Context: an optimization exercise on an open-source flow, tuned for small area, a short achievable clock period and few clock cycles per item. The choices shown serve that exercise and are no tape-out recipe. Where RTL was checked, it was by simulation tests only, not by an equivalence proof against the original. Not every run is shown, and edits may drop behaviour that the tests do not exercise. No functional check of the RTL was part of runs 2 and 5 to 10.

===== flow/config.mk =====
export PLATFORM = sky130hd
export DESIGN_NAME = MD5
export DESIGN_NICKNAME = MD5
export VERILOG_FILES = /design/flow/design.v
export SDC_FILE = /design/flow/constraint.sdc
export NUM_CORES = 8
export LEC_CHECK = 0
export CAP_MARGIN = 20
export CORE_MARGIN = 2
export CORE_UTILIZATION = 40
export SLEW_MARGIN = 20

===== flow/constraint.sdc =====
create_clock -name core_clock -period 9.0 [get_ports {clk}]
set_input_delay 1.8000 -clock core_clock [delete_from_list [all_inputs] [get_ports {clk}]]
set_output_delay 1.8000 -clock core_clock [all_outputs]
set_load 0.01 [all_outputs]

===== flow/design.v =====
module MD5_core(
    input wire clk,
    input wire reset_n,
    input wire init,
    input wire next,
    input wire [511:0] block,
    output wire [127:0] digest,
    output wire ready
);
localparam A0 = 32'h67452301;
localparam B0 = 32'hefcdab89;
localparam C0 = 32'h98badcfe;
localparam D0 = 32'h10325476;
localparam CTRL_IDLE = 3'h0;
localparam CTRL_PIPE = 3'h1;
localparam CTRL_LOOP = 3'h2;
localparam CTRL_FINISH = 3'h3;
localparam NUM_ROUNDS = 64;
reg [31:0] h0_reg;
reg [31:0] h0_new;
reg [31:0] h1_reg;
reg [31:0] h1_new;
reg [31:0] h2_reg;
reg [31:0] h2_new;
reg [31:0] h3_reg;
reg [31:0] h3_new;
reg h_we;
reg [31:0] a_reg;
reg [31:0] a_new;
reg [31:0] b_reg;
reg [31:0] b_new;
reg [31:0] c_reg;
reg [31:0] c_new;
reg [31:0] d_reg;
reg [31:0] d_new;
reg a_d_we;
reg [31:0] pipe_b_reg;
reg [31:0] pipe_b_new;
reg ready_reg;
reg ready_new;
reg ready_we;
reg [31:0] block_reg [0:15];
reg block_we;
reg [6:0] round_ctr_reg;
reg [6:0] round_ctr_new;
reg round_ctr_inc;
reg round_ctr_rst;
reg round_ctr_we;
reg [2:0] MD5_core_ctrl_reg;
reg [2:0] MD5_core_ctrl_new;
reg MD5_core_ctrl_we;
reg init_state;
reg update_state;
reg init_round;
reg update_round;
function [31:0] F(
    input [31:0] b,
    input [31:0] c,
    input [31:0] d,
    input [5:0] round
);
    begin
        if (round < 16)
            F = (b & c) | ((~b) & d);
        else if ((round >= 16) && (round < 32))
            F = (d & b) | ((~d) & c);
        else if ((round >= 32) && (round < 48))
            F = b ^ c ^ d;
        else  
            F = c ^ (b | (~d));
    end
endfunction
function [31:0] K(
    input [5:0] round
);
    begin
        case (round)
            6'h00: K = 32'hd76aa478;
            6'h01: K = 32'he8c7b756;
            6'h02: K = 32'h242070db;
            6'h03: K = 32'hc1bdceee;
            6'h04: K = 32'hf57c0faf;
            6'h05: K = 32'h4787c62a;
            6'h06: K = 32'ha8304613;
            6'h07: K = 32'hfd469501;
            6'h08: K = 32'h698098d8;
            6'h09: K = 32'h8b44f7af;
            6'h0a: K = 32'hffff5bb1;
            6'h0b: K = 32'h895cd7be;
            6'h0c: K = 32'h6b901122;
            6'h0d: K = 32'hfd987193;
            6'h0e: K = 32'ha679438e;
            6'h0f: K = 32'h49b40821;
            6'h10: K = 32'hf61e2562;
            6'h11: K = 32'hc040b340;
            6'h12: K = 32'h265e5a51;
            6'h13: K = 32'he9b6c7aa;
            6'h14: K = 32'hd62f105d;
            6'h15: K = 32'h02441453;
            6'h16: K = 32'hd8a1e681;
            6'h17: K = 32'he7d3fbc8;
            6'h18: K = 32'h21e1cde6;
            6'h19: K = 32'hc33707d6;
            6'h1a: K = 32'hf4d50d87;
            6'h1b: K = 32'h455a14ed;
            6'h1c: K = 32'ha9e3e905;
            6'h1d: K = 32'hfcefa3f8;
            6'h1e: K = 32'h676f02d9;
            6'h1f: K = 32'h8d2a4c8a;
            6'h20: K = 32'hfffa3942;
            6'h21: K = 32'h8771f681;
            6'h22: K = 32'h6d9d6122;
            6'h23: K = 32'hfde5380c;
            6'h24: K = 32'ha4beea44;
            6'h25: K = 32'h4bdecfa9;
            6'h26: K = 32'hf6bb4b60;
            6'h27: K = 32'hbebfbc70;
            6'h28: K = 32'h289b7ec6;
            6'h29: K = 32'heaa127fa;
            6'h2a: K = 32'hd4ef3085;
            6'h2b: K = 32'h04881d05;
            6'h2c: K = 32'hd9d4d039;
            6'h2d: K = 32'he6db99e5;
            6'h2e: K = 32'h1fa27cf8;
            6'h2f: K = 32'hc4ac5665;
            6'h30: K = 32'hf4292244;
            6'h31: K = 32'h432aff97;
            6'h32: K = 32'hab9423a7;
            6'h33: K = 32'hfc93a039;
            6'h34: K = 32'h655b59c3;
            6'h35: K = 32'h8f0ccc92;
            6'h36: K = 32'hffeff47d;
            6'h37: K = 32'h85845dd1;
            6'h38: K = 32'h6fa87e4f;
            6'h39: K = 32'hfe2ce6e0;
            6'h3a: K = 32'ha3014314;
            6'h3b: K = 32'h4e0811a1;
            6'h3c: K = 32'hf7537e82;
            6'h3d: K = 32'hbd3af235;
            6'h3e: K = 32'h2ad7d2bb;
            6'h3f: K = 32'heb86d391;
        endcase
    end
endfunction
function [31:0] rotate(
    input [31:0] x,
    input [5:0] round
);
    begin
        if (round < 16)
            case (round[1:0])
                0: rotate = {x[24:0], x[31:25]};     
                1: rotate = {x[19:0], x[31:20]};     
                2: rotate = {x[14:0], x[31:15]};     
                3: rotate = {x[09:0], x[31:10]};     
            endcase
        else if ((round >= 16) && (round < 32))
            case (round[1:0])
                0: rotate = {x[26:0], x[31:27]};     
                1: rotate = {x[22:0], x[31:23]};     
                2: rotate = {x[17:0], x[31:18]};     
                3: rotate = {x[11:0], x[31:12]};     
            endcase
        else if ((round >= 32) && (round < 48))
            case (round[1:0])
                0: rotate = {x[27:0], x[31:28]};     
                1: rotate = {x[20:0], x[31:21]};     
                2: rotate = {x[15:0], x[31:16]};     
                3: rotate = {x[08:0], x[31:09]};     
            endcase
        else   
            case (round[1:0])
                0: rotate = {x[25:0], x[31:26]};     
                1: rotate = {x[21:0], x[31:22]};     
                2: rotate = {x[16:0], x[31:17]};     
                3: rotate = {x[10:0], x[31:11]};     
            endcase
    end
endfunction
function [3:0] G(
    input [5:0] round
);
    begin
        case (round)
            6'h00: G = 0;
            6'h01: G = 1;
            6'h02: G = 2;
            6'h03: G = 3;
            6'h04: G = 4;
            6'h05: G = 5;
            6'h06: G = 6;
            6'h07: G = 7;
            6'h08: G = 8;
            6'h09: G = 9;
            6'h0a: G = 10;
            6'h0b: G = 11;
            6'h0c: G = 12;
            6'h0d: G = 13;
            6'h0e: G = 14;
            6'h0f: G = 15;
            6'h10: G = 1;
            6'h11: G = 6;
            6'h12: G = 11;
            6'h13: G = 0;
            6'h14: G = 5;
            6'h15: G = 10;
            6'h16: G = 15;
            6'h17: G = 4;
            6'h18: G = 9;
            6'h19: G = 14;
            6'h1a: G = 3;
            6'h1b: G = 8;
            6'h1c: G = 13;
            6'h1d: G = 2;
            6'h1e: G = 7;
            6'h1f: G = 12;
            6'h20: G = 5;
            6'h21: G = 8;
            6'h22: G = 11;
            6'h23: G = 14;
            6'h24: G = 1;
            6'h25: G = 4;
            6'h26: G = 7;
            6'h27: G = 10;
            6'h28: G = 13;
            6'h29: G = 0;
            6'h2a: G = 3;
            6'h2b: G = 6;
            6'h2c: G = 9;
            6'h2d: G = 12;
            6'h2e: G = 15;
            6'h2f: G = 2;
            6'h30: G = 0;
            6'h31: G = 7;
            6'h32: G = 14;
            6'h33: G = 5;
            6'h34: G = 12;
            6'h35: G = 3;
            6'h36: G = 10;
            6'h37: G = 1;
            6'h38: G = 8;
            6'h39: G = 15;
            6'h3a: G = 6;
            6'h3b: G = 13;
            6'h3c: G = 4;
            6'h3d: G = 11;
            6'h3e: G = 2;
            6'h3f: G = 9;
        endcase
    end
endfunction
function [31:0] byteflip(
    input [31:0] w
);
    begin
        byteflip = {w[7:0], w[15:8], w[23:16], w[31:24]};
    end
endfunction
assign ready = ready_reg;
assign digest = {byteflip(h0_reg), byteflip(h1_reg),
                 byteflip(h2_reg), byteflip(h3_reg)};
always @(posedge clk or negedge reset_n) begin: reg_update
    integer i;
    if (!reset_n) begin
        for (i = 0; i < 16; i = i + 1) 
            block_reg[i] <= 32'h0;
        h0_reg <= 32'h0;
        h1_reg <= 32'h0;
        h2_reg <= 32'h0;
        h3_reg <= 32'h0;
        a_reg <= 32'h0;
        b_reg <= 32'h0;
        c_reg <= 32'h0;
        d_reg <= 32'h0;
        pipe_b_reg <= 32'h0;
        ready_reg <= 1'h1;
        round_ctr_reg <= 7'h0;
        MD5_core_ctrl_reg <= CTRL_IDLE;
    end
    else begin
        pipe_b_reg <= pipe_b_new;
        if (ready_we)
            ready_reg <= ready_new;
        if (block_we) begin
            block_reg[00] <= block[511:480];
            block_reg[01] <= block[479:448];
            block_reg[02] <= block[447:416];
            block_reg[03] <= block[415:384];
            block_reg[04] <= block[383:352];
            block_reg[05] <= block[351:320];
            block_reg[06] <= block[319:288];
            block_reg[07] <= block[287:256];
            block_reg[08] <= block[255:224];
            block_reg[09] <= block[223:192];
            block_reg[10] <= block[191:160];
            block_reg[11] <= block[159:128];
            block_reg[12] <= block[127:096];
            block_reg[13] <= block[095:064];
            block_reg[14] <= block[063:032];
            block_reg[15] <= block[031:000];
        end
        if (h_we) begin
            h0_reg <= h0_new;
            h1_reg <= h1_new;
            h2_reg <= h2_new;
            h3_reg <= h3_new;
        end
        if (a_d_we) begin
            a_reg <= a_new;
            b_reg <= b_new;
            c_reg <= c_new;
            d_reg <= d_new;
        end
        if (round_ctr_we)
            round_ctr_reg <= round_ctr_new;
        if (MD5_core_ctrl_we)
            MD5_core_ctrl_reg <= MD5_core_ctrl_new;
    end
end
always @(*) begin: MD5_dp
    reg [31:0] f;
    reg [31:0] k;
    reg [3:0] g;
    reg [31:0] w;
    reg [31:0] tmp_b0;
    reg [31:0] lr;
    reg [31:0] tmp_b2;
    h0_new = 32'h0;
    h1_new = 32'h0;
    h2_new = 32'h0;
    h3_new = 32'h0;
    h_we = 1'h0;
    a_new = 32'h0;
    b_new = 32'h0;
    c_new = 32'h0;
    d_new = 32'h0;
    a_d_we = 1'h0;
    f = F(b_reg, c_reg, d_reg, round_ctr_reg[5:0]);
    g = G(round_ctr_reg[5:0]);
    w = block_reg[g];
    k = K(round_ctr_reg[5:0]);
    tmp_b0 = a_reg + f + w + k;
    pipe_b_new = tmp_b0;
    lr = rotate(pipe_b_reg, round_ctr_reg[5:0]);
    tmp_b2 = lr + b_reg;
    if (init_state) begin
        h0_new = A0;
        h1_new = B0;
        h2_new = C0;
        h3_new = D0;
        h_we = 1'h1;
    end
    if (update_state) begin
        h0_new = h0_reg + a_reg;
        h1_new = h1_reg + b_reg;
        h2_new = h2_reg + c_reg;
        h3_new = h3_reg + d_reg;
        h_we = 1'h1;
    end
    if (init_round) begin
        a_new = h0_reg;
        b_new = h1_reg;
        c_new = h2_reg;
        d_new = h3_reg;
        a_d_we = 1'h1;
    end
    if (update_round) begin
        a_new = d_reg;
        b_new = tmp_b2;
        c_new = b_reg;
        d_new = c_reg;
        a_d_we = 1'h1;
    end
end
always @(*) begin: round_ctr
    round_ctr_new = 7'h0;
    round_ctr_we = 1'h0;
    if (round_ctr_rst) begin
        round_ctr_new = 7'h0;
        round_ctr_we = 1'h1;
    end
    if (round_ctr_inc) begin
        round_ctr_new = round_ctr_reg + 1'h1;
        round_ctr_we = 1'h1;
    end
end
always @(*) begin: MD5_core_ctrl
    ready_new = 1'h0;
    ready_we = 1'h0;
    block_we = 1'h0;
    round_ctr_inc = 1'h0;
    round_ctr_rst = 1'h0;
    init_state = 1'h0;
    update_state = 1'h0;
    init_round = 1'h0;
    update_round = 1'h0;
    MD5_core_ctrl_new = CTRL_IDLE;
    MD5_core_ctrl_we = 1'h0;
    case (MD5_core_ctrl_reg) 
        CTRL_IDLE: begin
            if (init) begin
                init_state = 1'h1;
            end
            if (next) begin
                init_round = 1'h1;
                block_we = 1'h1;
                round_ctr_rst = 1'h1;
                ready_new = 1'h0;
                ready_we = 1'h1;
                MD5_core_ctrl_new = CTRL_PIPE;
                MD5_core_ctrl_we = 1'h1;
            end
        end
        CTRL_PIPE: begin
            MD5_core_ctrl_new = CTRL_LOOP;
            MD5_core_ctrl_we = 1'h1;
        end
        CTRL_LOOP: begin
            if (round_ctr_reg < 64) begin
                update_round = 1'h1;
                round_ctr_inc = 1'h1;
                MD5_core_ctrl_new = CTRL_PIPE;
                MD5_core_ctrl_we = 1'h1;
            end
            else begin
                update_state = 1'h1;
                ready_new = 1'h1;
                ready_we = 1'h1;
                MD5_core_ctrl_new = CTRL_IDLE;
                MD5_core_ctrl_we = 1'h1;
            end
        end
        default: begin
        end
    endcase
end
endmodule
module MD5(
    input wire clk,
    input wire reset_n,
    input wire cs,
    input wire we,
    input wire [7:0] address,
    input wire [31:0] write_data,
    output wire [31:0] read_data
);
localparam ADDR_NAME0 = 8'h00;
localparam ADDR_NAME1 = 8'h01;
localparam ADDR_VERSION = 8'h02;
localparam ADDR_CTRL = 8'h08;
localparam CTRL_INIT_BIT = 0;
localparam CTRL_NEXT_BIT = 1;
localparam ADDR_STATUS = 8'h09;
localparam STATUS_READY_BIT = 0;
localparam ADDR_BLOCK0 = 8'h20;
localparam ADDR_BLOCK15 = 8'h2f;
localparam ADDR_DIGEST0 = 8'h40;
localparam ADDR_DIGEST3 = 8'h43;
localparam CORE_NAME0 = 32'h6d643520;    
localparam CORE_NAME1 = 32'h68617368;    
localparam CORE_VERSION = 32'h302e3120;  
reg init_reg;
reg init_new;
reg next_reg;
reg next_new;
reg [31:0] block_reg [0:15];
reg block_we;
reg [31:0] tmp_read_data;
wire core_ready;
wire [511:0] core_block;
wire [127:0] core_digest;
assign read_data = tmp_read_data;
assign core_block = {block_reg[0],  block_reg[1],  block_reg[2],  block_reg[3],
                     block_reg[4],  block_reg[5],  block_reg[6],  block_reg[7],
                     block_reg[8],  block_reg[9],  block_reg[10], block_reg[11],
                     block_reg[12], block_reg[13], block_reg[14], block_reg[15]};
MD5_core core(
    .clk(clk),
    .reset_n(reset_n),
    .init(init_reg),
    .next(next_reg),
    .block(core_block),
    .digest(core_digest),
    .ready(core_ready)
);
always @(posedge clk or negedge reset_n) begin: reg_update
    integer i;
    if (!reset_n) begin
        for (i = 0; i < 16; i = i + 1) 
            block_reg[i] <= 32'h0;
        init_reg <= 1'h0;
        next_reg <= 1'h0;
    end
    else begin
        init_reg <= init_new;
        next_reg <= next_new;
        if (block_we)
            block_reg[address[3:0]] <= write_data;
    end
end  
always @(*) begin: api
    init_new = 1'h0;
    next_new = 1'h0;
    block_we = 1'h0;
    tmp_read_data = 32'h0;
    if (cs) begin
        if (we) begin
            if (core_ready) begin
                if (address == ADDR_CTRL) begin
                    init_new = write_data[CTRL_INIT_BIT];
                    next_new = write_data[CTRL_NEXT_BIT];
                end
                if ((address >= ADDR_BLOCK0) && (address <= ADDR_BLOCK15))
                    block_we = 1'h1;
            end
        end
        else begin
            case (address)
                ADDR_NAME0: tmp_read_data = CORE_NAME0;
                ADDR_NAME1: tmp_read_data = CORE_NAME1;
                ADDR_VERSION: tmp_read_data = CORE_VERSION;
                ADDR_STATUS: tmp_read_data = {31'h0, core_ready};
                default: begin
                end
            endcase  
            if ((address >= ADDR_DIGEST0) && (address <= ADDR_DIGEST3))
                tmp_read_data = core_digest[(3 - (address - ADDR_DIGEST0))*32 +: 32];
        end
    end
end  
endmodule    

===== flow/run.sh =====
#!/bin/bash
# synth_recipe.tcl (not shown) runs the flow's synth.tcl, then flattens the netlist and writes it again
# the make line also repeats each setting of config.mk as NAME=value (left out here)
make -C /OpenROAD-flow-scripts/flow DESIGN_CONFIG=/design/flow/config.mk WORK_HOME=/design/flow/orfs CLKGATE_MAP_FILE= SYNTH_SCRIPT=/design/flow/synth_recipe.tcl finish

==> reports/results.ini, run 1 <==
[status]
status = finished clean

[placed_design]
dpl.hpwl_um = 161000
placed_cell_area_sq_um = 73800
dp_cells = 9625
globalplace.congestion = 0.969
place_ws_ns = 0.724
port_buffers = 75

[critical_path]
crit_fanout = 14
start_kind = flip-flop
cp_slowest_cell = nor3_4
crit_arrival_ns = 9.24
critPathTopFamily = simple AND/OR/NAND/NOR gates
worst_ep_required_time_ns = 9.68
path_common_cell = buf_4
slowest_delay_ns = 0.82
regToRegSetupSlack_ns = 0.44
path_class = reg -> reg
endpoint = core.pipe_b_reg[28]$_DFF_PN0_
rr_worst_depth = 28
cp_num_buf_inv = 5
r2r_start = core.round_ctr_reg[1]$_DFFE_PN0P_
cp-startpoint = core.round_ctr_reg[1]$_DFFE_PN0P_
critPathCaptureType = flip-flop
reg2reg_to = core.pipe_b_reg[28]$_DFF_PN0_
cp.depth = 28

[floorplanning]
die_h_um = 424
die_x_um = 424
ios = 76
taps = 2340
die-area_sq_um = 180000
rows = 154

[synthesis]
synth.distinct_cells = 94
netlist.area_leader.share_pct = 46.8
synth-xor-area-share_pct = 2.38
synth_fa_ha_area_share_pct = 5.73
syn_area_sq_um = 70700
yosysWarnings = 4
ys_seq_elements = 1324
synth_common_cells = nand2_1 (2140), dfrtp_1 (1323), mux2_2 (513), nor2_1 (434), clkbuf_1 (369)
synth-simple-area-share_pct = 17.3
synth.avg_cell_area_sq_um = 9.34
synth_top_family_by_area = simple AND/OR/NAND/NOR gates
synth_area_leader_cell = dfrtp_1
synth_compound_area_share_pct = 14.6
synth_nets = 7889
synth_ff_type = dfrtp_1
postSynthCellCount = 7564
synth_async_sr_flop_share_pct = 100
synth_edf_count = 0
muxShareOfSynthArea_pct = 9.70
yosysSeqAreaShare_pct = 46.9
yosysMostFrequentCell = nand2_1
synthTopCellsByArea = dfrtp_1 (47%), nand2_1 (11%), mux2_2 (8.2%), ha_1 (3.8%), a21oi_1 (2.6%)

[cts]
clockBufferDepth = 3
hold_buffers = 0
ctsResizeCount = 0
cts_made_buffers = 147
cts_root_buf = clkbuf_16
clkTransAtPathRegs_ns = 0.06
htreeDepth = 4
clock_sinks = 1324
cts_setup_buffers = 0
clk_latency_ns = 0.82
tritoncts = yes

[grt]
grt_pass1_vias = 56800
grt_max_degree = 211
grt_util_met2_pct = 43.5
grt_overflow = 0
grt_usage_pct = 27.3
grt_util_met3_pct = 4.21
grt_pass1_wl_um = 374000
antenna_found_initial = 5
use_met1_pct = 37.2
grt.busiest_layer = met2

[final_layout]
stdcell_count = 9892
areaGrowthSynthToFinish_pct = 11.6
area_share_nonclk_buffers_pct = 2.30
multi_input_area_share_pct = 44.9
fill_cells = 16800
layout.cells.most_common = nand2_1
seq_cells = 1324
num-multi-input-gates = 5609
largestClassByArea = multi-input gates
clkCellAreaFrac_pct = 6.37
layout_common_cells = nand2_1 (2125), dfrtp_1 (1319), mux2_2 (513)
inverters = 156
layout-drive-gt1-share_pct = 13.4
multi_input_area_sq_um = 35400
nNonClkBuffers = 198
antenna-diode-count = 4
fin_area_sq_um = 78900
nets = 7761
clkbuf_count = 215

[route]
drt-pass1-iter-count = 10
ant_nets = 0
wire_per_inst_um = 25.1
topRoutingLayerUsed = met5
vias = 58300
wirelength_um = 249000
wl_met1_um = 106000
wl_met2_um = 116000
first_iter_violations = 6880
drc = 0
vias_per_cell = 5.89
dr_wl_met3_um = 16400

[timing]
relSlewSlack_pct = 17.1
worstMarginPinSlew_ns = 1.24
rsz0062_at_grt = no
drv_slew = 0
setup_viol = 0
fmax_mhz = 117
fin_skew_ns = 0.0725
hold_viol = 0
fin_ws_ns = 0.441
fin_hold_ws_ns = 0.410
fin_crit_sh_pct = 95.1

[hold_path]
hold_end = core.block_reg[12][7]$_DFFE_PN0P_
hold_depth = 2
min_from = block_reg[12][7]$_DFFE_PN0P_
hold_class = reg -> reg

[run]
drv_cap = 0

Testbench counts for the RTL of run 1, summed over its fixed seeds: cycles 29,631, blocks 192.
**Run 1: where the registers sit**

Drawn at 1 px/um. Other sequential cells in the stronger gray, the rest of the logic in the fainter gray.
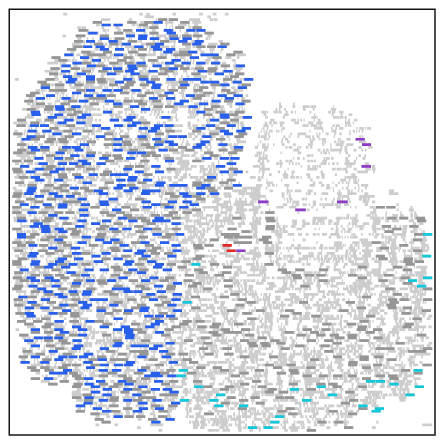
[red] core.MD5_core_ctrl_reg | placed flops: 2
[blue] core.block_reg | placed flops: 512
[purple] core.round_ctr_reg | placed flops: 7 | where: right middle
[cyan] core.h3_reg | placed flops: 32
Final Util: 44.8%
register share of the cell area: 42.0%
Reg area: 33100 sq um

**Run 1: path with the least slack**

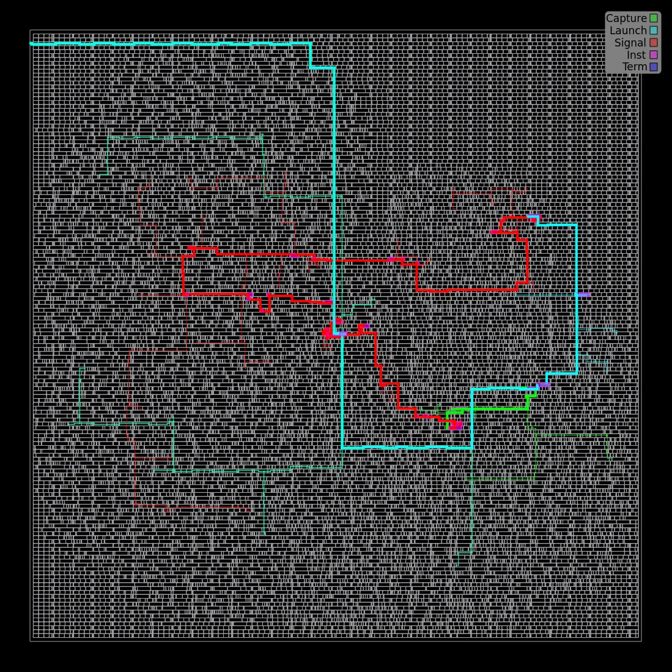
Final Critical Period: 8.56 ns
Setup TNS: 0 ns

**Run 1: placement density heat map**

Drawn at 1 px/um. The die is cut into 21 by 21 equal tiles; dark purple is low, yellow is high, 0 to 100% covered.
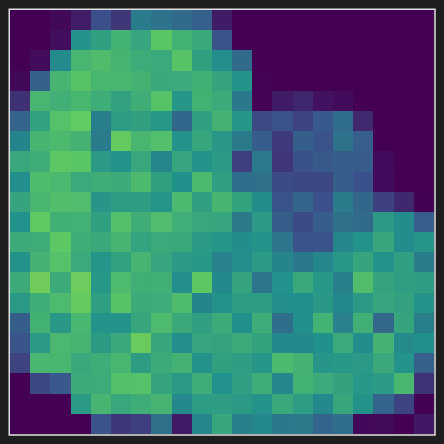
fullest tile: 78%
densest ninth of the die: left middle
mean over tiles: 42%
core footprint: 176000 sq um
Initial Util: 40.2%

**Run 1: cell classes on the final placement**

Drawn at 1 px/um.
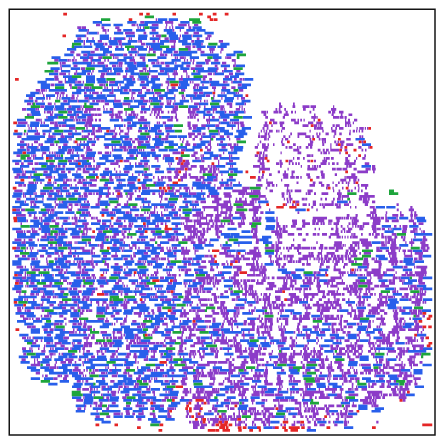

--- run 2 (changed files replaced; the others as in run 1) ---
==> flow/design.v <==
module MD5_core(
    input wire clk,
    input wire reset_n,
    input wire init,
    input wire next,
    input wire block_wr,
    input wire block_sel,
    input wire [3:0] block_addr,
    input wire [31:0] block_data,
    output wire [127:0] digest,
    output wire ready
);
localparam A0 = 32'h67452301;
localparam B0 = 32'hefcdab89;
localparam C0 = 32'h98badcfe;
localparam D0 = 32'h10325476;
function [31:0] K(input [5:0] i);
    begin
        case (i)
            6'd0: K = 32'hd76aa478;
            6'd1: K = 32'he8c7b756;
            6'd2: K = 32'h242070db;
            6'd3: K = 32'hc1bdceee;
            6'd4: K = 32'hf57c0faf;
            6'd5: K = 32'h4787c62a;
            6'd6: K = 32'ha8304613;
            6'd7: K = 32'hfd469501;
            6'd8: K = 32'h698098d8;
            6'd9: K = 32'h8b44f7af;
            6'd10: K = 32'hffff5bb1;
            6'd11: K = 32'h895cd7be;
            6'd12: K = 32'h6b901122;
            6'd13: K = 32'hfd987193;
            6'd14: K = 32'ha679438e;
            6'd15: K = 32'h49b40821;
            6'd16: K = 32'hf61e2562;
            6'd17: K = 32'hc040b340;
            6'd18: K = 32'h265e5a51;
            6'd19: K = 32'he9b6c7aa;
            6'd20: K = 32'hd62f105d;
            6'd21: K = 32'h02441453;
            6'd22: K = 32'hd8a1e681;
            6'd23: K = 32'he7d3fbc8;
            6'd24: K = 32'h21e1cde6;
            6'd25: K = 32'hc33707d6;
            6'd26: K = 32'hf4d50d87;
            6'd27: K = 32'h455a14ed;
            6'd28: K = 32'ha9e3e905;
            6'd29: K = 32'hfcefa3f8;
            6'd30: K = 32'h676f02d9;
            6'd31: K = 32'h8d2a4c8a;
            6'd32: K = 32'hfffa3942;
            6'd33: K = 32'h8771f681;
            6'd34: K = 32'h6d9d6122;
            6'd35: K = 32'hfde5380c;
            6'd36: K = 32'ha4beea44;
            6'd37: K = 32'h4bdecfa9;
            6'd38: K = 32'hf6bb4b60;
            6'd39: K = 32'hbebfbc70;
            6'd40: K = 32'h289b7ec6;
            6'd41: K = 32'heaa127fa;
            6'd42: K = 32'hd4ef3085;
            6'd43: K = 32'h04881d05;
            6'd44: K = 32'hd9d4d039;
            6'd45: K = 32'he6db99e5;
            6'd46: K = 32'h1fa27cf8;
            6'd47: K = 32'hc4ac5665;
            6'd48: K = 32'hf4292244;
            6'd49: K = 32'h432aff97;
            6'd50: K = 32'hab9423a7;
            6'd51: K = 32'hfc93a039;
            6'd52: K = 32'h655b59c3;
            6'd53: K = 32'h8f0ccc92;
            6'd54: K = 32'hffeff47d;
            6'd55: K = 32'h85845dd1;
            6'd56: K = 32'h6fa87e4f;
            6'd57: K = 32'hfe2ce6e0;
            6'd58: K = 32'ha3014314;
            6'd59: K = 32'h4e0811a1;
            6'd60: K = 32'hf7537e82;
            6'd61: K = 32'hbd3af235;
            6'd62: K = 32'h2ad7d2bb;
            6'd63: K = 32'heb86d391;
        endcase
    end
endfunction
function [3:0] G(input [5:0] i);
    begin
        case (i)
            6'd0: G = 4'd0;
            6'd1: G = 4'd1;
            6'd2: G = 4'd2;
            6'd3: G = 4'd3;
            6'd4: G = 4'd4;
            6'd5: G = 4'd5;
            6'd6: G = 4'd6;
            6'd7: G = 4'd7;
            6'd8: G = 4'd8;
            6'd9: G = 4'd9;
            6'd10: G = 4'd10;
            6'd11: G = 4'd11;
            6'd12: G = 4'd12;
            6'd13: G = 4'd13;
            6'd14: G = 4'd14;
            6'd15: G = 4'd15;
            6'd16: G = 4'd1;
            6'd17: G = 4'd6;
            6'd18: G = 4'd11;
            6'd19: G = 4'd0;
            6'd20: G = 4'd5;
            6'd21: G = 4'd10;
            6'd22: G = 4'd15;
            6'd23: G = 4'd4;
            6'd24: G = 4'd9;
            6'd25: G = 4'd14;
            6'd26: G = 4'd3;
            6'd27: G = 4'd8;
            6'd28: G = 4'd13;
            6'd29: G = 4'd2;
            6'd30: G = 4'd7;
            6'd31: G = 4'd12;
            6'd32: G = 4'd5;
            6'd33: G = 4'd8;
            6'd34: G = 4'd11;
            6'd35: G = 4'd14;
            6'd36: G = 4'd1;
            6'd37: G = 4'd4;
            6'd38: G = 4'd7;
            6'd39: G = 4'd10;
            6'd40: G = 4'd13;
            6'd41: G = 4'd0;
            6'd42: G = 4'd3;
            6'd43: G = 4'd6;
            6'd44: G = 4'd9;
            6'd45: G = 4'd12;
            6'd46: G = 4'd15;
            6'd47: G = 4'd2;
            6'd48: G = 4'd0;
            6'd49: G = 4'd7;
            6'd50: G = 4'd14;
            6'd51: G = 4'd5;
            6'd52: G = 4'd12;
            6'd53: G = 4'd3;
            6'd54: G = 4'd10;
            6'd55: G = 4'd1;
            6'd56: G = 4'd8;
            6'd57: G = 4'd15;
            6'd58: G = 4'd6;
            6'd59: G = 4'd13;
            6'd60: G = 4'd4;
            6'd61: G = 4'd11;
            6'd62: G = 4'd2;
            6'd63: G = 4'd9;
        endcase
    end
endfunction
function [31:0] rotl(input [31:0] x, input [3:0] j);
    begin
        case (j)
            4'd0: rotl = {x[24:0], x[31:25]};    
            4'd1: rotl = {x[19:0], x[31:20]};    
            4'd2: rotl = {x[14:0], x[31:15]};    
            4'd3: rotl = {x[9:0], x[31:10]};    
            4'd4: rotl = {x[26:0], x[31:27]};    
            4'd5: rotl = {x[22:0], x[31:23]};    
            4'd6: rotl = {x[17:0], x[31:18]};    
            4'd7: rotl = {x[11:0], x[31:12]};    
            4'd8: rotl = {x[27:0], x[31:28]};    
            4'd9: rotl = {x[20:0], x[31:21]};    
            4'd10: rotl = {x[15:0], x[31:16]};    
            4'd11: rotl = {x[8:0], x[31:9]};    
            4'd12: rotl = {x[25:0], x[31:26]};    
            4'd13: rotl = {x[21:0], x[31:22]};    
            4'd14: rotl = {x[16:0], x[31:17]};    
            4'd15: rotl = {x[10:0], x[31:11]};    
        endcase
    end
endfunction
function [31:0] F(input [31:0] b, input [31:0] c, input [31:0] d, input [1:0] t);
    begin
        case (t)
            2'd0: F = d ^ (b & (c ^ d));
            2'd1: F = c ^ (d & (b ^ c));
            2'd2: F = b ^ c ^ d;
            2'd3: F = c ^ (b | ~d);
        endcase
    end
endfunction
function [31:0] bswap(input [31:0] w);
    begin
        bswap = {w[7:0], w[15:8], w[23:16], w[31:24]};
    end
endfunction
reg [31:0] blk [0:15];
reg [31:0] h0_reg, h1_reg, h2_reg, h3_reg;   
reg [31:0] a_reg, b_reg, c_reg, d_reg;
reg [31:0] pre_reg;      
reg [5:0]  ri_reg;
reg        pstep_reg;    
reg        plast_reg;    
reg        pv_reg;       
reg [6:0]  cnt_reg;      
reg        busy_reg;
reg        fin_reg;      
reg        reload_reg;   
wire idle    = ~busy_reg;
wire go      = next & idle;
wire do_init = init & idle;
wire bwe     = block_wr & idle;
wire cnt_lo  = ~cnt_reg[6] & ~cnt_reg[5] & ~cnt_reg[4];    
wire match   = bwe & cnt_lo & ~reload_reg & (block_addr == cnt_reg[3:0]);
wire inval   = bwe & (cnt_reg[4] | (cnt_lo & (block_addr < cnt_reg[3:0])));
wire prep    = match | ((busy_reg | go) & ~cnt_reg[6] & ~reload_reg);
wire step    = (pv_reg & pstep_reg) | fin_reg;
wire [31:0] w_sel  = (block_sel & idle) ? block_data : blk[G(cnt_reg[5:0])];
wire [31:0] pre_new = (pv_reg ? d_reg : a_reg) + K(cnt_reg[5:0]) + w_sel;
wire [31:0] f_val  = F(b_reg, c_reg, d_reg, ri_reg[5:4]);
wire [31:0] b_new  = b_reg + rotl(pre_reg + f_val, {ri_reg[5:4], ri_reg[1:0]});
wire [31:0] h_sum  = h0_reg + b_reg;
assign ready  = idle;
assign digest = {bswap(h0_reg), bswap(h1_reg), bswap(h2_reg), bswap(h3_reg)};
always @(posedge clk or negedge reset_n) begin
    if (!reset_n) begin
        busy_reg   <= 1'b0;
        pv_reg     <= 1'b0;
        cnt_reg    <= 7'd0;
        fin_reg    <= 1'b0;
        reload_reg <= 1'b0;
    end
    else begin
        fin_reg    <= pv_reg & plast_reg;
        reload_reg <= fin_reg | do_init | inval;
        if (go)
            busy_reg <= 1'b1;
        else if (pv_reg & plast_reg)
            busy_reg <= 1'b0;
        if (do_init | inval | reload_reg) begin
            cnt_reg <= 7'd0;
            pv_reg  <= 1'b0;
        end
        else begin
            pv_reg <= prep;
            if (prep)
                cnt_reg <= cnt_reg + 7'd1;
        end
    end
end
always @(posedge clk) begin
    if (bwe)
        blk[block_addr] <= block_data;
    if (prep) begin
        pre_reg   <= pre_new;
        ri_reg    <= cnt_reg[5:0];
        pstep_reg <= (cnt_reg[5:0] >= 6'd61);
        plast_reg <= (cnt_reg[5:0] == 6'd63);
    end
    if (reload_reg) begin
        a_reg <= h0_reg;
        b_reg <= h1_reg;
        c_reg <= h2_reg;
        d_reg <= h3_reg;
    end
    else if (pv_reg) begin
        a_reg <= d_reg;
        b_reg <= b_new;
        c_reg <= b_reg;
        d_reg <= c_reg;
    end
    if (do_init) begin
        h0_reg <= A0;
        h1_reg <= B0;
        h2_reg <= C0;
        h3_reg <= D0;
    end
    else if (step) begin
        h0_reg <= h3_reg;
        h1_reg <= h_sum;
        h2_reg <= h1_reg;
        h3_reg <= h2_reg;
    end
end
endmodule
module MD5(
    input wire clk,
    input wire reset_n,
    input wire cs,
    input wire we,
    input wire [7:0] address,
    input wire [31:0] write_data,
    output wire [31:0] read_data
);
localparam CORE_NAME0   = 32'h6d643520;    
localparam CORE_NAME1   = 32'h68617368;    
localparam CORE_VERSION = 32'h302e3120;    
wire         ready;
wire [127:0] digest;
wire wr       = cs & we;
wire ctrl_wr  = wr & (address == 8'h08);
wire block_wr = wr & (address[7:4] == 4'h2);
MD5_core core(
    .clk(clk),
    .reset_n(reset_n),
    .init(ctrl_wr & write_data[0] & ~write_data[1]),
    .next(ctrl_wr & write_data[1] & ~write_data[0]),
    .block_wr(block_wr),
    .block_sel(address[5]),
    .block_addr(address[3:0]),
    .block_data(write_data),
    .digest(digest),
    .ready(ready)
);
reg [31:0] rd;
always @(*) begin
    rd = 32'h0;
    case (address)
        8'h00: rd = CORE_NAME0;
        8'h01: rd = CORE_NAME1;
        8'h02: rd = CORE_VERSION;
        8'h09: rd = {31'h0, ready};
        8'h40: rd = digest[127:96];
        8'h41: rd = digest[95:64];
        8'h42: rd = digest[63:32];
        8'h43: rd = digest[31:0];
        default: rd = 32'h0;
    endcase
end
assign read_data = rd;
endmodule
**Run 2: cell classes on the final placement**

Drawn at 1 px/um.
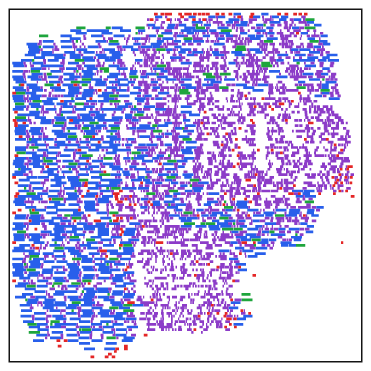
[blue] sequential cells | cells: 817
[purple] combinational and other logic | cells: 3732
[red] remaining buffers and delay cells | cells: 220
[green] clock drivers and dummy loads | cells: 163
Final Util: 45.1%
register share of the cell area: 42.4%
core footprint: 120000 sq um

==> reports/results.ini, run 2 <==
[status]
status = finished clean

[route]
first_iter_violations = 4795
wl_met2_um = 73200
dr_wl_met3_um = 12900
wire_per_inst_um = 25.2
drc = 0
vias = 40000
drt-pass1-iter-count = 9
wirelength_um = 165000
topRoutingLayerUsed = met5
vias_per_cell = 6.12

[final_layout]
layout-drive-gt1-share_pct = 9.29
num-multi-input-gates = 3592
layout.cells.most_common = nand2_1
seqCellArea_sq_um = 22900
inverters = 140
layout_common_cells = nand2_1 (745), edfxtp_1 (646), a21oi_1 (394)
largestClassByArea = multi-input gates
fill_cells = 11400
multi_input_area_share_pct = 43.8
area_share_nonclk_buffers_pct = 3.47
clkCellAreaFrac_pct = 5.56
fin_area_sq_um = 53900
multi_input_area_sq_um = 23600
nets = 5092

[critical_path]
start_kind = flip-flop
cp-startpoint = core.ri_reg[4]$_DFFE_PP_
r2r_start = core.ri_reg[4]$_DFFE_PP_
slowest_delay_ns = 0.66
endpoint = core.b_reg[30]$_DFFE_PP_
critPathCaptureType = flip-flop
critPathTopFamily = compound AO/OA/AOI/OAI gates
crit_arrival_ns = 8.74
cp.depth = 30
worst_ep_required_time_ns = 9.39
path_common_cell = o21ai_0
reg2reg_to = core.b_reg[30]$_DFFE_PP_
regToRegSetupSlack_ns = 0.65
rr_worst_depth = 30
cp_num_buf_inv = 3
crit_fanout = 28

[hold_path]
min_from = core.h0_reg[6]$_SDFFE_PP0P_
hold_class = reg -> reg
hold_depth = 2
hold_end = core.h0_reg[6]$_SDFFE_PP0P_

[timing]
fmax_mhz = 120
relSlewSlack_pct = 13.7
setup_viol = 0
fin_skew_ns = 0.0333
fin_crit_sh_pct = 92.8
worstMarginPinSlew_ns = 1.28
fin_hold_ws_ns = 0.482
hold_viol = 0
fin_ws_ns = 0.647
drv_slew = 0
final.setup.tns_ns = 0
period_minus_slack_ns = 8.35
rsz0062_at_grt = no

[synthesis]
synth-xor-area-share_pct = 3.47
syn_area_sq_um = 48200
synth_ff_type = edfxtp_1
yosysWarnings = 2
netlist.area_leader.share_pct = 40.3
synth_fa_ha_area_share_pct = 5.52
ys_seq_elements = 817
synth-simple-area-share_pct = 13.6
synthTopCellsByArea = edfxtp_1 (40%), dfxtp_1 (6.7%), nand2_1 (5.8%), a21oi_1 (4.1%), ha_1 (4.0%)
synth_edf_count = 646
synth.avg_cell_area_sq_um = 9.81
synth_compound_area_share_pct = 21.6
synth_nets = 5145
synth_common_cells = nand2_1 (745), edfxtp_1 (646), a21oi_1 (396), clkbuf_1 (300), o21ai_0 (277)
yosysSeqAreaShare_pct = 47.5
synth_async_sr_flop_share_pct = 1.35
postSynthCellCount = 4911

[grt]
grt_usage_pct = 26.3
grt_pass1_wl_um = 246000
grt.busiest_layer = met2
antenna_found_initial = 13
grt_overflow = 0
grt_util_met2_pct = 40.7
grt_pass1_vias = 37300
grt_util_met3_pct = 4.31
use_met1_pct = 36.8

[placed_design]
placed_cell_area_sq_um = 50900
dpl.hpwl_um = 111000
dp_cells = 6381
port_buffers = 75
globalplace.congestion = 0.976

[cts]
ctsResizeCount = 0
cts_setup_buffers = 0
tritoncts = yes
clk_latency_ns = 0.68
clock_sinks = 817
cts_root_buf = clkbuf_16
hold_buffers = 0
htreeDepth = 3
cts_made_buffers = 87
clockBufferDepth = 3
clkTransAtPathRegs_ns = 0.06

[floorplanning]
die-area_sq_um = 123000
taps = 1612
rows = 127
die_x_um = 351
die_h_um = 351

[run]
drv_cap = 0

**Run 2: placement density heat map**

Drawn at 1 px/um. The die is cut into 35 by 35 equal tiles; dark purple is low, yellow is high, 0 to 100% covered.
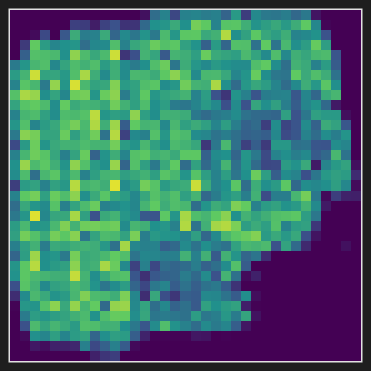
mean over tiles: 42%
emptiest ninth of the die: bottom right
fullest tile: 96%
Initial Util: 40.3%

**Run 2: path with the least slack**

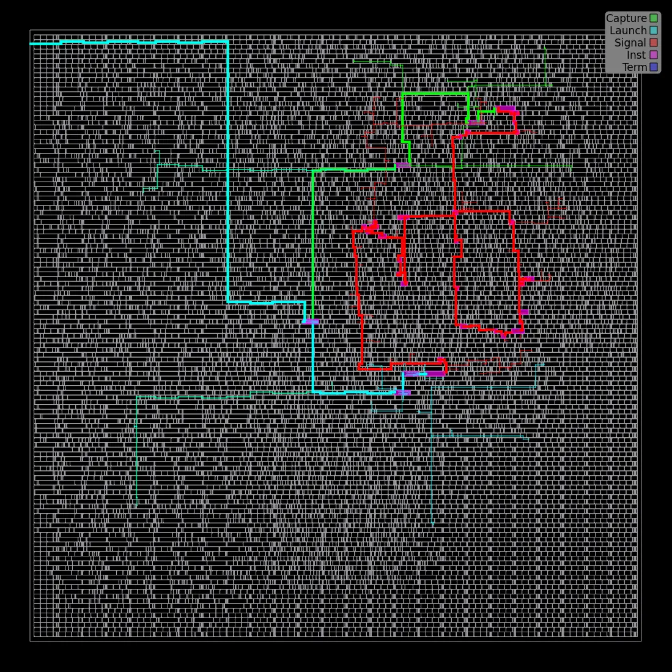

## Run 3: files that changed since run 2, shown whole
==> flow/design.v <==
module MD5_core(
    input wire clk,
    input wire reset_n,
    input wire init,
    input wire next,
    input wire block_wr,
    input wire block_sel,
    input wire [3:0] block_addr,
    input wire [31:0] block_data,
    output wire [127:0] digest,
    output wire ready
);
localparam A0 = 32'h67452301;
localparam B0 = 32'hefcdab89;
localparam C0 = 32'h98badcfe;
localparam D0 = 32'h10325476;
function [31:0] K(input [5:0] i);
    begin
        case (i)
            6'd0: K = 32'hd76aa478;
            6'd1: K = 32'he8c7b756;
            6'd2: K = 32'h242070db;
            6'd3: K = 32'hc1bdceee;
            6'd4: K = 32'hf57c0faf;
            6'd5: K = 32'h4787c62a;
            6'd6: K = 32'ha8304613;
            6'd7: K = 32'hfd469501;
            6'd8: K = 32'h698098d8;
            6'd9: K = 32'h8b44f7af;
            6'd10: K = 32'hffff5bb1;
            6'd11: K = 32'h895cd7be;
            6'd12: K = 32'h6b901122;
            6'd13: K = 32'hfd987193;
            6'd14: K = 32'ha679438e;
            6'd15: K = 32'h49b40821;
            6'd16: K = 32'hf61e2562;
            6'd17: K = 32'hc040b340;
            6'd18: K = 32'h265e5a51;
            6'd19: K = 32'he9b6c7aa;
            6'd20: K = 32'hd62f105d;
            6'd21: K = 32'h02441453;
            6'd22: K = 32'hd8a1e681;
            6'd23: K = 32'he7d3fbc8;
            6'd24: K = 32'h21e1cde6;
            6'd25: K = 32'hc33707d6;
            6'd26: K = 32'hf4d50d87;
            6'd27: K = 32'h455a14ed;
            6'd28: K = 32'ha9e3e905;
            6'd29: K = 32'hfcefa3f8;
            6'd30: K = 32'h676f02d9;
            6'd31: K = 32'h8d2a4c8a;
            6'd32: K = 32'hfffa3942;
            6'd33: K = 32'h8771f681;
            6'd34: K = 32'h6d9d6122;
            6'd35: K = 32'hfde5380c;
            6'd36: K = 32'ha4beea44;
            6'd37: K = 32'h4bdecfa9;
            6'd38: K = 32'hf6bb4b60;
            6'd39: K = 32'hbebfbc70;
            6'd40: K = 32'h289b7ec6;
            6'd41: K = 32'heaa127fa;
            6'd42: K = 32'hd4ef3085;
            6'd43: K = 32'h04881d05;
            6'd44: K = 32'hd9d4d039;
            6'd45: K = 32'he6db99e5;
            6'd46: K = 32'h1fa27cf8;
            6'd47: K = 32'hc4ac5665;
            6'd48: K = 32'hf4292244;
            6'd49: K = 32'h432aff97;
            6'd50: K = 32'hab9423a7;
            6'd51: K = 32'hfc93a039;
            6'd52: K = 32'h655b59c3;
            6'd53: K = 32'h8f0ccc92;
            6'd54: K = 32'hffeff47d;
            6'd55: K = 32'h85845dd1;
            6'd56: K = 32'h6fa87e4f;
            6'd57: K = 32'hfe2ce6e0;
            6'd58: K = 32'ha3014314;
            6'd59: K = 32'h4e0811a1;
            6'd60: K = 32'hf7537e82;
            6'd61: K = 32'hbd3af235;
            6'd62: K = 32'h2ad7d2bb;
            6'd63: K = 32'heb86d391;
        endcase
    end
endfunction
function [15:0] G1H(input [5:0] i);
    begin
        case (i)
            6'd0: G1H = 16'h0001;
            6'd1: G1H = 16'h0002;
            6'd2: G1H = 16'h0004;
            6'd3: G1H = 16'h0008;
            6'd4: G1H = 16'h0010;
            6'd5: G1H = 16'h0020;
            6'd6: G1H = 16'h0040;
            6'd7: G1H = 16'h0080;
            6'd8: G1H = 16'h0100;
            6'd9: G1H = 16'h0200;
            6'd10: G1H = 16'h0400;
            6'd11: G1H = 16'h0800;
            6'd12: G1H = 16'h1000;
            6'd13: G1H = 16'h2000;
            6'd14: G1H = 16'h4000;
            6'd15: G1H = 16'h8000;
            6'd16: G1H = 16'h0002;
            6'd17: G1H = 16'h0040;
            6'd18: G1H = 16'h0800;
            6'd19: G1H = 16'h0001;
            6'd20: G1H = 16'h0020;
            6'd21: G1H = 16'h0400;
            6'd22: G1H = 16'h8000;
            6'd23: G1H = 16'h0010;
            6'd24: G1H = 16'h0200;
            6'd25: G1H = 16'h4000;
            6'd26: G1H = 16'h0008;
            6'd27: G1H = 16'h0100;
            6'd28: G1H = 16'h2000;
            6'd29: G1H = 16'h0004;
            6'd30: G1H = 16'h0080;
            6'd31: G1H = 16'h1000;
            6'd32: G1H = 16'h0020;
            6'd33: G1H = 16'h0100;
            6'd34: G1H = 16'h0800;
            6'd35: G1H = 16'h4000;
            6'd36: G1H = 16'h0002;
            6'd37: G1H = 16'h0010;
            6'd38: G1H = 16'h0080;
            6'd39: G1H = 16'h0400;
            6'd40: G1H = 16'h2000;
            6'd41: G1H = 16'h0001;
            6'd42: G1H = 16'h0008;
            6'd43: G1H = 16'h0040;
            6'd44: G1H = 16'h0200;
            6'd45: G1H = 16'h1000;
            6'd46: G1H = 16'h8000;
            6'd47: G1H = 16'h0004;
            6'd48: G1H = 16'h0001;
            6'd49: G1H = 16'h0080;
            6'd50: G1H = 16'h4000;
            6'd51: G1H = 16'h0020;
            6'd52: G1H = 16'h1000;
            6'd53: G1H = 16'h0008;
            6'd54: G1H = 16'h0400;
            6'd55: G1H = 16'h0002;
            6'd56: G1H = 16'h0100;
            6'd57: G1H = 16'h8000;
            6'd58: G1H = 16'h0040;
            6'd59: G1H = 16'h2000;
            6'd60: G1H = 16'h0010;
            6'd61: G1H = 16'h0800;
            6'd62: G1H = 16'h0004;
            6'd63: G1H = 16'h0200;
        endcase
    end
endfunction
function [31:0] rotl(input [31:0] x, input [15:0] s);
    begin
        rotl = ({32{s[0]}} & {x[24:0], x[31:25]}) |
        ({32{s[1]}} & {x[19:0], x[31:20]}) |
        ({32{s[2]}} & {x[14:0], x[31:15]}) |
        ({32{s[3]}} & {x[9:0], x[31:10]}) |
        ({32{s[4]}} & {x[26:0], x[31:27]}) |
        ({32{s[5]}} & {x[22:0], x[31:23]}) |
        ({32{s[6]}} & {x[17:0], x[31:18]}) |
        ({32{s[7]}} & {x[11:0], x[31:12]}) |
        ({32{s[8]}} & {x[27:0], x[31:28]}) |
        ({32{s[9]}} & {x[20:0], x[31:21]}) |
        ({32{s[10]}} & {x[15:0], x[31:16]}) |
        ({32{s[11]}} & {x[8:0], x[31:9]}) |
        ({32{s[12]}} & {x[25:0], x[31:26]}) |
        ({32{s[13]}} & {x[21:0], x[31:22]}) |
        ({32{s[14]}} & {x[16:0], x[31:17]}) |
        ({32{s[15]}} & {x[10:0], x[31:11]});
    end
endfunction
function [31:0] bswap(input [31:0] w);
    begin
        bswap = {w[7:0], w[15:8], w[23:16], w[31:24]};
    end
endfunction
reg [31:0] blk [0:15];
reg [31:0] h0_reg, h1_reg, h2_reg, h3_reg;   
reg [31:0] a_reg, b_reg, c_reg, d_reg;
reg [31:0] x1_reg, x0_reg;   
reg [31:0] pre_reg;      
reg [15:0] rsel_reg;     
reg        pstep_reg;    
reg        plast_reg;    
reg [15:0] gsel_reg;     
reg        pv_reg;       
reg [6:0]  cnt_reg;      
reg        busy_reg;
reg        fin_reg;      
reg        reload_reg;   
wire idle    = ~busy_reg;
wire go      = next & idle;
wire do_init = init & idle;
wire bwe     = block_wr & idle;
wire cnt_lo  = ~cnt_reg[6] & ~cnt_reg[5] & ~cnt_reg[4];    
wire match   = bwe & cnt_lo & ~reload_reg & (block_addr == cnt_reg[3:0]);
wire inval   = bwe & (cnt_reg[4] | (cnt_lo & (block_addr < cnt_reg[3:0])));
wire prep    = match | ((busy_reg | go) & ~cnt_reg[6] & ~reload_reg);
wire clear   = do_init | inval | reload_reg;
wire step    = (pv_reg & pstep_reg) | fin_reg;
wire [6:0] cnt_inc = cnt_reg + 7'd1;
reg [31:0] w_mem;
integer i;
always @(*) begin
    w_mem = 32'h0;
    for (i = 0; i < 16; i = i + 1)
        w_mem = w_mem | ({32{gsel_reg[i]}} & blk[i]);
end
wire [31:0] w_sel   = (block_sel & idle) ? block_data : w_mem;
wire [31:0] pre_new = (pv_reg ? d_reg : a_reg) + K(cnt_reg[5:0]) + w_sel;
wire [31:0] f_val   = (b_reg & x1_reg) | (~b_reg & x0_reg);
wire [31:0] b_new   = b_reg + rotl(pre_reg + f_val, rsel_reg);
wire [31:0] h_sum   = h0_reg + b_reg;
wire [31:0] c_nx = reload_reg ? h2_reg : (pv_reg ? b_reg : c_reg);
wire [31:0] d_nx = reload_reg ? h3_reg : (pv_reg ? c_reg : d_reg);
reg  [31:0] x1_new, x0_new;
always @(*) begin
    case (cnt_reg[5:4])
        2'd0: begin x1_new = c_nx;           x0_new = d_nx;          end
        2'd1: begin x1_new = c_nx | d_nx;    x0_new = c_nx & ~d_nx;  end
        2'd2: begin x1_new = ~(c_nx ^ d_nx); x0_new = c_nx ^ d_nx;   end
        2'd3: begin x1_new = ~c_nx;          x0_new = ~(c_nx ^ d_nx); end
    endcase
end
assign ready  = idle;
assign digest = {bswap(h0_reg), bswap(h1_reg), bswap(h2_reg), bswap(h3_reg)};
always @(posedge clk or negedge reset_n) begin
    if (!reset_n) begin
        busy_reg   <= 1'b0;
        pv_reg     <= 1'b0;
        cnt_reg    <= 7'd0;
        gsel_reg   <= 16'h0001;
        fin_reg    <= 1'b0;
        reload_reg <= 1'b0;
    end
    else begin
        fin_reg    <= pv_reg & plast_reg;
        reload_reg <= fin_reg | do_init | inval;
        if (go)
            busy_reg <= 1'b1;
        else if (pv_reg & plast_reg)
            busy_reg <= 1'b0;
        if (clear) begin
            cnt_reg  <= 7'd0;
            gsel_reg <= 16'h0001;
            pv_reg   <= 1'b0;
        end
        else begin
            pv_reg <= prep;
            if (prep) begin
                cnt_reg  <= cnt_inc;
                gsel_reg <= G1H(cnt_inc[5:0]);
            end
        end
    end
end
always @(posedge clk) begin
    if (bwe)
        blk[block_addr] <= block_data;
    if (prep) begin
        pre_reg   <= pre_new;
        rsel_reg  <= 16'h0001 << {cnt_reg[5:4], cnt_reg[1:0]};
        pstep_reg <= (cnt_reg[5:0] >= 6'd61);
        plast_reg <= (cnt_reg[5:0] == 6'd63);
    end
    x1_reg <= x1_new;
    x0_reg <= x0_new;
    if (reload_reg) begin
        a_reg <= h0_reg;
        b_reg <= h1_reg;
        c_reg <= h2_reg;
        d_reg <= h3_reg;
    end
    else if (pv_reg) begin
        a_reg <= d_reg;
        b_reg <= b_new;
        c_reg <= b_reg;
        d_reg <= c_reg;
    end
    if (do_init) begin
        h0_reg <= A0;
        h1_reg <= B0;
        h2_reg <= C0;
        h3_reg <= D0;
    end
    else if (step) begin
        h0_reg <= h3_reg;
        h1_reg <= h_sum;
        h2_reg <= h1_reg;
        h3_reg <= h2_reg;
    end
end
endmodule
module MD5(
    input wire clk,
    input wire reset_n,
    input wire cs,
    input wire we,
    input wire [7:0] address,
    input wire [31:0] write_data,
    output wire [31:0] read_data
);
localparam CORE_NAME0   = 32'h6d643520;    
localparam CORE_NAME1   = 32'h68617368;    
localparam CORE_VERSION = 32'h302e3120;    
wire         ready;
wire [127:0] digest;
wire wr       = cs & we;
wire ctrl_wr  = wr & (address == 8'h08);
wire block_wr = wr & (address[7:4] == 4'h2);
MD5_core core(
    .clk(clk),
    .reset_n(reset_n),
    .init(ctrl_wr & write_data[0] & ~write_data[1]),
    .next(ctrl_wr & write_data[1] & ~write_data[0]),
    .block_wr(block_wr),
    .block_sel(address[5]),
    .block_addr(address[3:0]),
    .block_data(write_data),
    .digest(digest),
    .ready(ready)
);
reg [31:0] rd;
always @(*) begin
    rd = 32'h0;
    case (address)
        8'h00: rd = CORE_NAME0;
        8'h01: rd = CORE_NAME1;
        8'h02: rd = CORE_VERSION;
        8'h09: rd = {31'h0, ready};
        8'h40: rd = digest[127:96];
        8'h41: rd = digest[95:64];
        8'h42: rd = digest[63:32];
        8'h43: rd = digest[31:0];
        default: rd = 32'h0;
    endcase
end
assign read_data = rd;
endmodule
**Run 3: path with the least slack**

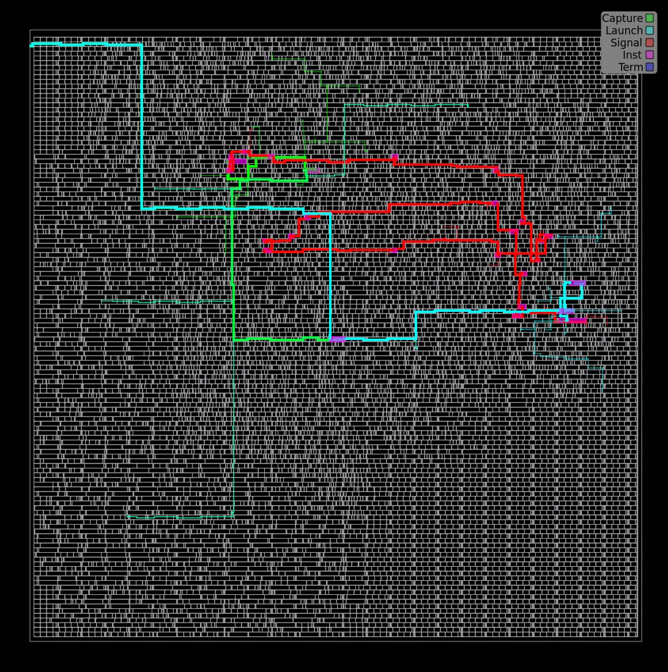
final cell count without fillers: 6479
Final Critical Period: 8.22 ns
final setup margin: 0.776 ns
Final Util: 45.4%

**Run 3: sizing map**

Drawn at 2 px/um.
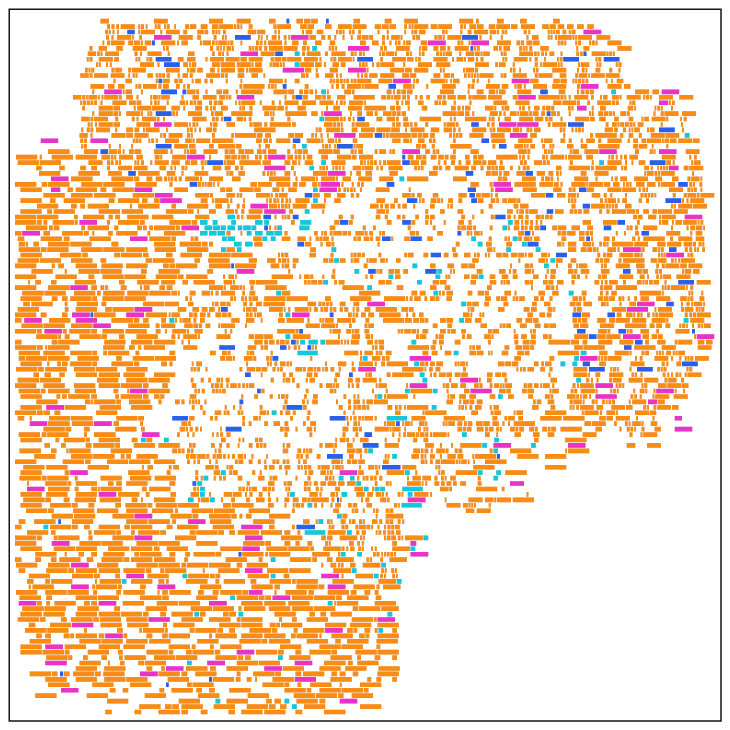
[magenta] _6 and larger | cells: 129 | share: 2.7%
[blue] _2 cells | cells: 124 | share: 2.6%
[orange] _0 and _1 cells | cells: 4441 | share: 92%
[cyan] _3 and _4 cells | cells: 158 | share: 3.3%
Non-clock buffers: 203
Design Area, Final: 55400 sq um
Syn-to-layout area delta: 12.3%

==> reports/results.ini, run 3 <==
[grt]
grt_max_degree = 191
grt_usage_pct = 26.5
use_met1_pct = 36.9
grt.busiest_layer = met2
grt_util_met2_pct = 42.4
grt_overflow = 0
grt_pass1_wl_um = 251000
grt_util_met3_pct = 4.10
grt_pass1_vias = 37300
antenna_found_initial = 7

[route]
drt-pass1-iter-count = 9
wl_met1_um = 74200
wl_met2_um = 79000
wirelength_um = 171000
ant_nets = 0
wire_per_inst_um = 26.4
first_iter_violations = 4625
vias = 39800
drc = 0
dr_wl_met3_um = 12200
vias_per_cell = 6.14
topRoutingLayerUsed = met5

[floorplanning]
rows = 128
ios = 76
start_util_pct = 40.4
die-area_sq_um = 126000
die_h_um = 355
taps = 1625
die_x_um = 355
core_area_sq_um = 122000

[placed_design]
place_ws_ns = 0.886
placed_cell_area_sq_um = 51900
globalplace.congestion = 0.957
dpl.hpwl_um = 111000
port_buffers = 75
dp_cells = 6286

[critical_path]
cp_slowest_cell = a311oi_1
crit_arrival_ns = 8.68
start_kind = flip-flop
crit_fanout = 8
cp_num_buf_inv = 0
rr_worst_depth = 24
crit_chain = mux2_2 > ha_1 > a211oi_2 > o211ai_1 > and4bb_1 > a21bo_2 > a2111oi_0 > or3b_1 > a21oi_1 > o21a_1 > nor2_1 > xor2_1 > o2111ai_1 > ha_1 > nor3_1 > o21ai_0 > a311oi_1 > o31ai_1 > a311oi_1 > o2111ai_1 > a21boi_0 > o21bai_1 > mux2i_1 > o21ai_0
endpoint = core.b_reg[30]$_DFFE_PP_
slowest_delay_ns = 0.79
cp.depth = 24
critPathCaptureType = flip-flop
reg2reg_to = core.b_reg[30]$_DFFE_PP_
path_class = reg -> reg
worst_ep_required_time_ns = 9.45
regToRegSetupSlack_ns = 0.78
cp-startpoint = core.b_reg[1]$_DFFE_PP_
critPathTopFamily = compound AO/OA/AOI/OAI gates
r2r_start = core.b_reg[1]$_DFFE_PP_

[synthesis]
synth_ff_type = edfxtp_1
synthTopCellsByArea = edfxtp_1 (36%), dfxtp_1 (12%), ha_1 (5.4%), nand2_1 (4.5%), o21ai_0 (3.8%)
synth_top_family_by_area = compound AO/OA/AOI/OAI gates
synth_fa_ha_area_share_pct = 6.85
yosysSeqAreaShare_pct = 49.2
synth_nets = 5115
muxShareOfSynthArea_pct = 5.31
yosysMostFrequentCell = nand2_1
ys_seq_elements = 909
netlist.area_leader.share_pct = 36.2
syn_area_sq_um = 49300
synth_async_sr_flop_share_pct = 2.97
synth_compound_area_share_pct = 20.8
synth.avg_cell_area_sq_um = 10.2
synth-simple-area-share_pct = 11.4
synth_common_cells = nand2_1 (597), edfxtp_1 (594), o21ai_0 (379), clkbuf_1 (318), a21oi_1 (293)
synth-xor-area-share_pct = 2.05
synth.distinct_cells = 86
synth_area_leader_cell = edfxtp_1
postSynthCellCount = 4822
synth_edf_count = 594
yosysWarnings = 2

[timing]
drv_slew = 0
fin_crit_sh_pct = 91.4
hold_viol = 0
fin_hold_ws_ns = 0.489
fin_skew_ns = 0.0869
worstMarginPinSlew_ns = 1.16
rsz0062_at_grt = no
final.setup.tns_ns = 0
fmax_mhz = 122
setup_viol = 0
relSlewSlack_pct = 22.1

[final_layout]
antenna-diode-count = 2
multi_input_area_share_pct = 41.7
area_share_nonclk_buffers_pct = 3.13
seqCellArea_sq_um = 24300
fill_cells = 11500
layout_common_cells = nand2_1 (597), edfxtp_1 (594), o21ai_0 (378)
inverters = 206
nets = 5057
clkbuf_count = 133
clkCellAreaFrac_pct = 6.25
layout-drive-gt1-share_pct = 8.47
num-multi-input-gates = 3344
layout.cells.most_common = nand2_1
largest_register = core.blk
seq_share_pct = 43.9
largest_reg_flops = 512
seq_cells = 909
multi_input_area_sq_um = 23100
largestClassByArea = sequential cells

[cts]
cts_made_buffers = 100
hold_buffers = 0
clk_latency_ns = 0.77
cts_setup_buffers = 0
clock_sinks = 909
clockBufferDepth = 3
htreeDepth = 3
cts_root_buf = clkbuf_16
tritoncts = yes
ctsResizeCount = 0
clkTransAtPathRegs_ns = 0.06

[hold_path]
min_from = core.h3_reg[0]$_SDFFE_PP0P_
hold_depth = 2
hold_class = reg -> reg
hold_end = core.h3_reg[0]$_SDFFE_PP0P_

[run]
drv_cap = 0

[status]
status = finished clean

Testbench counts for the RTL of run 3, summed over its fixed seeds: cycles 13,695, blocks 192.
**Run 3: cell classes on the final placement**

Drawn at 1 px/um.
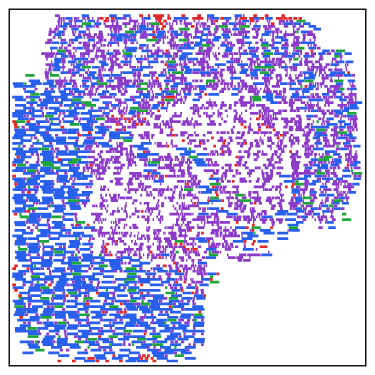

==> run 4: changes to the inputs <==
--- a/flow/config.mk
+++ b/flow/config.mk
@@ -10,2 +10,3 @@
 export CORE_UTILIZATION = 40
+export SETUP_SLACK_MARGIN = 3.5
 export SLEW_MARGIN = 20
**Run 4: cell classes on the final placement**

Drawn at 1 px/um.
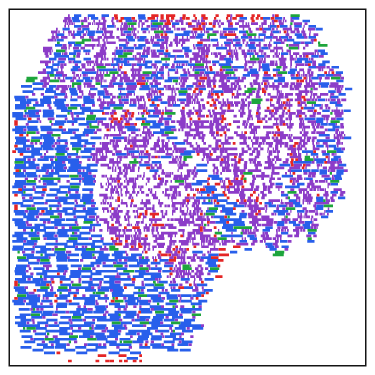
[purple] combinational and other logic | cells: 3551
[red] remaining buffers and delay cells | cells: 328
[blue] sequential cells | cells: 909
[green] clock drivers and dummy loads | cells: 184
Final Util: 47.1%
register share of the cell area: 42.3%
Design Area, Final: 57500 sq um

==> reports/results.ini, run 4 <==
[timing]
fmax_mhz = 149
rsz0062_at_grt = yes
final.setup.tns_ns = 0
relSlewSlack_pct = 17.9
drv_slew = 0
fin_skew_ns = 0.0279
setup_viol = 0
fin_crit_sh_pct = 74.5
worstMarginPinSlew_ns = 1.20
fin_hold_ws_ns = 0.480
hold_viol = 0

[floorplanning]
ios = 76
taps = 1625
die_x_um = 355
rows = 128
core_area_sq_um = 122000
die_h_um = 355
start_util_pct = 40.4
die-area_sq_um = 126000

[final_layout]
seqCellArea_sq_um = 24300
antenna-diode-count = 2
fill_cells = 11200
clkCellAreaFrac_pct = 5.65
largestClassByArea = sequential cells
num-multi-input-gates = 3345
multi_input_area_share_pct = 42.1
layout.cells.most_common = edfxtp_1
nets = 5182
layout_common_cells = edfxtp_1 (594), nand2_1 (589), o21ai_0 (341)
largest_register = core.blk
inverters = 206
seq_cells = 909
area_share_nonclk_buffers_pct = 5.08
largest_reg_flops = 512
nNonClkBuffers = 328
areaGrowthSynthToFinish_pct = 16.6
multi_input_area_sq_um = 24200
clkbuf_count = 130
layout-drive-gt1-share_pct = 13.8

[placed_design]
placed_cell_area_sq_um = 52000
globalplace.congestion = 0.968
dp_cells = 6283
place_ws_ns = 1.71
dpl.hpwl_um = 107000
port_buffers = 75

[critical_path]
worst_ep_required_time_ns = 9.43
cp-startpoint = core.b_reg[0]$_DFFE_PP_
critPathTopFamily = compound AO/OA/AOI/OAI gates
reg2reg_to = core.b_reg[23]$_DFFE_PP_
cp.depth = 28
cp_slowest_cell = edfxtp_1
slowest_delay_ns = 0.45
cp_num_buf_inv = 3
endpoint = core.b_reg[23]$_DFFE_PP_
critPathCaptureType = flip-flop
path_class = reg -> reg
start_kind = flip-flop
crit_fanout = 6
regToRegSetupSlack_ns = 2.30
rr_worst_depth = 28
crit_arrival_ns = 7.13
r2r_start = core.b_reg[0]$_DFFE_PP_

[synthesis]
yosysMostFrequentCell = nand2_1
synth_ff_type = edfxtp_1
postSynthCellCount = 4822
synth_async_sr_flop_share_pct = 2.97
muxShareOfSynthArea_pct = 5.31
ys_seq_elements = 909
yosysSeqAreaShare_pct = 49.2
yosysWarnings = 2
synth-simple-area-share_pct = 11.4
synth_nets = 5115
synth_common_cells = nand2_1 (597), edfxtp_1 (594), o21ai_0 (379), clkbuf_1 (318), a21oi_1 (293)
syn_area_sq_um = 49300
synth_area_leader_cell = edfxtp_1
synth_compound_area_share_pct = 20.8
synth.distinct_cells = 86
synthTopCellsByArea = edfxtp_1 (36%), dfxtp_1 (12%), ha_1 (5.4%), nand2_1 (4.5%), o21ai_0 (3.8%)
synth_top_family_by_area = compound AO/OA/AOI/OAI gates
netlist.area_leader.share_pct = 36.2
synth_edf_count = 594
synth_fa_ha_area_share_pct = 6.85
synth.avg_cell_area_sq_um = 10.2
synth-xor-area-share_pct = 2.05

[cts]
cts_root_buf = clkbuf_16
cts_made_buffers = 99
hold_buffers = 0
clock_sinks = 909
htreeDepth = 3
cts_setup_buffers = 70
clockBufferDepth = 3
clkTransAtPathRegs_ns = 0.06
tritoncts = yes
clk_latency_ns = 0.71
ctsResizeCount = 225

[route]
ant_nets = 0
wire_per_inst_um = 25.8
wl_met2_um = 76900
vias = 40500
vias_per_cell = 6.14
wirelength_um = 170000
dr_wl_met3_um = 13500
wl_met1_um = 72300
drt-pass1-iter-count = 10
topRoutingLayerUsed = met5
first_iter_violations = 4967
drc = 0

[grt]
grt_pass1_vias = 37500
grt_overflow = 0
antenna_found_initial = 9
grt_util_met2_pct = 41.0
grt_pass1_wl_um = 249000
grt_util_met3_pct = 4.47
grt_max_degree = 131
use_met1_pct = 35.8
grt.busiest_layer = met2
grt_usage_pct = 26.0

[hold_path]
hold_depth = 1
hold_end = core.fin_reg$_DFF_PN0_
hold_class = reg -> reg

[status]
status = finished clean

[run]
drv_cap = 0

**Run 4: path with the least slack**

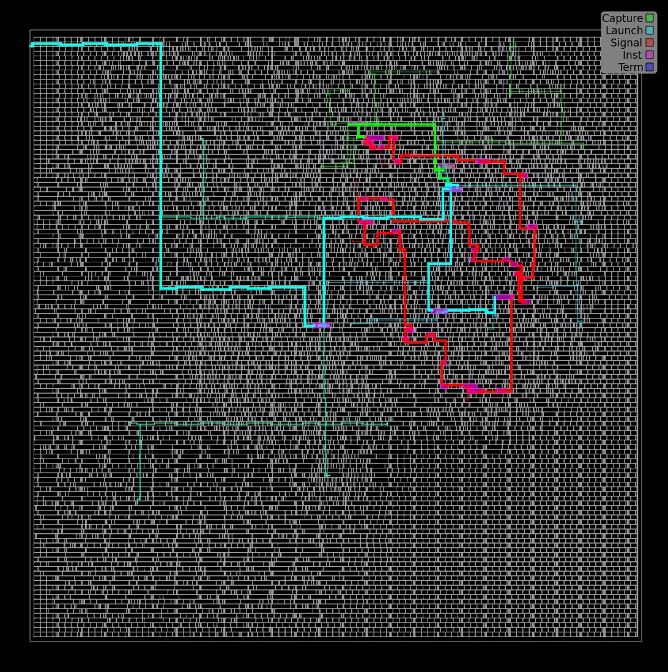
final cell count without fillers: 6599
Final Critical Period: 6.70 ns
final setup margin: 2.30 ns

**Run 4: placement density heat map**

Drawn at 1 px/um. The die is cut into 36 by 36 equal tiles; dark purple is low, yellow is high, 0 to 100% covered.
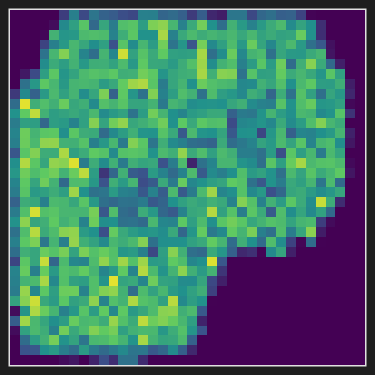

==> run 5: changes to the inputs <==
--- a/flow/design.v
+++ b/flow/design.v
@@ -6,3 +6,2 @@
     input wire block_wr,
-    input wire block_sel,
     input wire [3:0] block_addr,
@@ -202,3 +201,3 @@
 wire inval   = bwe & (cnt_reg[4] | (cnt_lo & (block_addr < cnt_reg[3:0])));
-wire prep    = match | ((busy_reg | go) & ~cnt_reg[6] & ~reload_reg);
+wire prep    = match | ((busy_reg | (go & ~cnt_lo)) & ~cnt_reg[6] & ~reload_reg);
 wire clear   = do_init | inval | reload_reg;
@@ -213,3 +212,4 @@
 end
-wire [31:0] w_sel   = (block_sel & idle) ? block_data : w_mem;
+wire        w_bus   = idle & cnt_lo;
+wire [31:0] w_sel   = w_bus ? block_data : w_mem;
 wire [31:0] pre_new = (pv_reg ? d_reg : a_reg) + K(cnt_reg[5:0]) + w_sel;
@@ -321,3 +321,2 @@
     .block_wr(block_wr),
-    .block_sel(address[5]),
     .block_addr(address[3:0]),
--- a/flow/config.mk
+++ b/flow/config.mk
@@ -7,2 +7,3 @@
 export LEC_CHECK = 0
+export ABC_AREA = 1
 export CAP_MARGIN = 20
@@ -10,3 +11,3 @@
 export CORE_UTILIZATION = 40
-export SETUP_SLACK_MARGIN = 3.5
+export SETUP_SLACK_MARGIN = 4.0
 export SLEW_MARGIN = 20
**Run 5: placement density heat map**

Drawn at 1 px/um. The die is cut into 36 by 36 equal tiles; dark purple is low, yellow is high, 0 to 100% covered.
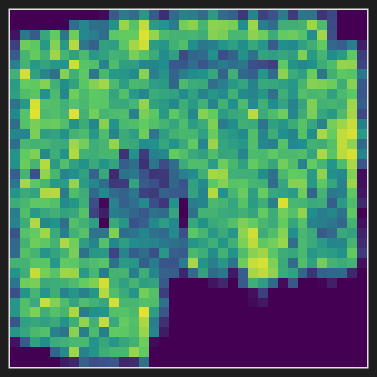
emptiest ninth of the die: bottom right
tiles over 75% full: 14%
mean over tiles: 47%
nearly empty tiles: 16%
fullest tile: 96%
core footprint: 124000 sq um
Initial Util: 40.3%
Final Util: 50.1%

==> reports/results.ini, run 5 <==
[placed_design]
dpl.hpwl_um = 130000
placed_cell_area_sq_um = 52400
dp_cells = 7167
place_ws_ns = 1.39
globalplace.congestion = 1.03
port_buffers = 75

[critical_path]
slowest_delay_ns = 0.19
crit_chain = buf_8 > nor2_4 > clkinv_4 > nor2_4 > inv_2 > buf_6 > nor2_4 > buf_12 > clkinvlp_4 > buf_12 > o22ai_2 > a21oi_1 > o211ai_1 > buf_2
critPathCaptureType = primary output
cp_num_buf_inv = 8
worst_ep_required_time_ns = 7.20
rr_worst_depth = 28
critPathTopFamily = buffers and inverters
crit_arrival_ns = 3.52
endpoint = read_data[5]
path_common_cell = nor2_4
crit_fanout = 5

[synthesis]
syn_area_sq_um = 49900
synth_async_sr_flop_share_pct = 2.97
synth_compound_area_share_pct = 17.2
synth_ff_type = edfxtp_1
synth-simple-area-share_pct = 18.2
synth.distinct_cells = 77
synth_fa_ha_area_share_pct = 6.77
synthTopCellsByArea = edfxtp_1 (36%), dfxtp_1 (12%), nand2_1 (9.7%), ha_1 (5.4%), inv_1 (4.0%)
yosysMostFrequentCell = nand2_1
muxShareOfSynthArea_pct = 1.56
synth_nets = 5942
netlist.area_leader.share_pct = 35.8
synth.avg_cell_area_sq_um = 8.83
yosysSeqAreaShare_pct = 48.7
synth-xor-area-share_pct = 1.00

[cts]
tritoncts = yes
clock_sinks = 909
clk_latency_ns = 0.73
clockBufferDepth = 3
htreeDepth = 3
cts_made_buffers = 99
hold_buffers = 0

[route]
first_iter_violations = 5459
wl_met1_um = 79700
wl_met2_um = 91300
vias_per_cell = 5.96
wirelength_um = 201000
vias = 45700
drc = 0
wire_per_inst_um = 26.3

[final_layout]
largest_reg_flops = 512
nNonClkBuffers = 483
antenna-diode-count = 2
num-multi-input-gates = 3892
layout-drive-gt1-share_pct = 21.5
clkCellAreaFrac_pct = 5.30
areaGrowthSynthToFinish_pct = 24.2
largest_register = core.blk
largestClassByArea = multi-input gates
nets = 6242
inverters = 564
layout_common_cells = nand2_1 (1190), edfxtp_1 (594), inv_1 (468)
seq_cells = 909
multi_input_area_share_pct = 41.4
fill_cells = 11500
seq_share_pct = 39.2
multi_input_area_sq_um = 25700
clkbuf_count = 134

[hold_path]
hold_class = reg -> reg
hold_end = core.h3_reg[31]$_SDFFE_PP0P_
min_from = core.h2_reg[31]$_SDFFE_PP1P_
hold_depth = 2

[timing]
fin_crit_sh_pct = 59.1
final.setup.tns_ns = 0
fmax_mhz = 188
relSlewSlack_pct = 25.7
rsz0062_at_grt = yes
setup_viol = 0
hold_viol = 0
fin_ws_ns = 3.68
fin_hold_ws_ns = 0.460
fin_skew_ns = 0.0519

[floorplanning]
taps = 1637
ios = 76
die_h_um = 357
die-area_sq_um = 128000
rows = 129

[grt]
grt_pass1_wl_um = 286000
use_met1_pct = 39.3
grt_usage_pct = 30.3
antenna_found_initial = 10
grt_max_degree = 87

[status]
status = finished clean

**Run 5: path with the least slack**

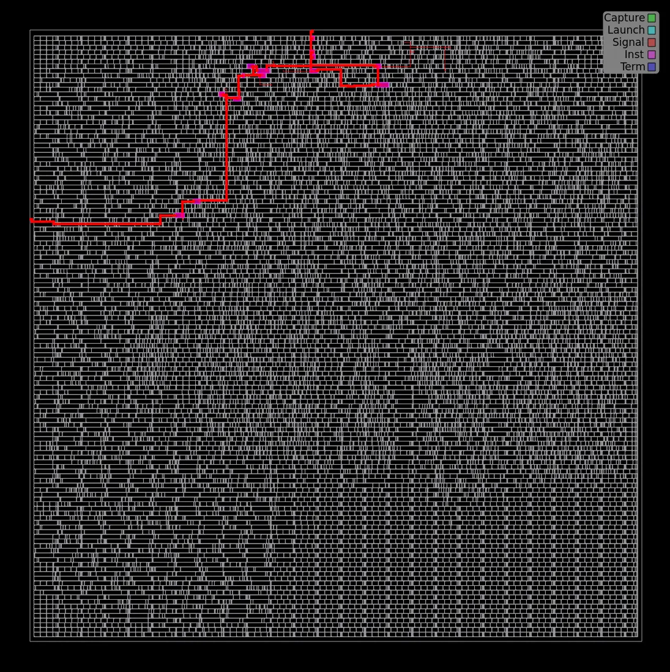
final cell count without fillers: 7671
Final Critical Period: 5.32 ns

**Run 5: sizing map**

Drawn at 2 px/um.
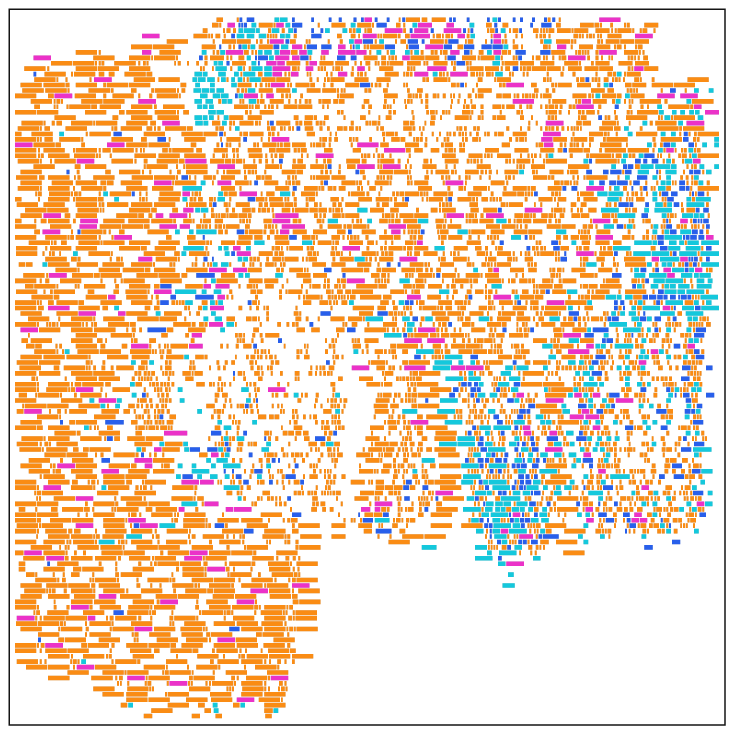

==> run 6: changes to the inputs <==
--- a/flow/design.v
+++ b/flow/design.v
@@ -155,2 +155,12 @@
 endfunction
+function [31:0] rot2(input [31:0] x, input [3:0] sr, input [4:0] sq);
+    reg [31:0] t;
+    begin
+        t = ({32{sr[0]}} & x) | ({32{sr[1]}} & {x[30:0], x[31]}) |
+            ({32{sr[2]}} & {x[29:0], x[31:30]}) | ({32{sr[3]}} & {x[28:0], x[31:29]});
+        rot2 = ({32{sq[0]}} & {t[27:0], t[31:28]}) | ({32{sq[1]}} & {t[23:0], t[31:24]}) |
+               ({32{sq[2]}} & {t[19:0], t[31:20]}) | ({32{sq[3]}} & {t[15:0], t[31:16]}) |
+               ({32{sq[4]}} & {t[11:0], t[31:12]});
+    end
+endfunction
 function [31:0] rotl(input [31:0] x, input [15:0] s);
@@ -175,2 +185,24 @@
 endfunction
+function [4:0] rot_amt(input [5:0] i);
+    begin
+        case ({i[5:4], i[1:0]})
+            4'd0: rot_amt = 5'd7;
+            4'd1: rot_amt = 5'd12;
+            4'd2: rot_amt = 5'd17;
+            4'd3: rot_amt = 5'd22;
+            4'd4: rot_amt = 5'd5;
+            4'd5: rot_amt = 5'd9;
+            4'd6: rot_amt = 5'd14;
+            4'd7: rot_amt = 5'd20;
+            4'd8: rot_amt = 5'd4;
+            4'd9: rot_amt = 5'd11;
+            4'd10: rot_amt = 5'd16;
+            4'd11: rot_amt = 5'd23;
+            4'd12: rot_amt = 5'd6;
+            4'd13: rot_amt = 5'd10;
+            4'd14: rot_amt = 5'd15;
+            4'd15: rot_amt = 5'd21;
+        endcase
+    end
+endfunction
 function [31:0] bswap(input [31:0] w);
@@ -185,3 +217,4 @@
 reg [31:0] pre_reg;      
-reg [15:0] rsel_reg;     
+reg [3:0]  rlo_reg;      
+reg [4:0]  rhi_reg;      
 reg        pstep_reg;    
@@ -216,3 +249,3 @@
 wire [31:0] f_val   = (b_reg & x1_reg) | (~b_reg & x0_reg);
-wire [31:0] b_new   = b_reg + rotl(pre_reg + f_val, rsel_reg);
+wire [31:0] b_new   = b_reg + rot2(pre_reg + f_val, rlo_reg, rhi_reg);
 wire [31:0] h_sum   = h0_reg + b_reg;
@@ -266,3 +299,4 @@
         pre_reg   <= pre_new;
-        rsel_reg  <= 16'h0001 << {cnt_reg[5:4], cnt_reg[1:0]};
+        rlo_reg   <= 4'h1 << (rot_amt(cnt_reg[5:0]) & 5'd3);
+        rhi_reg   <= 5'h1 << ((rot_amt(cnt_reg[5:0]) >> 2) - 5'd1);
         pstep_reg <= (cnt_reg[5:0] >= 6'd61);
**Run 6: sizing map**

Drawn at 2 px/um.
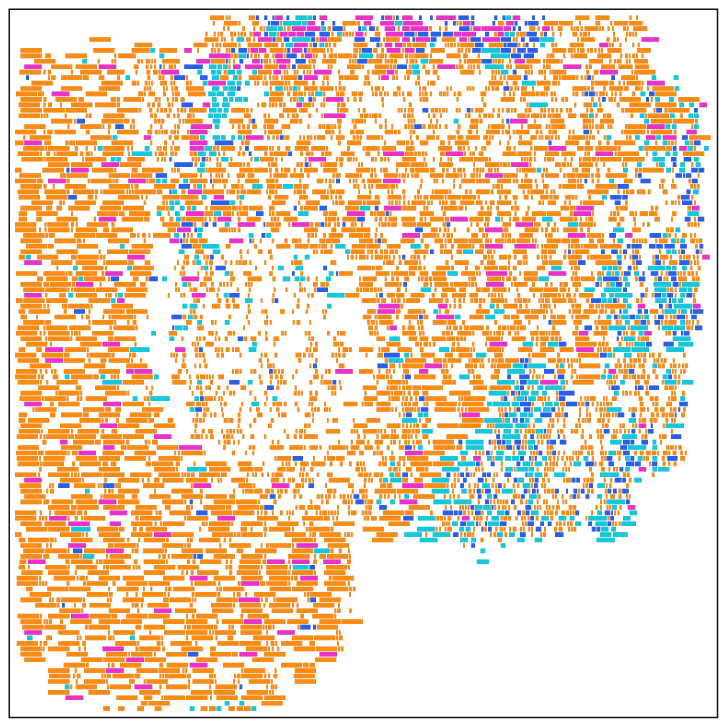
[blue] _2 cells | cells: 451 | share: 7.7%
[magenta] _6 and larger | cells: 210 | share: 3.6%
[orange] _0 and _1 cells | cells: 4683 | share: 80%
[cyan] _3 and _4 cells | cells: 484 | share: 8.3%
final setup margin: 3.71 ns
Syn-to-layout area delta: 22.5%
Non-clock buffers: 395
Design Area, Final: 59800 sq um

**Run 6: placement density heat map**

Drawn at 1 px/um. The die is cut into 35 by 35 equal tiles; dark purple is low, yellow is high, 0 to 100% covered.
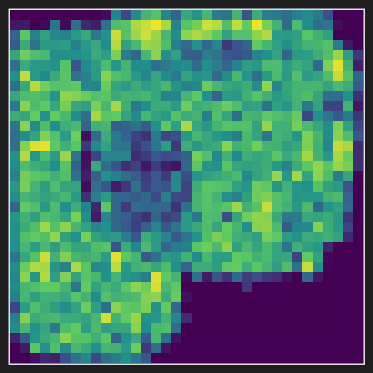
mean over tiles: 46%
nearly empty tiles: 16%
emptiest ninth of the die: bottom right
tiles over 75% full: 12%
fullest tile: 98%
core footprint: 121000 sq um
Initial Util: 40.2%
Final Util: 49.3%

==> reports/results.ini, run 6 <==
[critical_path]
rr_worst_depth = 27
worst_ep_required_time_ns = 7.20
path_class = in -> out
cp-startpoint = address[4]
critPathTopFamily = buffers and inverters
crit_chain = buf_6 > nor2_4 > inv_2 > nor3_4 > buf_4 > buf_6 > buf_6 > nand4_1 > buf_6 > buf_12 > buf_4 > o21ai_1 > buf_2
path_common_cell = buf_6
endpoint = read_data[11]
cp.depth = 13
cp_slowest_cell = buf_6
r2r_start = core.b_reg[29]$_DFFE_PP_
slowest_delay_ns = 0.19
crit_fanout = 8
critPathCaptureType = primary output

[final_layout]
fill_cells = 11300
layout_common_cells = nand2_1 (1207), edfxtp_1 (587), inv_1 (574)
seqCellArea_sq_um = 24100
area_share_nonclk_buffers_pct = 5.94
seq_share_pct = 40.3
largest_reg_flops = 512
clkCellAreaFrac_pct = 5.53
seq_cells = 902
stdcell_count = 7460
clkbuf_count = 122
layout-drive-gt1-share_pct = 19.6
antenna-diode-count = 7
multi_input_area_share_pct = 40.7
inverters = 638

[synthesis]
synth.distinct_cells = 79
yosysSeqAreaShare_pct = 49.3
ys_seq_elements = 902
synth_nets = 5790
synth_async_sr_flop_share_pct = 2.99
synth_area_leader_cell = edfxtp_1
postSynthCellCount = 5497
muxShareOfSynthArea_pct = 1.49
synth_common_cells = nand2_1 (1313), inv_1 (607), edfxtp_1 (587), o21ai_0 (366), nor2_1 (292)
yosysWarnings = 2
synth-simple-area-share_pct = 18.3
synth_ff_type = edfxtp_1
synth_edf_count = 587
syn_area_sq_um = 48800
synth.avg_cell_area_sq_um = 8.88
netlist.area_leader.share_pct = 36.1
yosysMostFrequentCell = nand2_1

[route]
wirelength_um = 192000
drc = 0
wire_per_inst_um = 25.8
topRoutingLayerUsed = met5
vias = 43000
ant_nets = 0
dr_wl_met3_um = 15500
drt-pass1-iter-count = 6
vias_per_cell = 5.77
wl_met2_um = 89900

[hold_path]
hold_depth = 2
min_from = core.plast_reg$_DFFE_PP_

[cts]
hold_buffers = 0
tritoncts = yes
clockBufferDepth = 3
cts_setup_buffers = 134
ctsResizeCount = 522
clkTransAtPathRegs_ns = 0.06
cts_made_buffers = 98
clock_sinks = 902

[floorplanning]
rows = 128
die-area_sq_um = 125000
die_x_um = 353
ios = 76
die_h_um = 353

[timing]
setup_viol = 0
fin_crit_sh_pct = 58.7
fmax_mhz = 189
fin_skew_ns = 0.0630
period_minus_slack_ns = 5.29
hold_viol = 0
fin_hold_ws_ns = 0.470
rsz0062_at_grt = yes
drv_slew = 0

[placed_design]
placed_cell_area_sq_um = 51400
dp_cells = 7035
dpl.hpwl_um = 128000
place_ws_ns = 1.99

[grt]
grt_pass1_wl_um = 272000
antenna_found_initial = 7
grt_usage_pct = 29.4
grt_util_met3_pct = 5.95
grt_pass1_vias = 39900
grt.busiest_layer = met2
grt_max_degree = 90
grt_util_met2_pct = 48.0

[status]
status = finished clean

[run]
drv_cap = 0

**Run 6: path with the least slack**

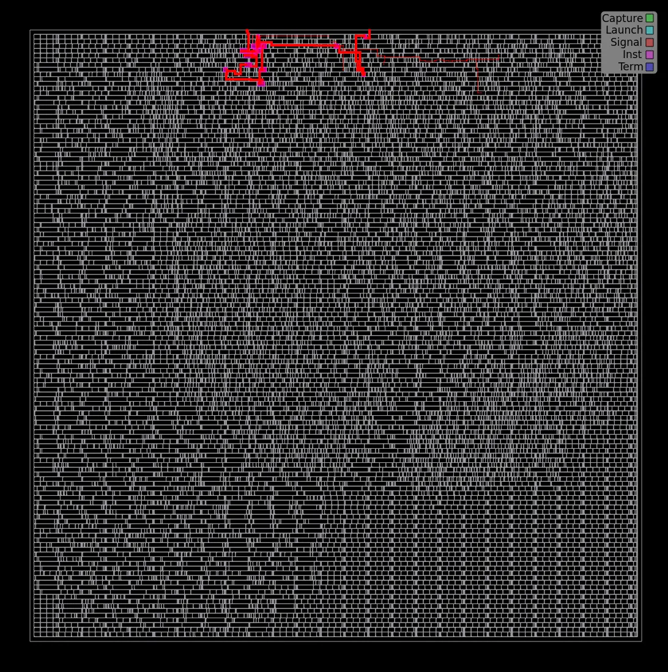

==> run 7: changes to the inputs <==
--- a/flow/config.mk
+++ b/flow/config.mk
@@ -11,2 +11,3 @@
 export CORE_UTILIZATION = 40
+export CTS_BUF_LIST = sky130_fd_sc_hd__clkbuf_8
 export SETUP_SLACK_MARGIN = 4.0
**Run 7: path with the least slack**

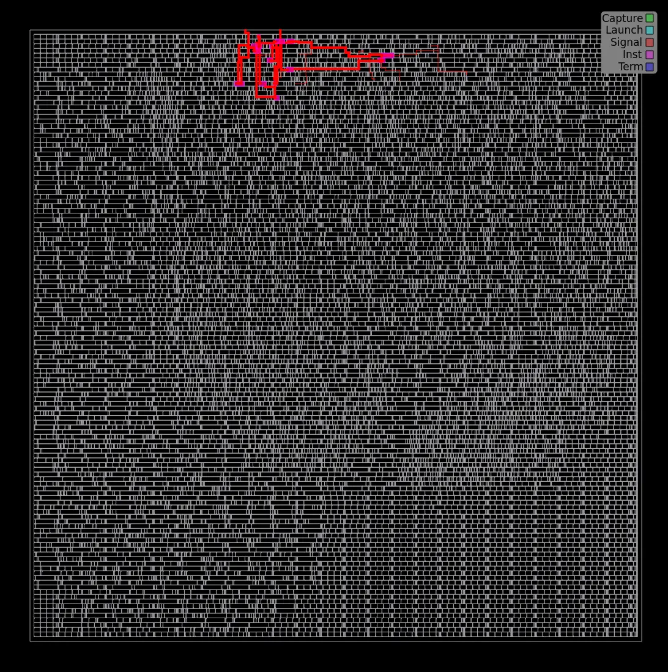
final cell count without fillers: 7543
Final Critical Period: 5.33 ns
final setup margin: 3.67 ns
Final Util: 48.9%

**Run 7: sizing map**

Drawn at 2 px/um.
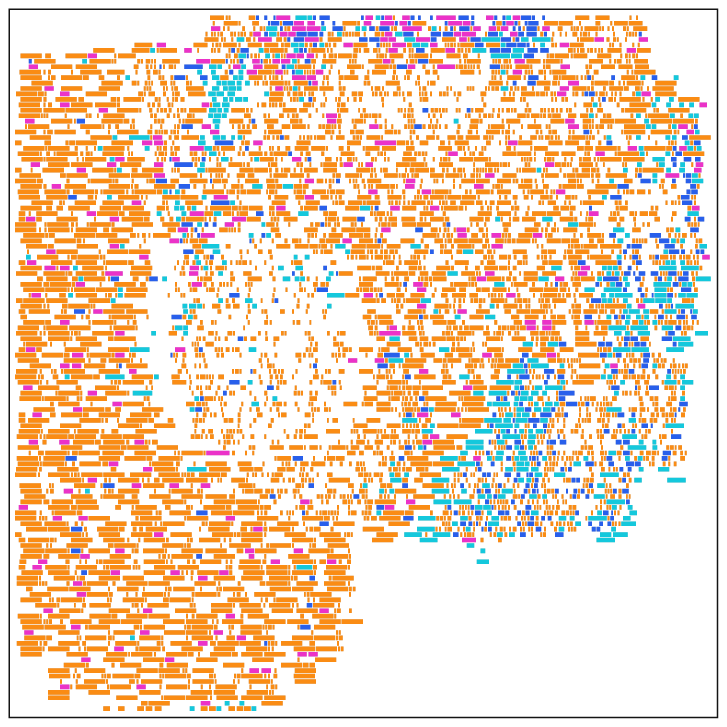
[cyan] _3 and _4 cells | cells: 483 | share: 8.2%
[magenta] _6 and larger | cells: 264 | share: 4.5%
[blue] _2 cells | cells: 443 | share: 7.5%
[orange] _0 and _1 cells | cells: 4725 | share: 80%
Non-clock buffers: 397
Design Area, Final: 59300 sq um

==> reports/results.ini, run 7 <==
[floorplanning]
taps = 1625
ios = 76
core_area_sq_um = 121000
start_util_pct = 40.2
rows = 128
die_h_um = 353
die-area_sq_um = 125000
die_x_um = 353

[cts]
cts_root_buf = clkbuf_8
hold_buffers = 0
cts_setup_buffers = 132
cts_made_buffers = 153
clk_latency_ns = 0.88
clock_sinks = 902
tritoncts = yes
htreeDepth = 4
ctsResizeCount = 489

[synthesis]
synth_ff_type = edfxtp_1
synth.avg_cell_area_sq_um = 8.88
synth_async_sr_flop_share_pct = 2.99
synthTopCellsByArea = edfxtp_1 (36%), dfxtp_1 (12%), nand2_1 (10%), ha_1 (5.5%), inv_1 (4.7%)
ys_seq_elements = 902
syn_area_sq_um = 48800
yosysSeqAreaShare_pct = 49.3
synth_fa_ha_area_share_pct = 6.92
synth_top_family_by_area = simple AND/OR/NAND/NOR gates
synth_compound_area_share_pct = 15.9
synth_area_leader_cell = edfxtp_1
muxShareOfSynthArea_pct = 1.49
yosysWarnings = 2
netlist.area_leader.share_pct = 36.1
synth-simple-area-share_pct = 18.3
synth.distinct_cells = 79
synth_edf_count = 587

[grt]
antenna_found_initial = 9
grt_pass1_wl_um = 271000
grt_pass1_vias = 40000
grt_usage_pct = 29.4
grt_overflow = 0
grt.busiest_layer = met2
grt_util_met2_pct = 47.6
use_met1_pct = 37.2
grt_max_degree = 90
grt_util_met3_pct = 6.08

[timing]
drv_slew = 0
fmax_mhz = 188
fin_hold_ws_ns = 0.480
setup_viol = 0
fin_skew_ns = 0.0669
worstMarginPinSlew_ns = 1.09
hold_viol = 0
final.setup.tns_ns = 0

[placed_design]
dpl.hpwl_um = 128000
placed_cell_area_sq_um = 51400
dp_cells = 7035
globalplace.congestion = 1.03
port_buffers = 75
place_ws_ns = 1.99

[critical_path]
crit_chain = buf_8 > nor2_4 > inv_2 > nor3_4 > buf_6 > clkinvlp_4 > buf_8 > buf_6 > nor2_4 > buf_12 > buf_6 > a221oi_1 > o21ai_1 > buf_2
cp-startpoint = address[5]
cp.depth = 14
critPathTopFamily = buffers and inverters
slowest_delay_ns = 0.18
critPathCaptureType = primary output
cp_num_buf_inv = 9
crit_arrival_ns = 3.53
path_common_cell = buf_6
worst_ep_required_time_ns = 7.20
start_kind = input pin
r2r_start = core.b_reg[28]$_DFFE_PP_
endpoint = read_data[1]

[hold_path]
hold_depth = 2
min_from = core.plast_reg$_DFFE_PP_
hold_class = reg -> reg
hold_end = core.fin_reg$_DFF_PN0_

[route]
drc = 0
wl_met2_um = 89100
first_iter_violations = 4910
ant_nets = 0
topRoutingLayerUsed = met5
wl_met1_um = 75400
vias_per_cell = 5.74
wirelength_um = 192000
vias = 43300
drt-pass1-iter-count = 6

[final_layout]
fill_cells = 11400
layout.cells.most_common = nand2_1
layout-drive-gt1-share_pct = 20.1
area_share_nonclk_buffers_pct = 5.96
largest_reg_flops = 512
seq_share_pct = 40.6
layout_common_cells = nand2_1 (1207), inv_1 (635), edfxtp_1 (587)
multi_input_area_share_pct = 41.0
seqCellArea_sq_um = 24100
largest_register = core.blk
inverters = 638
clkCellAreaFrac_pct = 4.85
seq_cells = 902
clkbuf_count = 168
nets = 6096
num-multi-input-gates = 3711

[run]
drv_cap = 0

[status]
status = finished clean

**Run 7: placement density heat map**

Drawn at 1 px/um. The die is cut into 35 by 35 equal tiles; dark purple is low, yellow is high, 0 to 100% covered.
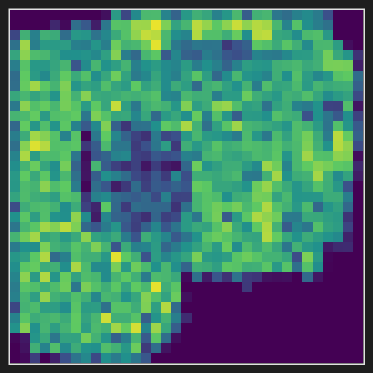

==> run 8: changes to the inputs <==
--- a/flow/config.mk
+++ b/flow/config.mk
@@ -12,3 +12,3 @@
 export CTS_BUF_LIST = sky130_fd_sc_hd__clkbuf_8
-export SETUP_SLACK_MARGIN = 4.0
+export SETUP_SLACK_MARGIN = 3.6
 export SLEW_MARGIN = 20
**Run 8: placement density heat map**

Drawn at 1 px/um. The die is cut into 35 by 35 equal tiles; dark purple is low, yellow is high, 0 to 100% covered.
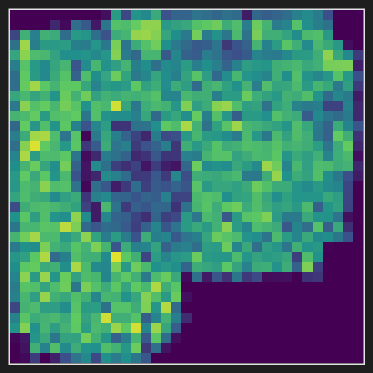
tiles over 75% full: 7.8%
nearly empty tiles: 16%
mean over tiles: 44%
fullest tile: 96%
emptiest ninth of the die: bottom right
Final Util: 46.4%

==> reports/results.ini, run 8 <==
[synthesis]
synth_async_sr_flop_share_pct = 2.99
syn_area_sq_um = 48800
synth_edf_count = 587
synth_nets = 5790
muxShareOfSynthArea_pct = 1.49
synth-simple-area-share_pct = 18.3
synth-xor-area-share_pct = 1.14
synth_top_family_by_area = simple AND/OR/NAND/NOR gates
ys_seq_elements = 902
yosysMostFrequentCell = nand2_1
synth_fa_ha_area_share_pct = 6.92
synthTopCellsByArea = edfxtp_1 (36%), dfxtp_1 (12%), nand2_1 (10%), ha_1 (5.5%), inv_1 (4.7%)
synth.avg_cell_area_sq_um = 8.88
synth.distinct_cells = 79
postSynthCellCount = 5497
netlist.area_leader.share_pct = 36.1

[floorplanning]
taps = 1625
core_area_sq_um = 121000
ios = 76
die-area_sq_um = 125000
die_h_um = 353
die_x_um = 353
rows = 128

[cts]
htreeDepth = 4
cts_setup_buffers = 68
clk_latency_ns = 0.88
clock_sinks = 902
hold_buffers = 0
clockBufferDepth = 3
cts_root_buf = clkbuf_8
ctsResizeCount = 238
tritoncts = yes
cts_made_buffers = 153

[hold_path]
min_from = core.plast_reg$_DFFE_PP_
hold_class = reg -> reg
hold_end = core.fin_reg$_DFF_PN0_

[grt]
use_met1_pct = 36.9
grt_max_degree = 90
grt_pass1_vias = 39200
grt_overflow = 0
grt_pass1_wl_um = 267000
antenna_found_initial = 12
grt_usage_pct = 29.0
grt_util_met2_pct = 47.1

[final_layout]
layout-drive-gt1-share_pct = 13.8
nets = 5960
fill_cells = 11700
stdcell_count = 7408
num-multi-input-gates = 3709
clkbuf_count = 168
nNonClkBuffers = 262
multi_input_area_share_pct = 40.4
layout.cells.most_common = nand2_1
seq_cells = 902
largestClassByArea = sequential cells
largest_reg_flops = 512
layout_common_cells = nand2_1 (1274), inv_1 (651), edfxtp_1 (587)
largest_register = core.blk
clkCellAreaFrac_pct = 5.10

[timing]
fmax_mhz = 187
drv_slew = 0
rsz0062_at_grt = yes
fin_skew_ns = 0.0562
worstMarginPinSlew_ns = 1.10
fin_ws_ns = 3.66

[route]
wire_per_inst_um = 25.2
dr_wl_met3_um = 14300
wl_met1_um = 75300
vias = 42400
first_iter_violations = 4855
wl_met2_um = 86300
drc = 0
drt-pass1-iter-count = 9
ant_nets = 0

[critical_path]
critPathTopFamily = simple AND/OR/NAND/NOR gates
rr_worst_depth = 28
path_common_cell = nand2_1
reg2reg_to = core.pre_reg[26]$_DFFE_PP_
slowest_delay_ns = 0.58
cp_slowest_cell = fa_1
cp_num_buf_inv = 7
crit_fanout = 16
endpoint = core.pre_reg[26]$_DFFE_PP_
cp.depth = 28
r2r_start = core.cnt_reg[1]$_DFFE_PN0P_
regToRegSetupSlack_ns = 3.66
crit_arrival_ns = 5.92

[status]
status = finished clean

[run]
drv_cap = 0

[placed_design]
place_ws_ns = 1.99
placed_cell_area_sq_um = 51400
dp_cells = 7035
port_buffers = 75
dpl.hpwl_um = 128000

**Run 8: where the registers sit**

Drawn at 1.5 px/um. Other sequential cells in the stronger gray, the rest of the logic in the fainter gray.
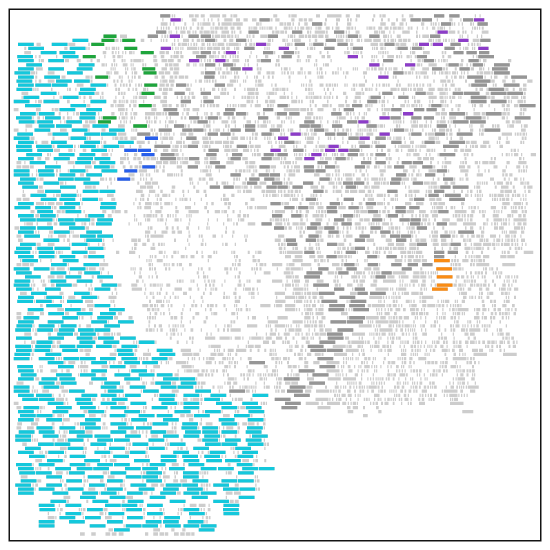
[cyan] core.blk | placed flops: 512
[purple] core.h3_reg | placed flops: 32
[green] core.gsel_reg | placed flops: 16 | where: top left
[blue] core.cnt_reg | placed flops: 7 | where: top left
[orange] core.rhi_reg | placed flops: 5 | where: right middle
Reg area: 24100 sq um
register share of the cell area: 42.7%

**Run 8: sizing map**

Drawn at 2 px/um.
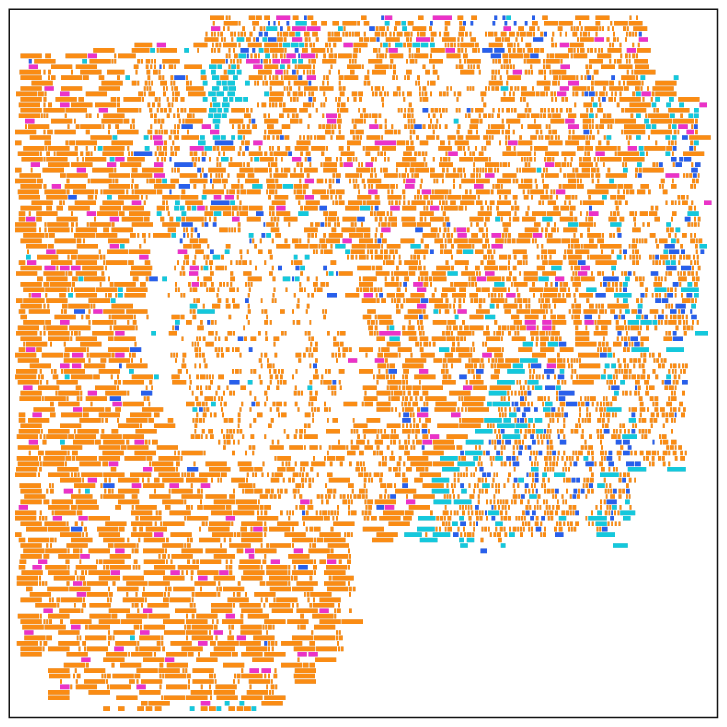

==> run 9: changes to the inputs <==
--- a/flow/config.mk
+++ b/flow/config.mk
@@ -10,5 +10,5 @@
 export CORE_MARGIN = 2
-export CORE_UTILIZATION = 40
+export CORE_UTILIZATION = 55
 export CTS_BUF_LIST = sky130_fd_sc_hd__clkbuf_8
-export SETUP_SLACK_MARGIN = 3.6
+export SETUP_SLACK_MARGIN = 4.0
 export SLEW_MARGIN = 20
**Run 9: sizing map**

Drawn at 2 px/um.
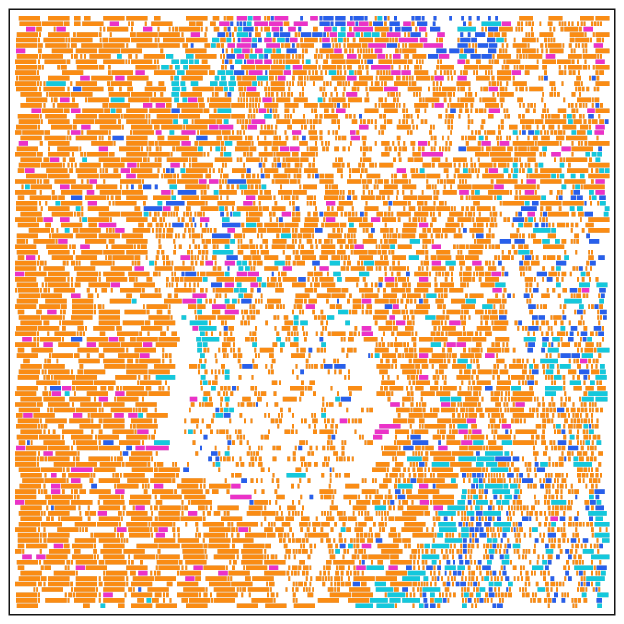
[orange] _0 and _1 cells | cells: 4824 | share: 82%
[magenta] _6 and larger | cells: 258 | share: 4.4%
[blue] _2 cells | cells: 394 | share: 6.7%
[cyan] _3 and _4 cells | cells: 380 | share: 6.5%
final setup margin: 3.50 ns
Non-clock buffers: 340
Syn-to-layout area delta: 18.0%
Design Area, Final: 57600 sq um

==> reports/results.ini, run 9 <==
[status]
status = finished clean

[synthesis]
yosysSeqAreaShare_pct = 49.3
synth-xor-area-share_pct = 1.14
synth.avg_cell_area_sq_um = 8.88
synth_fa_ha_area_share_pct = 6.92
synth_top_family_by_area = simple AND/OR/NAND/NOR gates
postSynthCellCount = 5497
synth-simple-area-share_pct = 18.3
muxShareOfSynthArea_pct = 1.49
synth_nets = 5790
synth_edf_count = 587
yosysWarnings = 2
netlist.area_leader.share_pct = 36.1
synth_area_leader_cell = edfxtp_1
synth_ff_type = edfxtp_1
synthTopCellsByArea = edfxtp_1 (36%), dfxtp_1 (12%), nand2_1 (10%), ha_1 (5.5%), inv_1 (4.7%)
synth.distinct_cells = 79
synth_compound_area_share_pct = 15.9
ys_seq_elements = 902
yosysMostFrequentCell = nand2_1
synth_common_cells = nand2_1 (1313), inv_1 (607), edfxtp_1 (587), o21ai_0 (366), nor2_1 (292)
syn_area_sq_um = 48800
synth_async_sr_flop_share_pct = 2.99

[floorplanning]
die_x_um = 302
ios = 76
die_h_um = 302
taps = 1165
start_util_pct = 55.3
die-area_sq_um = 91200

[critical_path]
worst_ep_required_time_ns = 9.60
rr_worst_depth = 32
r2r_start = core.b_reg[5]$_DFFE_PP_
crit_arrival_ns = 6.11
cp.depth = 32
endpoint = core.b_reg[10]$_DFFE_PP_
slowest_delay_ns = 0.57
critPathTopFamily = simple AND/OR/NAND/NOR gates
crit_fanout = 4
path_class = reg -> reg
cp-startpoint = core.b_reg[5]$_DFFE_PP_
cp_num_buf_inv = 3
start_kind = flip-flop
cp_slowest_cell = edfxtp_1
reg2reg_to = core.b_reg[10]$_DFFE_PP_
regToRegSetupSlack_ns = 3.50
critPathCaptureType = flip-flop

[route]
ant_nets = 0
vias_per_cell = 6.19
wl_met2_um = 84000
dr_wl_met3_um = 17500
wire_per_inst_um = 26.7
wirelength_um = 188000
vias = 43500
drc = 0
first_iter_violations = 5196
topRoutingLayerUsed = met5
wl_met1_um = 70100
drt-pass1-iter-count = 6

[grt]
grt_util_met2_pct = 62.6
grt_max_degree = 90
antenna_found_initial = 6
grt.busiest_layer = met2
grt_pass1_wl_um = 267000
grt_overflow = 0
grt_usage_pct = 40.4
grt_util_met3_pct = 9.03
grt_pass1_vias = 40500
use_met1_pct = 49.5

[cts]
tritoncts = yes
clkTransAtPathRegs_ns = 0.07
ctsResizeCount = 533
cts_root_buf = clkbuf_8
clock_sinks = 902
cts_setup_buffers = 125
cts_made_buffers = 149
clk_latency_ns = 0.87
htreeDepth = 4
hold_buffers = 0
clockBufferDepth = 3

[final_layout]
largest_reg_flops = 512
largestClassByArea = sequential cells
stdcell_count = 7027
clkCellAreaFrac_pct = 5.05
multi_input_area_share_pct = 41.0
largest_register = core.blk
layout_common_cells = nand2_1 (1251), inv_1 (637), edfxtp_1 (587)
clkbuf_count = 167
multi_input_area_sq_um = 23600
area_share_nonclk_buffers_pct = 5.37
seqCellArea_sq_um = 24100
layout.cells.most_common = nand2_1
num-multi-input-gates = 3710
nets = 6036
fill_cells = 7270
layout-drive-gt1-share_pct = 17.6
antenna-diode-count = 6
inverters = 640
seq_cells = 902

[timing]
setup_viol = 0
fin_hold_ws_ns = 0.483
relSlewSlack_pct = 27.5
rsz0062_at_grt = yes
hold_viol = 0
fin_crit_sh_pct = 61.1
drv_slew = 0
fmax_mhz = 182
fin_skew_ns = 0.0658
period_minus_slack_ns = 5.50
worstMarginPinSlew_ns = 1.08

[hold_path]
hold_end = core.h3_reg[1]$_SDFFE_PP1P_
hold_depth = 2
min_from = core.h2_reg[1]$_SDFFE_PP1P_
hold_class = reg -> reg

[placed_design]
port_buffers = 75
placed_cell_area_sq_um = 50700
dp_cells = 6560
globalplace.congestion = 1.03
place_ws_ns = 2.15
dpl.hpwl_um = 124000

[run]
drv_cap = 0

**Run 9: cell classes on the final placement**

Drawn at 1 px/um.
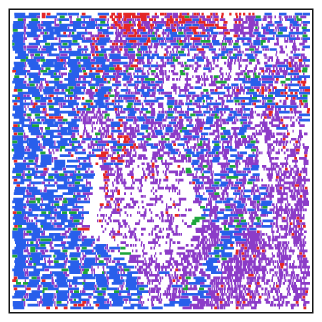
[blue] sequential cells | cells: 902
[red] remaining buffers and delay cells | cells: 340
[green] clock drivers and dummy loads | cells: 264
[purple] combinational and other logic | cells: 4350
core footprint: 88200 sq um
Rows: 109
register share of the cell area: 41.8%
Final Util: 65.3%

**Run 9: path with the least slack**

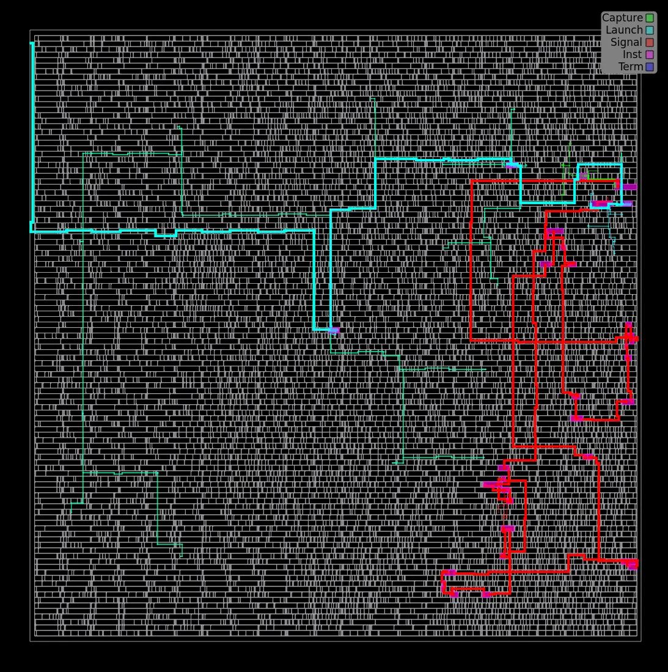

==> run 10: changes to the inputs <==
==> flow/flow/run.sh (new file) <==
#!/bin/bash
# The standard layout (standard.sh), with one change to synthesis: Yosys does not map
# adders to the library's full/half-adder cells (ADDER_MAP_FILE is empty), so ABC maps the
# adders' logic together with the rest. Registers are mapped exactly as in the standard synthesis.
# make's full output goes to flow_make.log; ORFS keeps each step's log under orfs/logs/.
set -euo pipefail
bash standard.sh ADDER_MAP_FILE= finish > flow_make.log 2>&1
==> flow/standard.sh (new file) <==
#!/bin/bash
# synth_recipe.tcl (not shown) runs the flow's synth.tcl, then flattens the netlist and writes it again
# the make line also repeats each setting of config.mk as NAME=value (left out here)
make -C /OpenROAD-flow-scripts/flow DESIGN_CONFIG=/design/flow/config.mk WORK_HOME=/design/flow/orfs CLKGATE_MAP_FILE= SYNTH_SCRIPT=/design/flow/synth_recipe.tcl "${@:-finish}"
--- a/flow/config.mk
+++ b/flow/config.mk
@@ -10,4 +10,3 @@
 export CORE_MARGIN = 2
-export CORE_UTILIZATION = 55
-export CTS_BUF_LIST = sky130_fd_sc_hd__clkbuf_8
+export CORE_UTILIZATION = 40
 export SETUP_SLACK_MARGIN = 4.0
removed: flow/run.sh
**Run 10: path with the least slack**

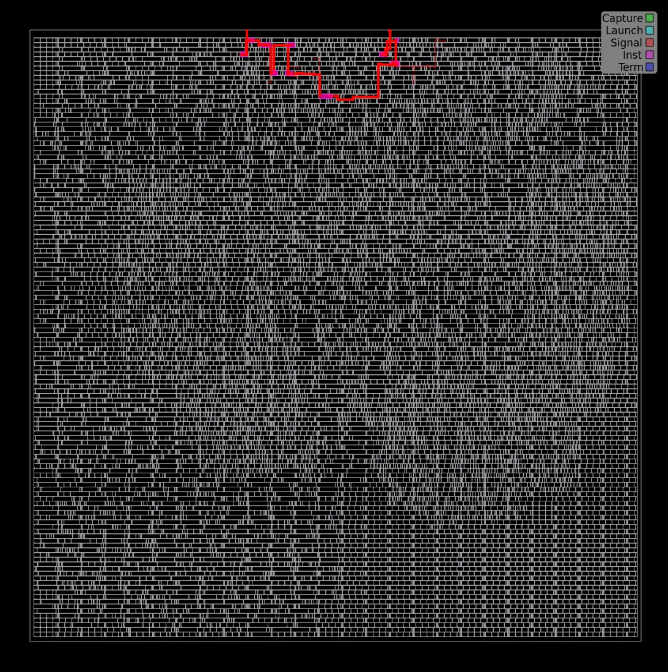
final cell count without fillers: 8203
final setup margin: 3.86 ns
Final Critical Period: 5.14 ns
Final Util: 46.7%

**Run 10: cell classes on the final placement**

Drawn at 1 px/um.
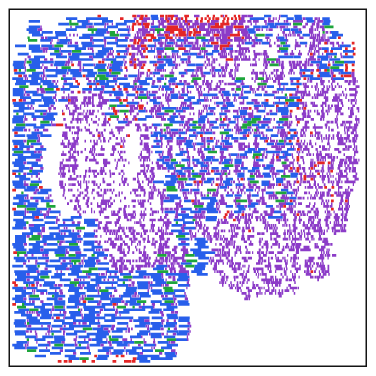
[blue] sequential cells | cells: 902
[purple] combinational and other logic | cells: 5234
[green] clock drivers and dummy loads | cells: 172
[red] remaining buffers and delay cells | cells: 267
Rows: 128
core footprint: 122000 sq um

==> reports/results.ini, run 10 <==
[final_layout]
num-multi-input-gates = 4553
multi_input_area_share_pct = 40.1
largest_reg_flops = 512
nets = 6543
area_share_nonclk_buffers_pct = 4.10
fin_area_sq_um = 57000
layout.cells.most_common = nand2_1
fill_cells = 12000
clkbuf_count = 134
largest_register = core.blk
seq_share_pct = 42.3
antenna-diode-count = 3
layout_common_cells = nand2_1 (1977), inv_1 (623), edfxtp_1 (587)
seq_cells = 902
multi_input_area_sq_um = 22900
nNonClkBuffers = 267
areaGrowthSynthToFinish_pct = 15.4
layout-drive-gt1-share_pct = 10.7
inverters = 681
seqCellArea_sq_um = 24100
clkCellAreaFrac_pct = 5.37
largestClassByArea = sequential cells

[synthesis]
netlist.area_leader.share_pct = 35.7
postSynthCellCount = 6366
syn_area_sq_um = 49400
synth.distinct_cells = 78
synth_area_leader_cell = edfxtp_1
ys_seq_elements = 902
synth-xor-area-share_pct = 2.21
synth_async_sr_flop_share_pct = 2.99
synthTopCellsByArea = edfxtp_1 (36%), nand2_1 (15%), dfxtp_1 (12%), inv_1 (4.9%), o21ai_0 (4.5%)
yosysMostFrequentCell = nand2_1
synth_nets = 6410
muxShareOfSynthArea_pct = 0
yosysSeqAreaShare_pct = 48.7
synth.avg_cell_area_sq_um = 7.76
synth_ff_type = edfxtp_1
synth_fa_ha_area_share_pct = 0.0203
synth-simple-area-share_pct = 27.6
yosysWarnings = 2
synth_top_family_by_area = simple AND/OR/NAND/NOR gates
synth_common_cells = nand2_1 (2003), inv_1 (646), edfxtp_1 (587), nor2_1 (554), o21ai_0 (447)
synth_edf_count = 587
synth_compound_area_share_pct = 14.4

[route]
vias = 46900
wl_met2_um = 93600
dr_wl_met3_um = 17500
wirelength_um = 204000
topRoutingLayerUsed = met5
ant_nets = 0
drt-pass1-iter-count = 7
first_iter_violations = 5461
vias_per_cell = 5.72
wl_met1_um = 81500
wire_per_inst_um = 24.9
drc = 0

[grt]
grt_util_met3_pct = 4.68
grt_max_degree = 102
use_met1_pct = 40.9
grt_pass1_vias = 42500
grt_pass1_wl_um = 290000
grt.busiest_layer = met2
grt_usage_pct = 31.3
antenna_found_initial = 4
grt_overflow = 0
grt_util_met2_pct = 50.4

[timing]
worstMarginPinSlew_ns = 1.09
rsz0062_at_grt = yes
fin_crit_sh_pct = 57.1
fin_hold_ws_ns = 0.471
fin_skew_ns = 0.0548
fmax_mhz = 195
setup_viol = 0
final.setup.tns_ns = 0
relSlewSlack_pct = 26.4
hold_viol = 0
drv_slew = 0

[cts]
cts_root_buf = clkbuf_16
clkTransAtPathRegs_ns = 0.06
clock_sinks = 902
htreeDepth = 3
cts_setup_buffers = 52
cts_made_buffers = 94
tritoncts = yes
hold_buffers = 0
clk_latency_ns = 0.70
ctsResizeCount = 280
clockBufferDepth = 3

[critical_path]
critPathTopFamily = simple AND/OR/NAND/NOR gates
crit_fanout = 6
slowest_delay_ns = 0.25
regToRegSetupSlack_ns = 4.13
cp_num_buf_inv = 5
path_class = in -> out
reg2reg_to = core.b_reg[22]$_DFFE_PP_
rr_worst_depth = 29
endpoint = read_data[26]
cp.depth = 12
start_kind = input pin
crit_chain = buf_6 > or2_4 > nor3_4 > buf_6 > inv_8 > nor2_4 > buf_12 > a21oi_2 > o21ai_1 > a21oi_1 > o21ai_1 > buf_2
cp-startpoint = address[5]
r2r_start = core.b_reg[2]$_DFFE_PP_
crit_arrival_ns = 3.34
critPathCaptureType = primary output
cp_slowest_cell = or2_4
worst_ep_required_time_ns = 7.20

[placed_design]
dpl.hpwl_um = 144000
dp_cells = 7906
place_ws_ns = 1.77
globalplace.congestion = 1.06
port_buffers = 75
placed_cell_area_sq_um = 52000

[status]
status = finished clean

[floorplanning]
die_x_um = 356
ios = 76
die_h_um = 356
start_util_pct = 40.4
taps = 1625
die-area_sq_um = 126000

[run]
drv_cap = 0

[hold_path]
hold_class = reg -> reg
hold_end = core.fin_reg$_DFF_PN0_
hold_depth = 2
min_from = core.plast_reg$_DFFE_PP_


==> gallery <==
Sizing map.
Drawn at 2 px/um.
panel A
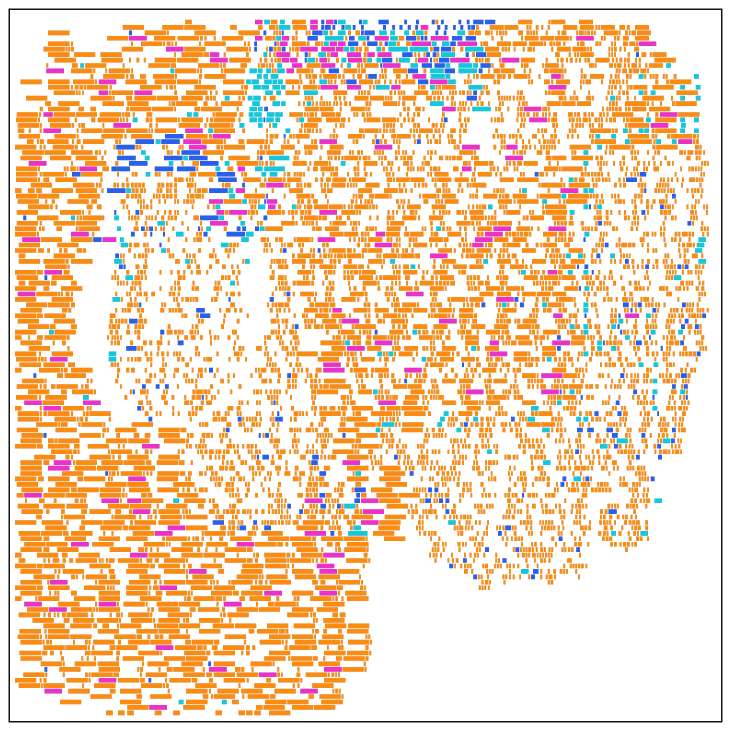
panel B
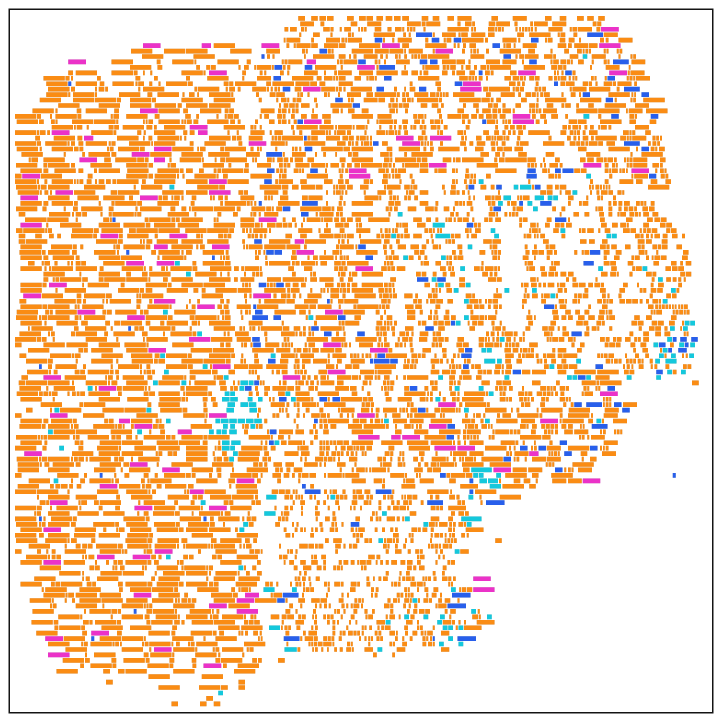
panel C
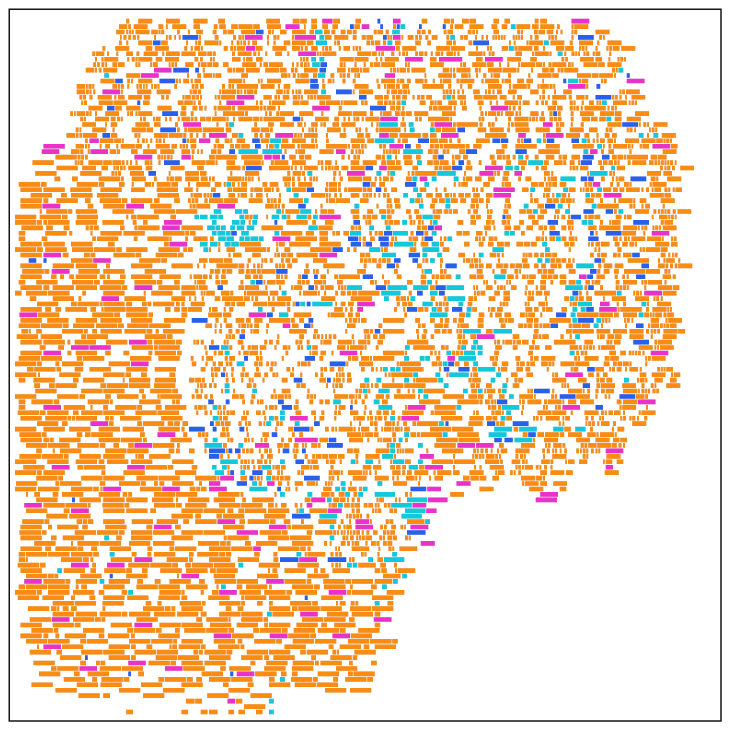
panel D
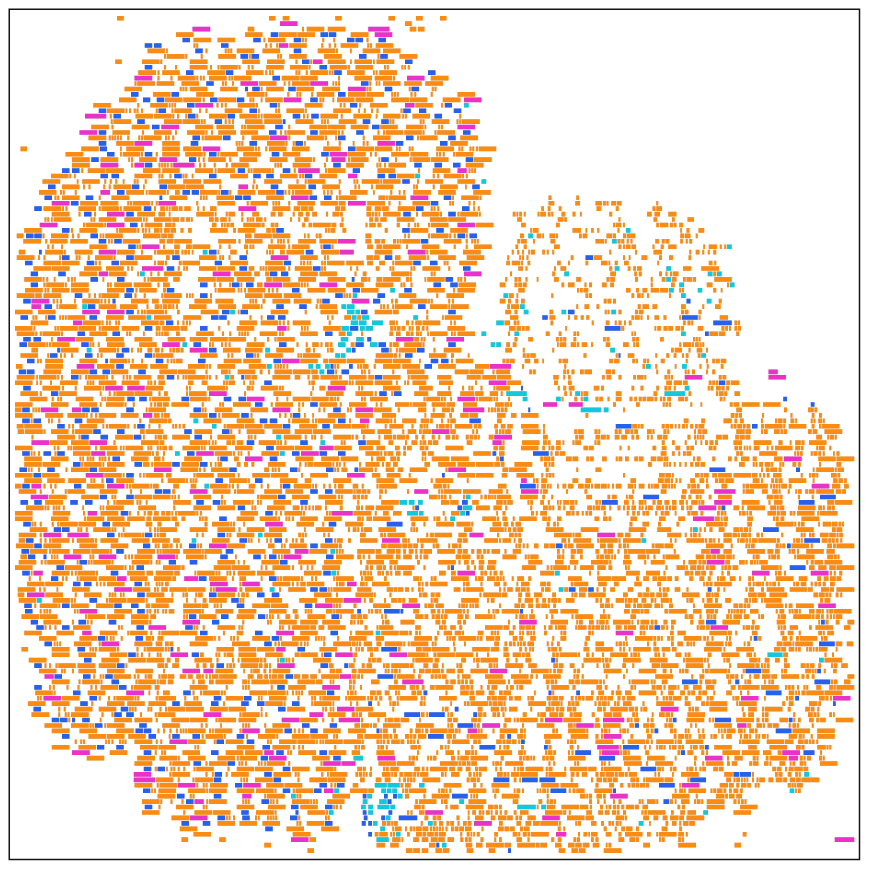
| from | picture |
|---|---|
| run 1 | panel D |
| run 4 | panel C |
| run 2 | panel B |
| run 10 | panel A |
- most cells: panel D
- largest die: panel D

[afterwards: timing with drivers on the ports]
The flow's constraints put no driver on any port. The routed layouts listed below were extracted and timed again, unchanged, in two steps.
Step 1 (the two cells are an assumption about what drives the block):
set clk [get_ports {clk}]
set_driving_cell -lib_cell sky130_fd_sc_hd__clkbuf_16 $clk
set_driving_cell -lib_cell sky130_fd_sc_hd__buf_2 [delete_from_list [all_inputs] $clk]
Step 2 also shifts input and output timing later by t, the mid clock arrival at the registers, as if the neighbouring blocks saw the same clock.
Three values: no drivers, after step 1, after step 2; two values: the first two.
| run | t, ns | setup WS [ns] | worst setup path at the end |
|---|---|---|---|
| run 1 | 0.879 | 0.441 / 0.441 / 0.441 | register to register |
| run 2 | 0.732 | 0.647 / 0.647 / 0.647 | register to register |
| run 3 | 0.811 | 0.776 / 0.776 / 0.776 | register to register |
| run 4 | 0.770 | 2.295 / 2.295 / 2.295 | register to register |
| run 5 | 0.784 | 3.683 / 3.603 / 3.416 | input to register |
| run 6 | 0.770 | 3.714 / 3.623 / 3.393 | input to register |
| run 7 | 0.922 | 3.669 / 3.611 / 3.225 | input to register |
| run 8 | 0.929 | 3.658 / 3.513 / 2.904 | input to register |
| run 9 | 0.914 | 3.497 / 3.497 / 3.261 | input to register |
| run 10 | 0.748 | 3.863 / 3.761 / 3.498 | input to register |
After both steps setup and hold are still met in every run listed. The setup slack of run 8, which loses most, moves by -0.145 ns with the drivers and by -0.754 ns with both steps.
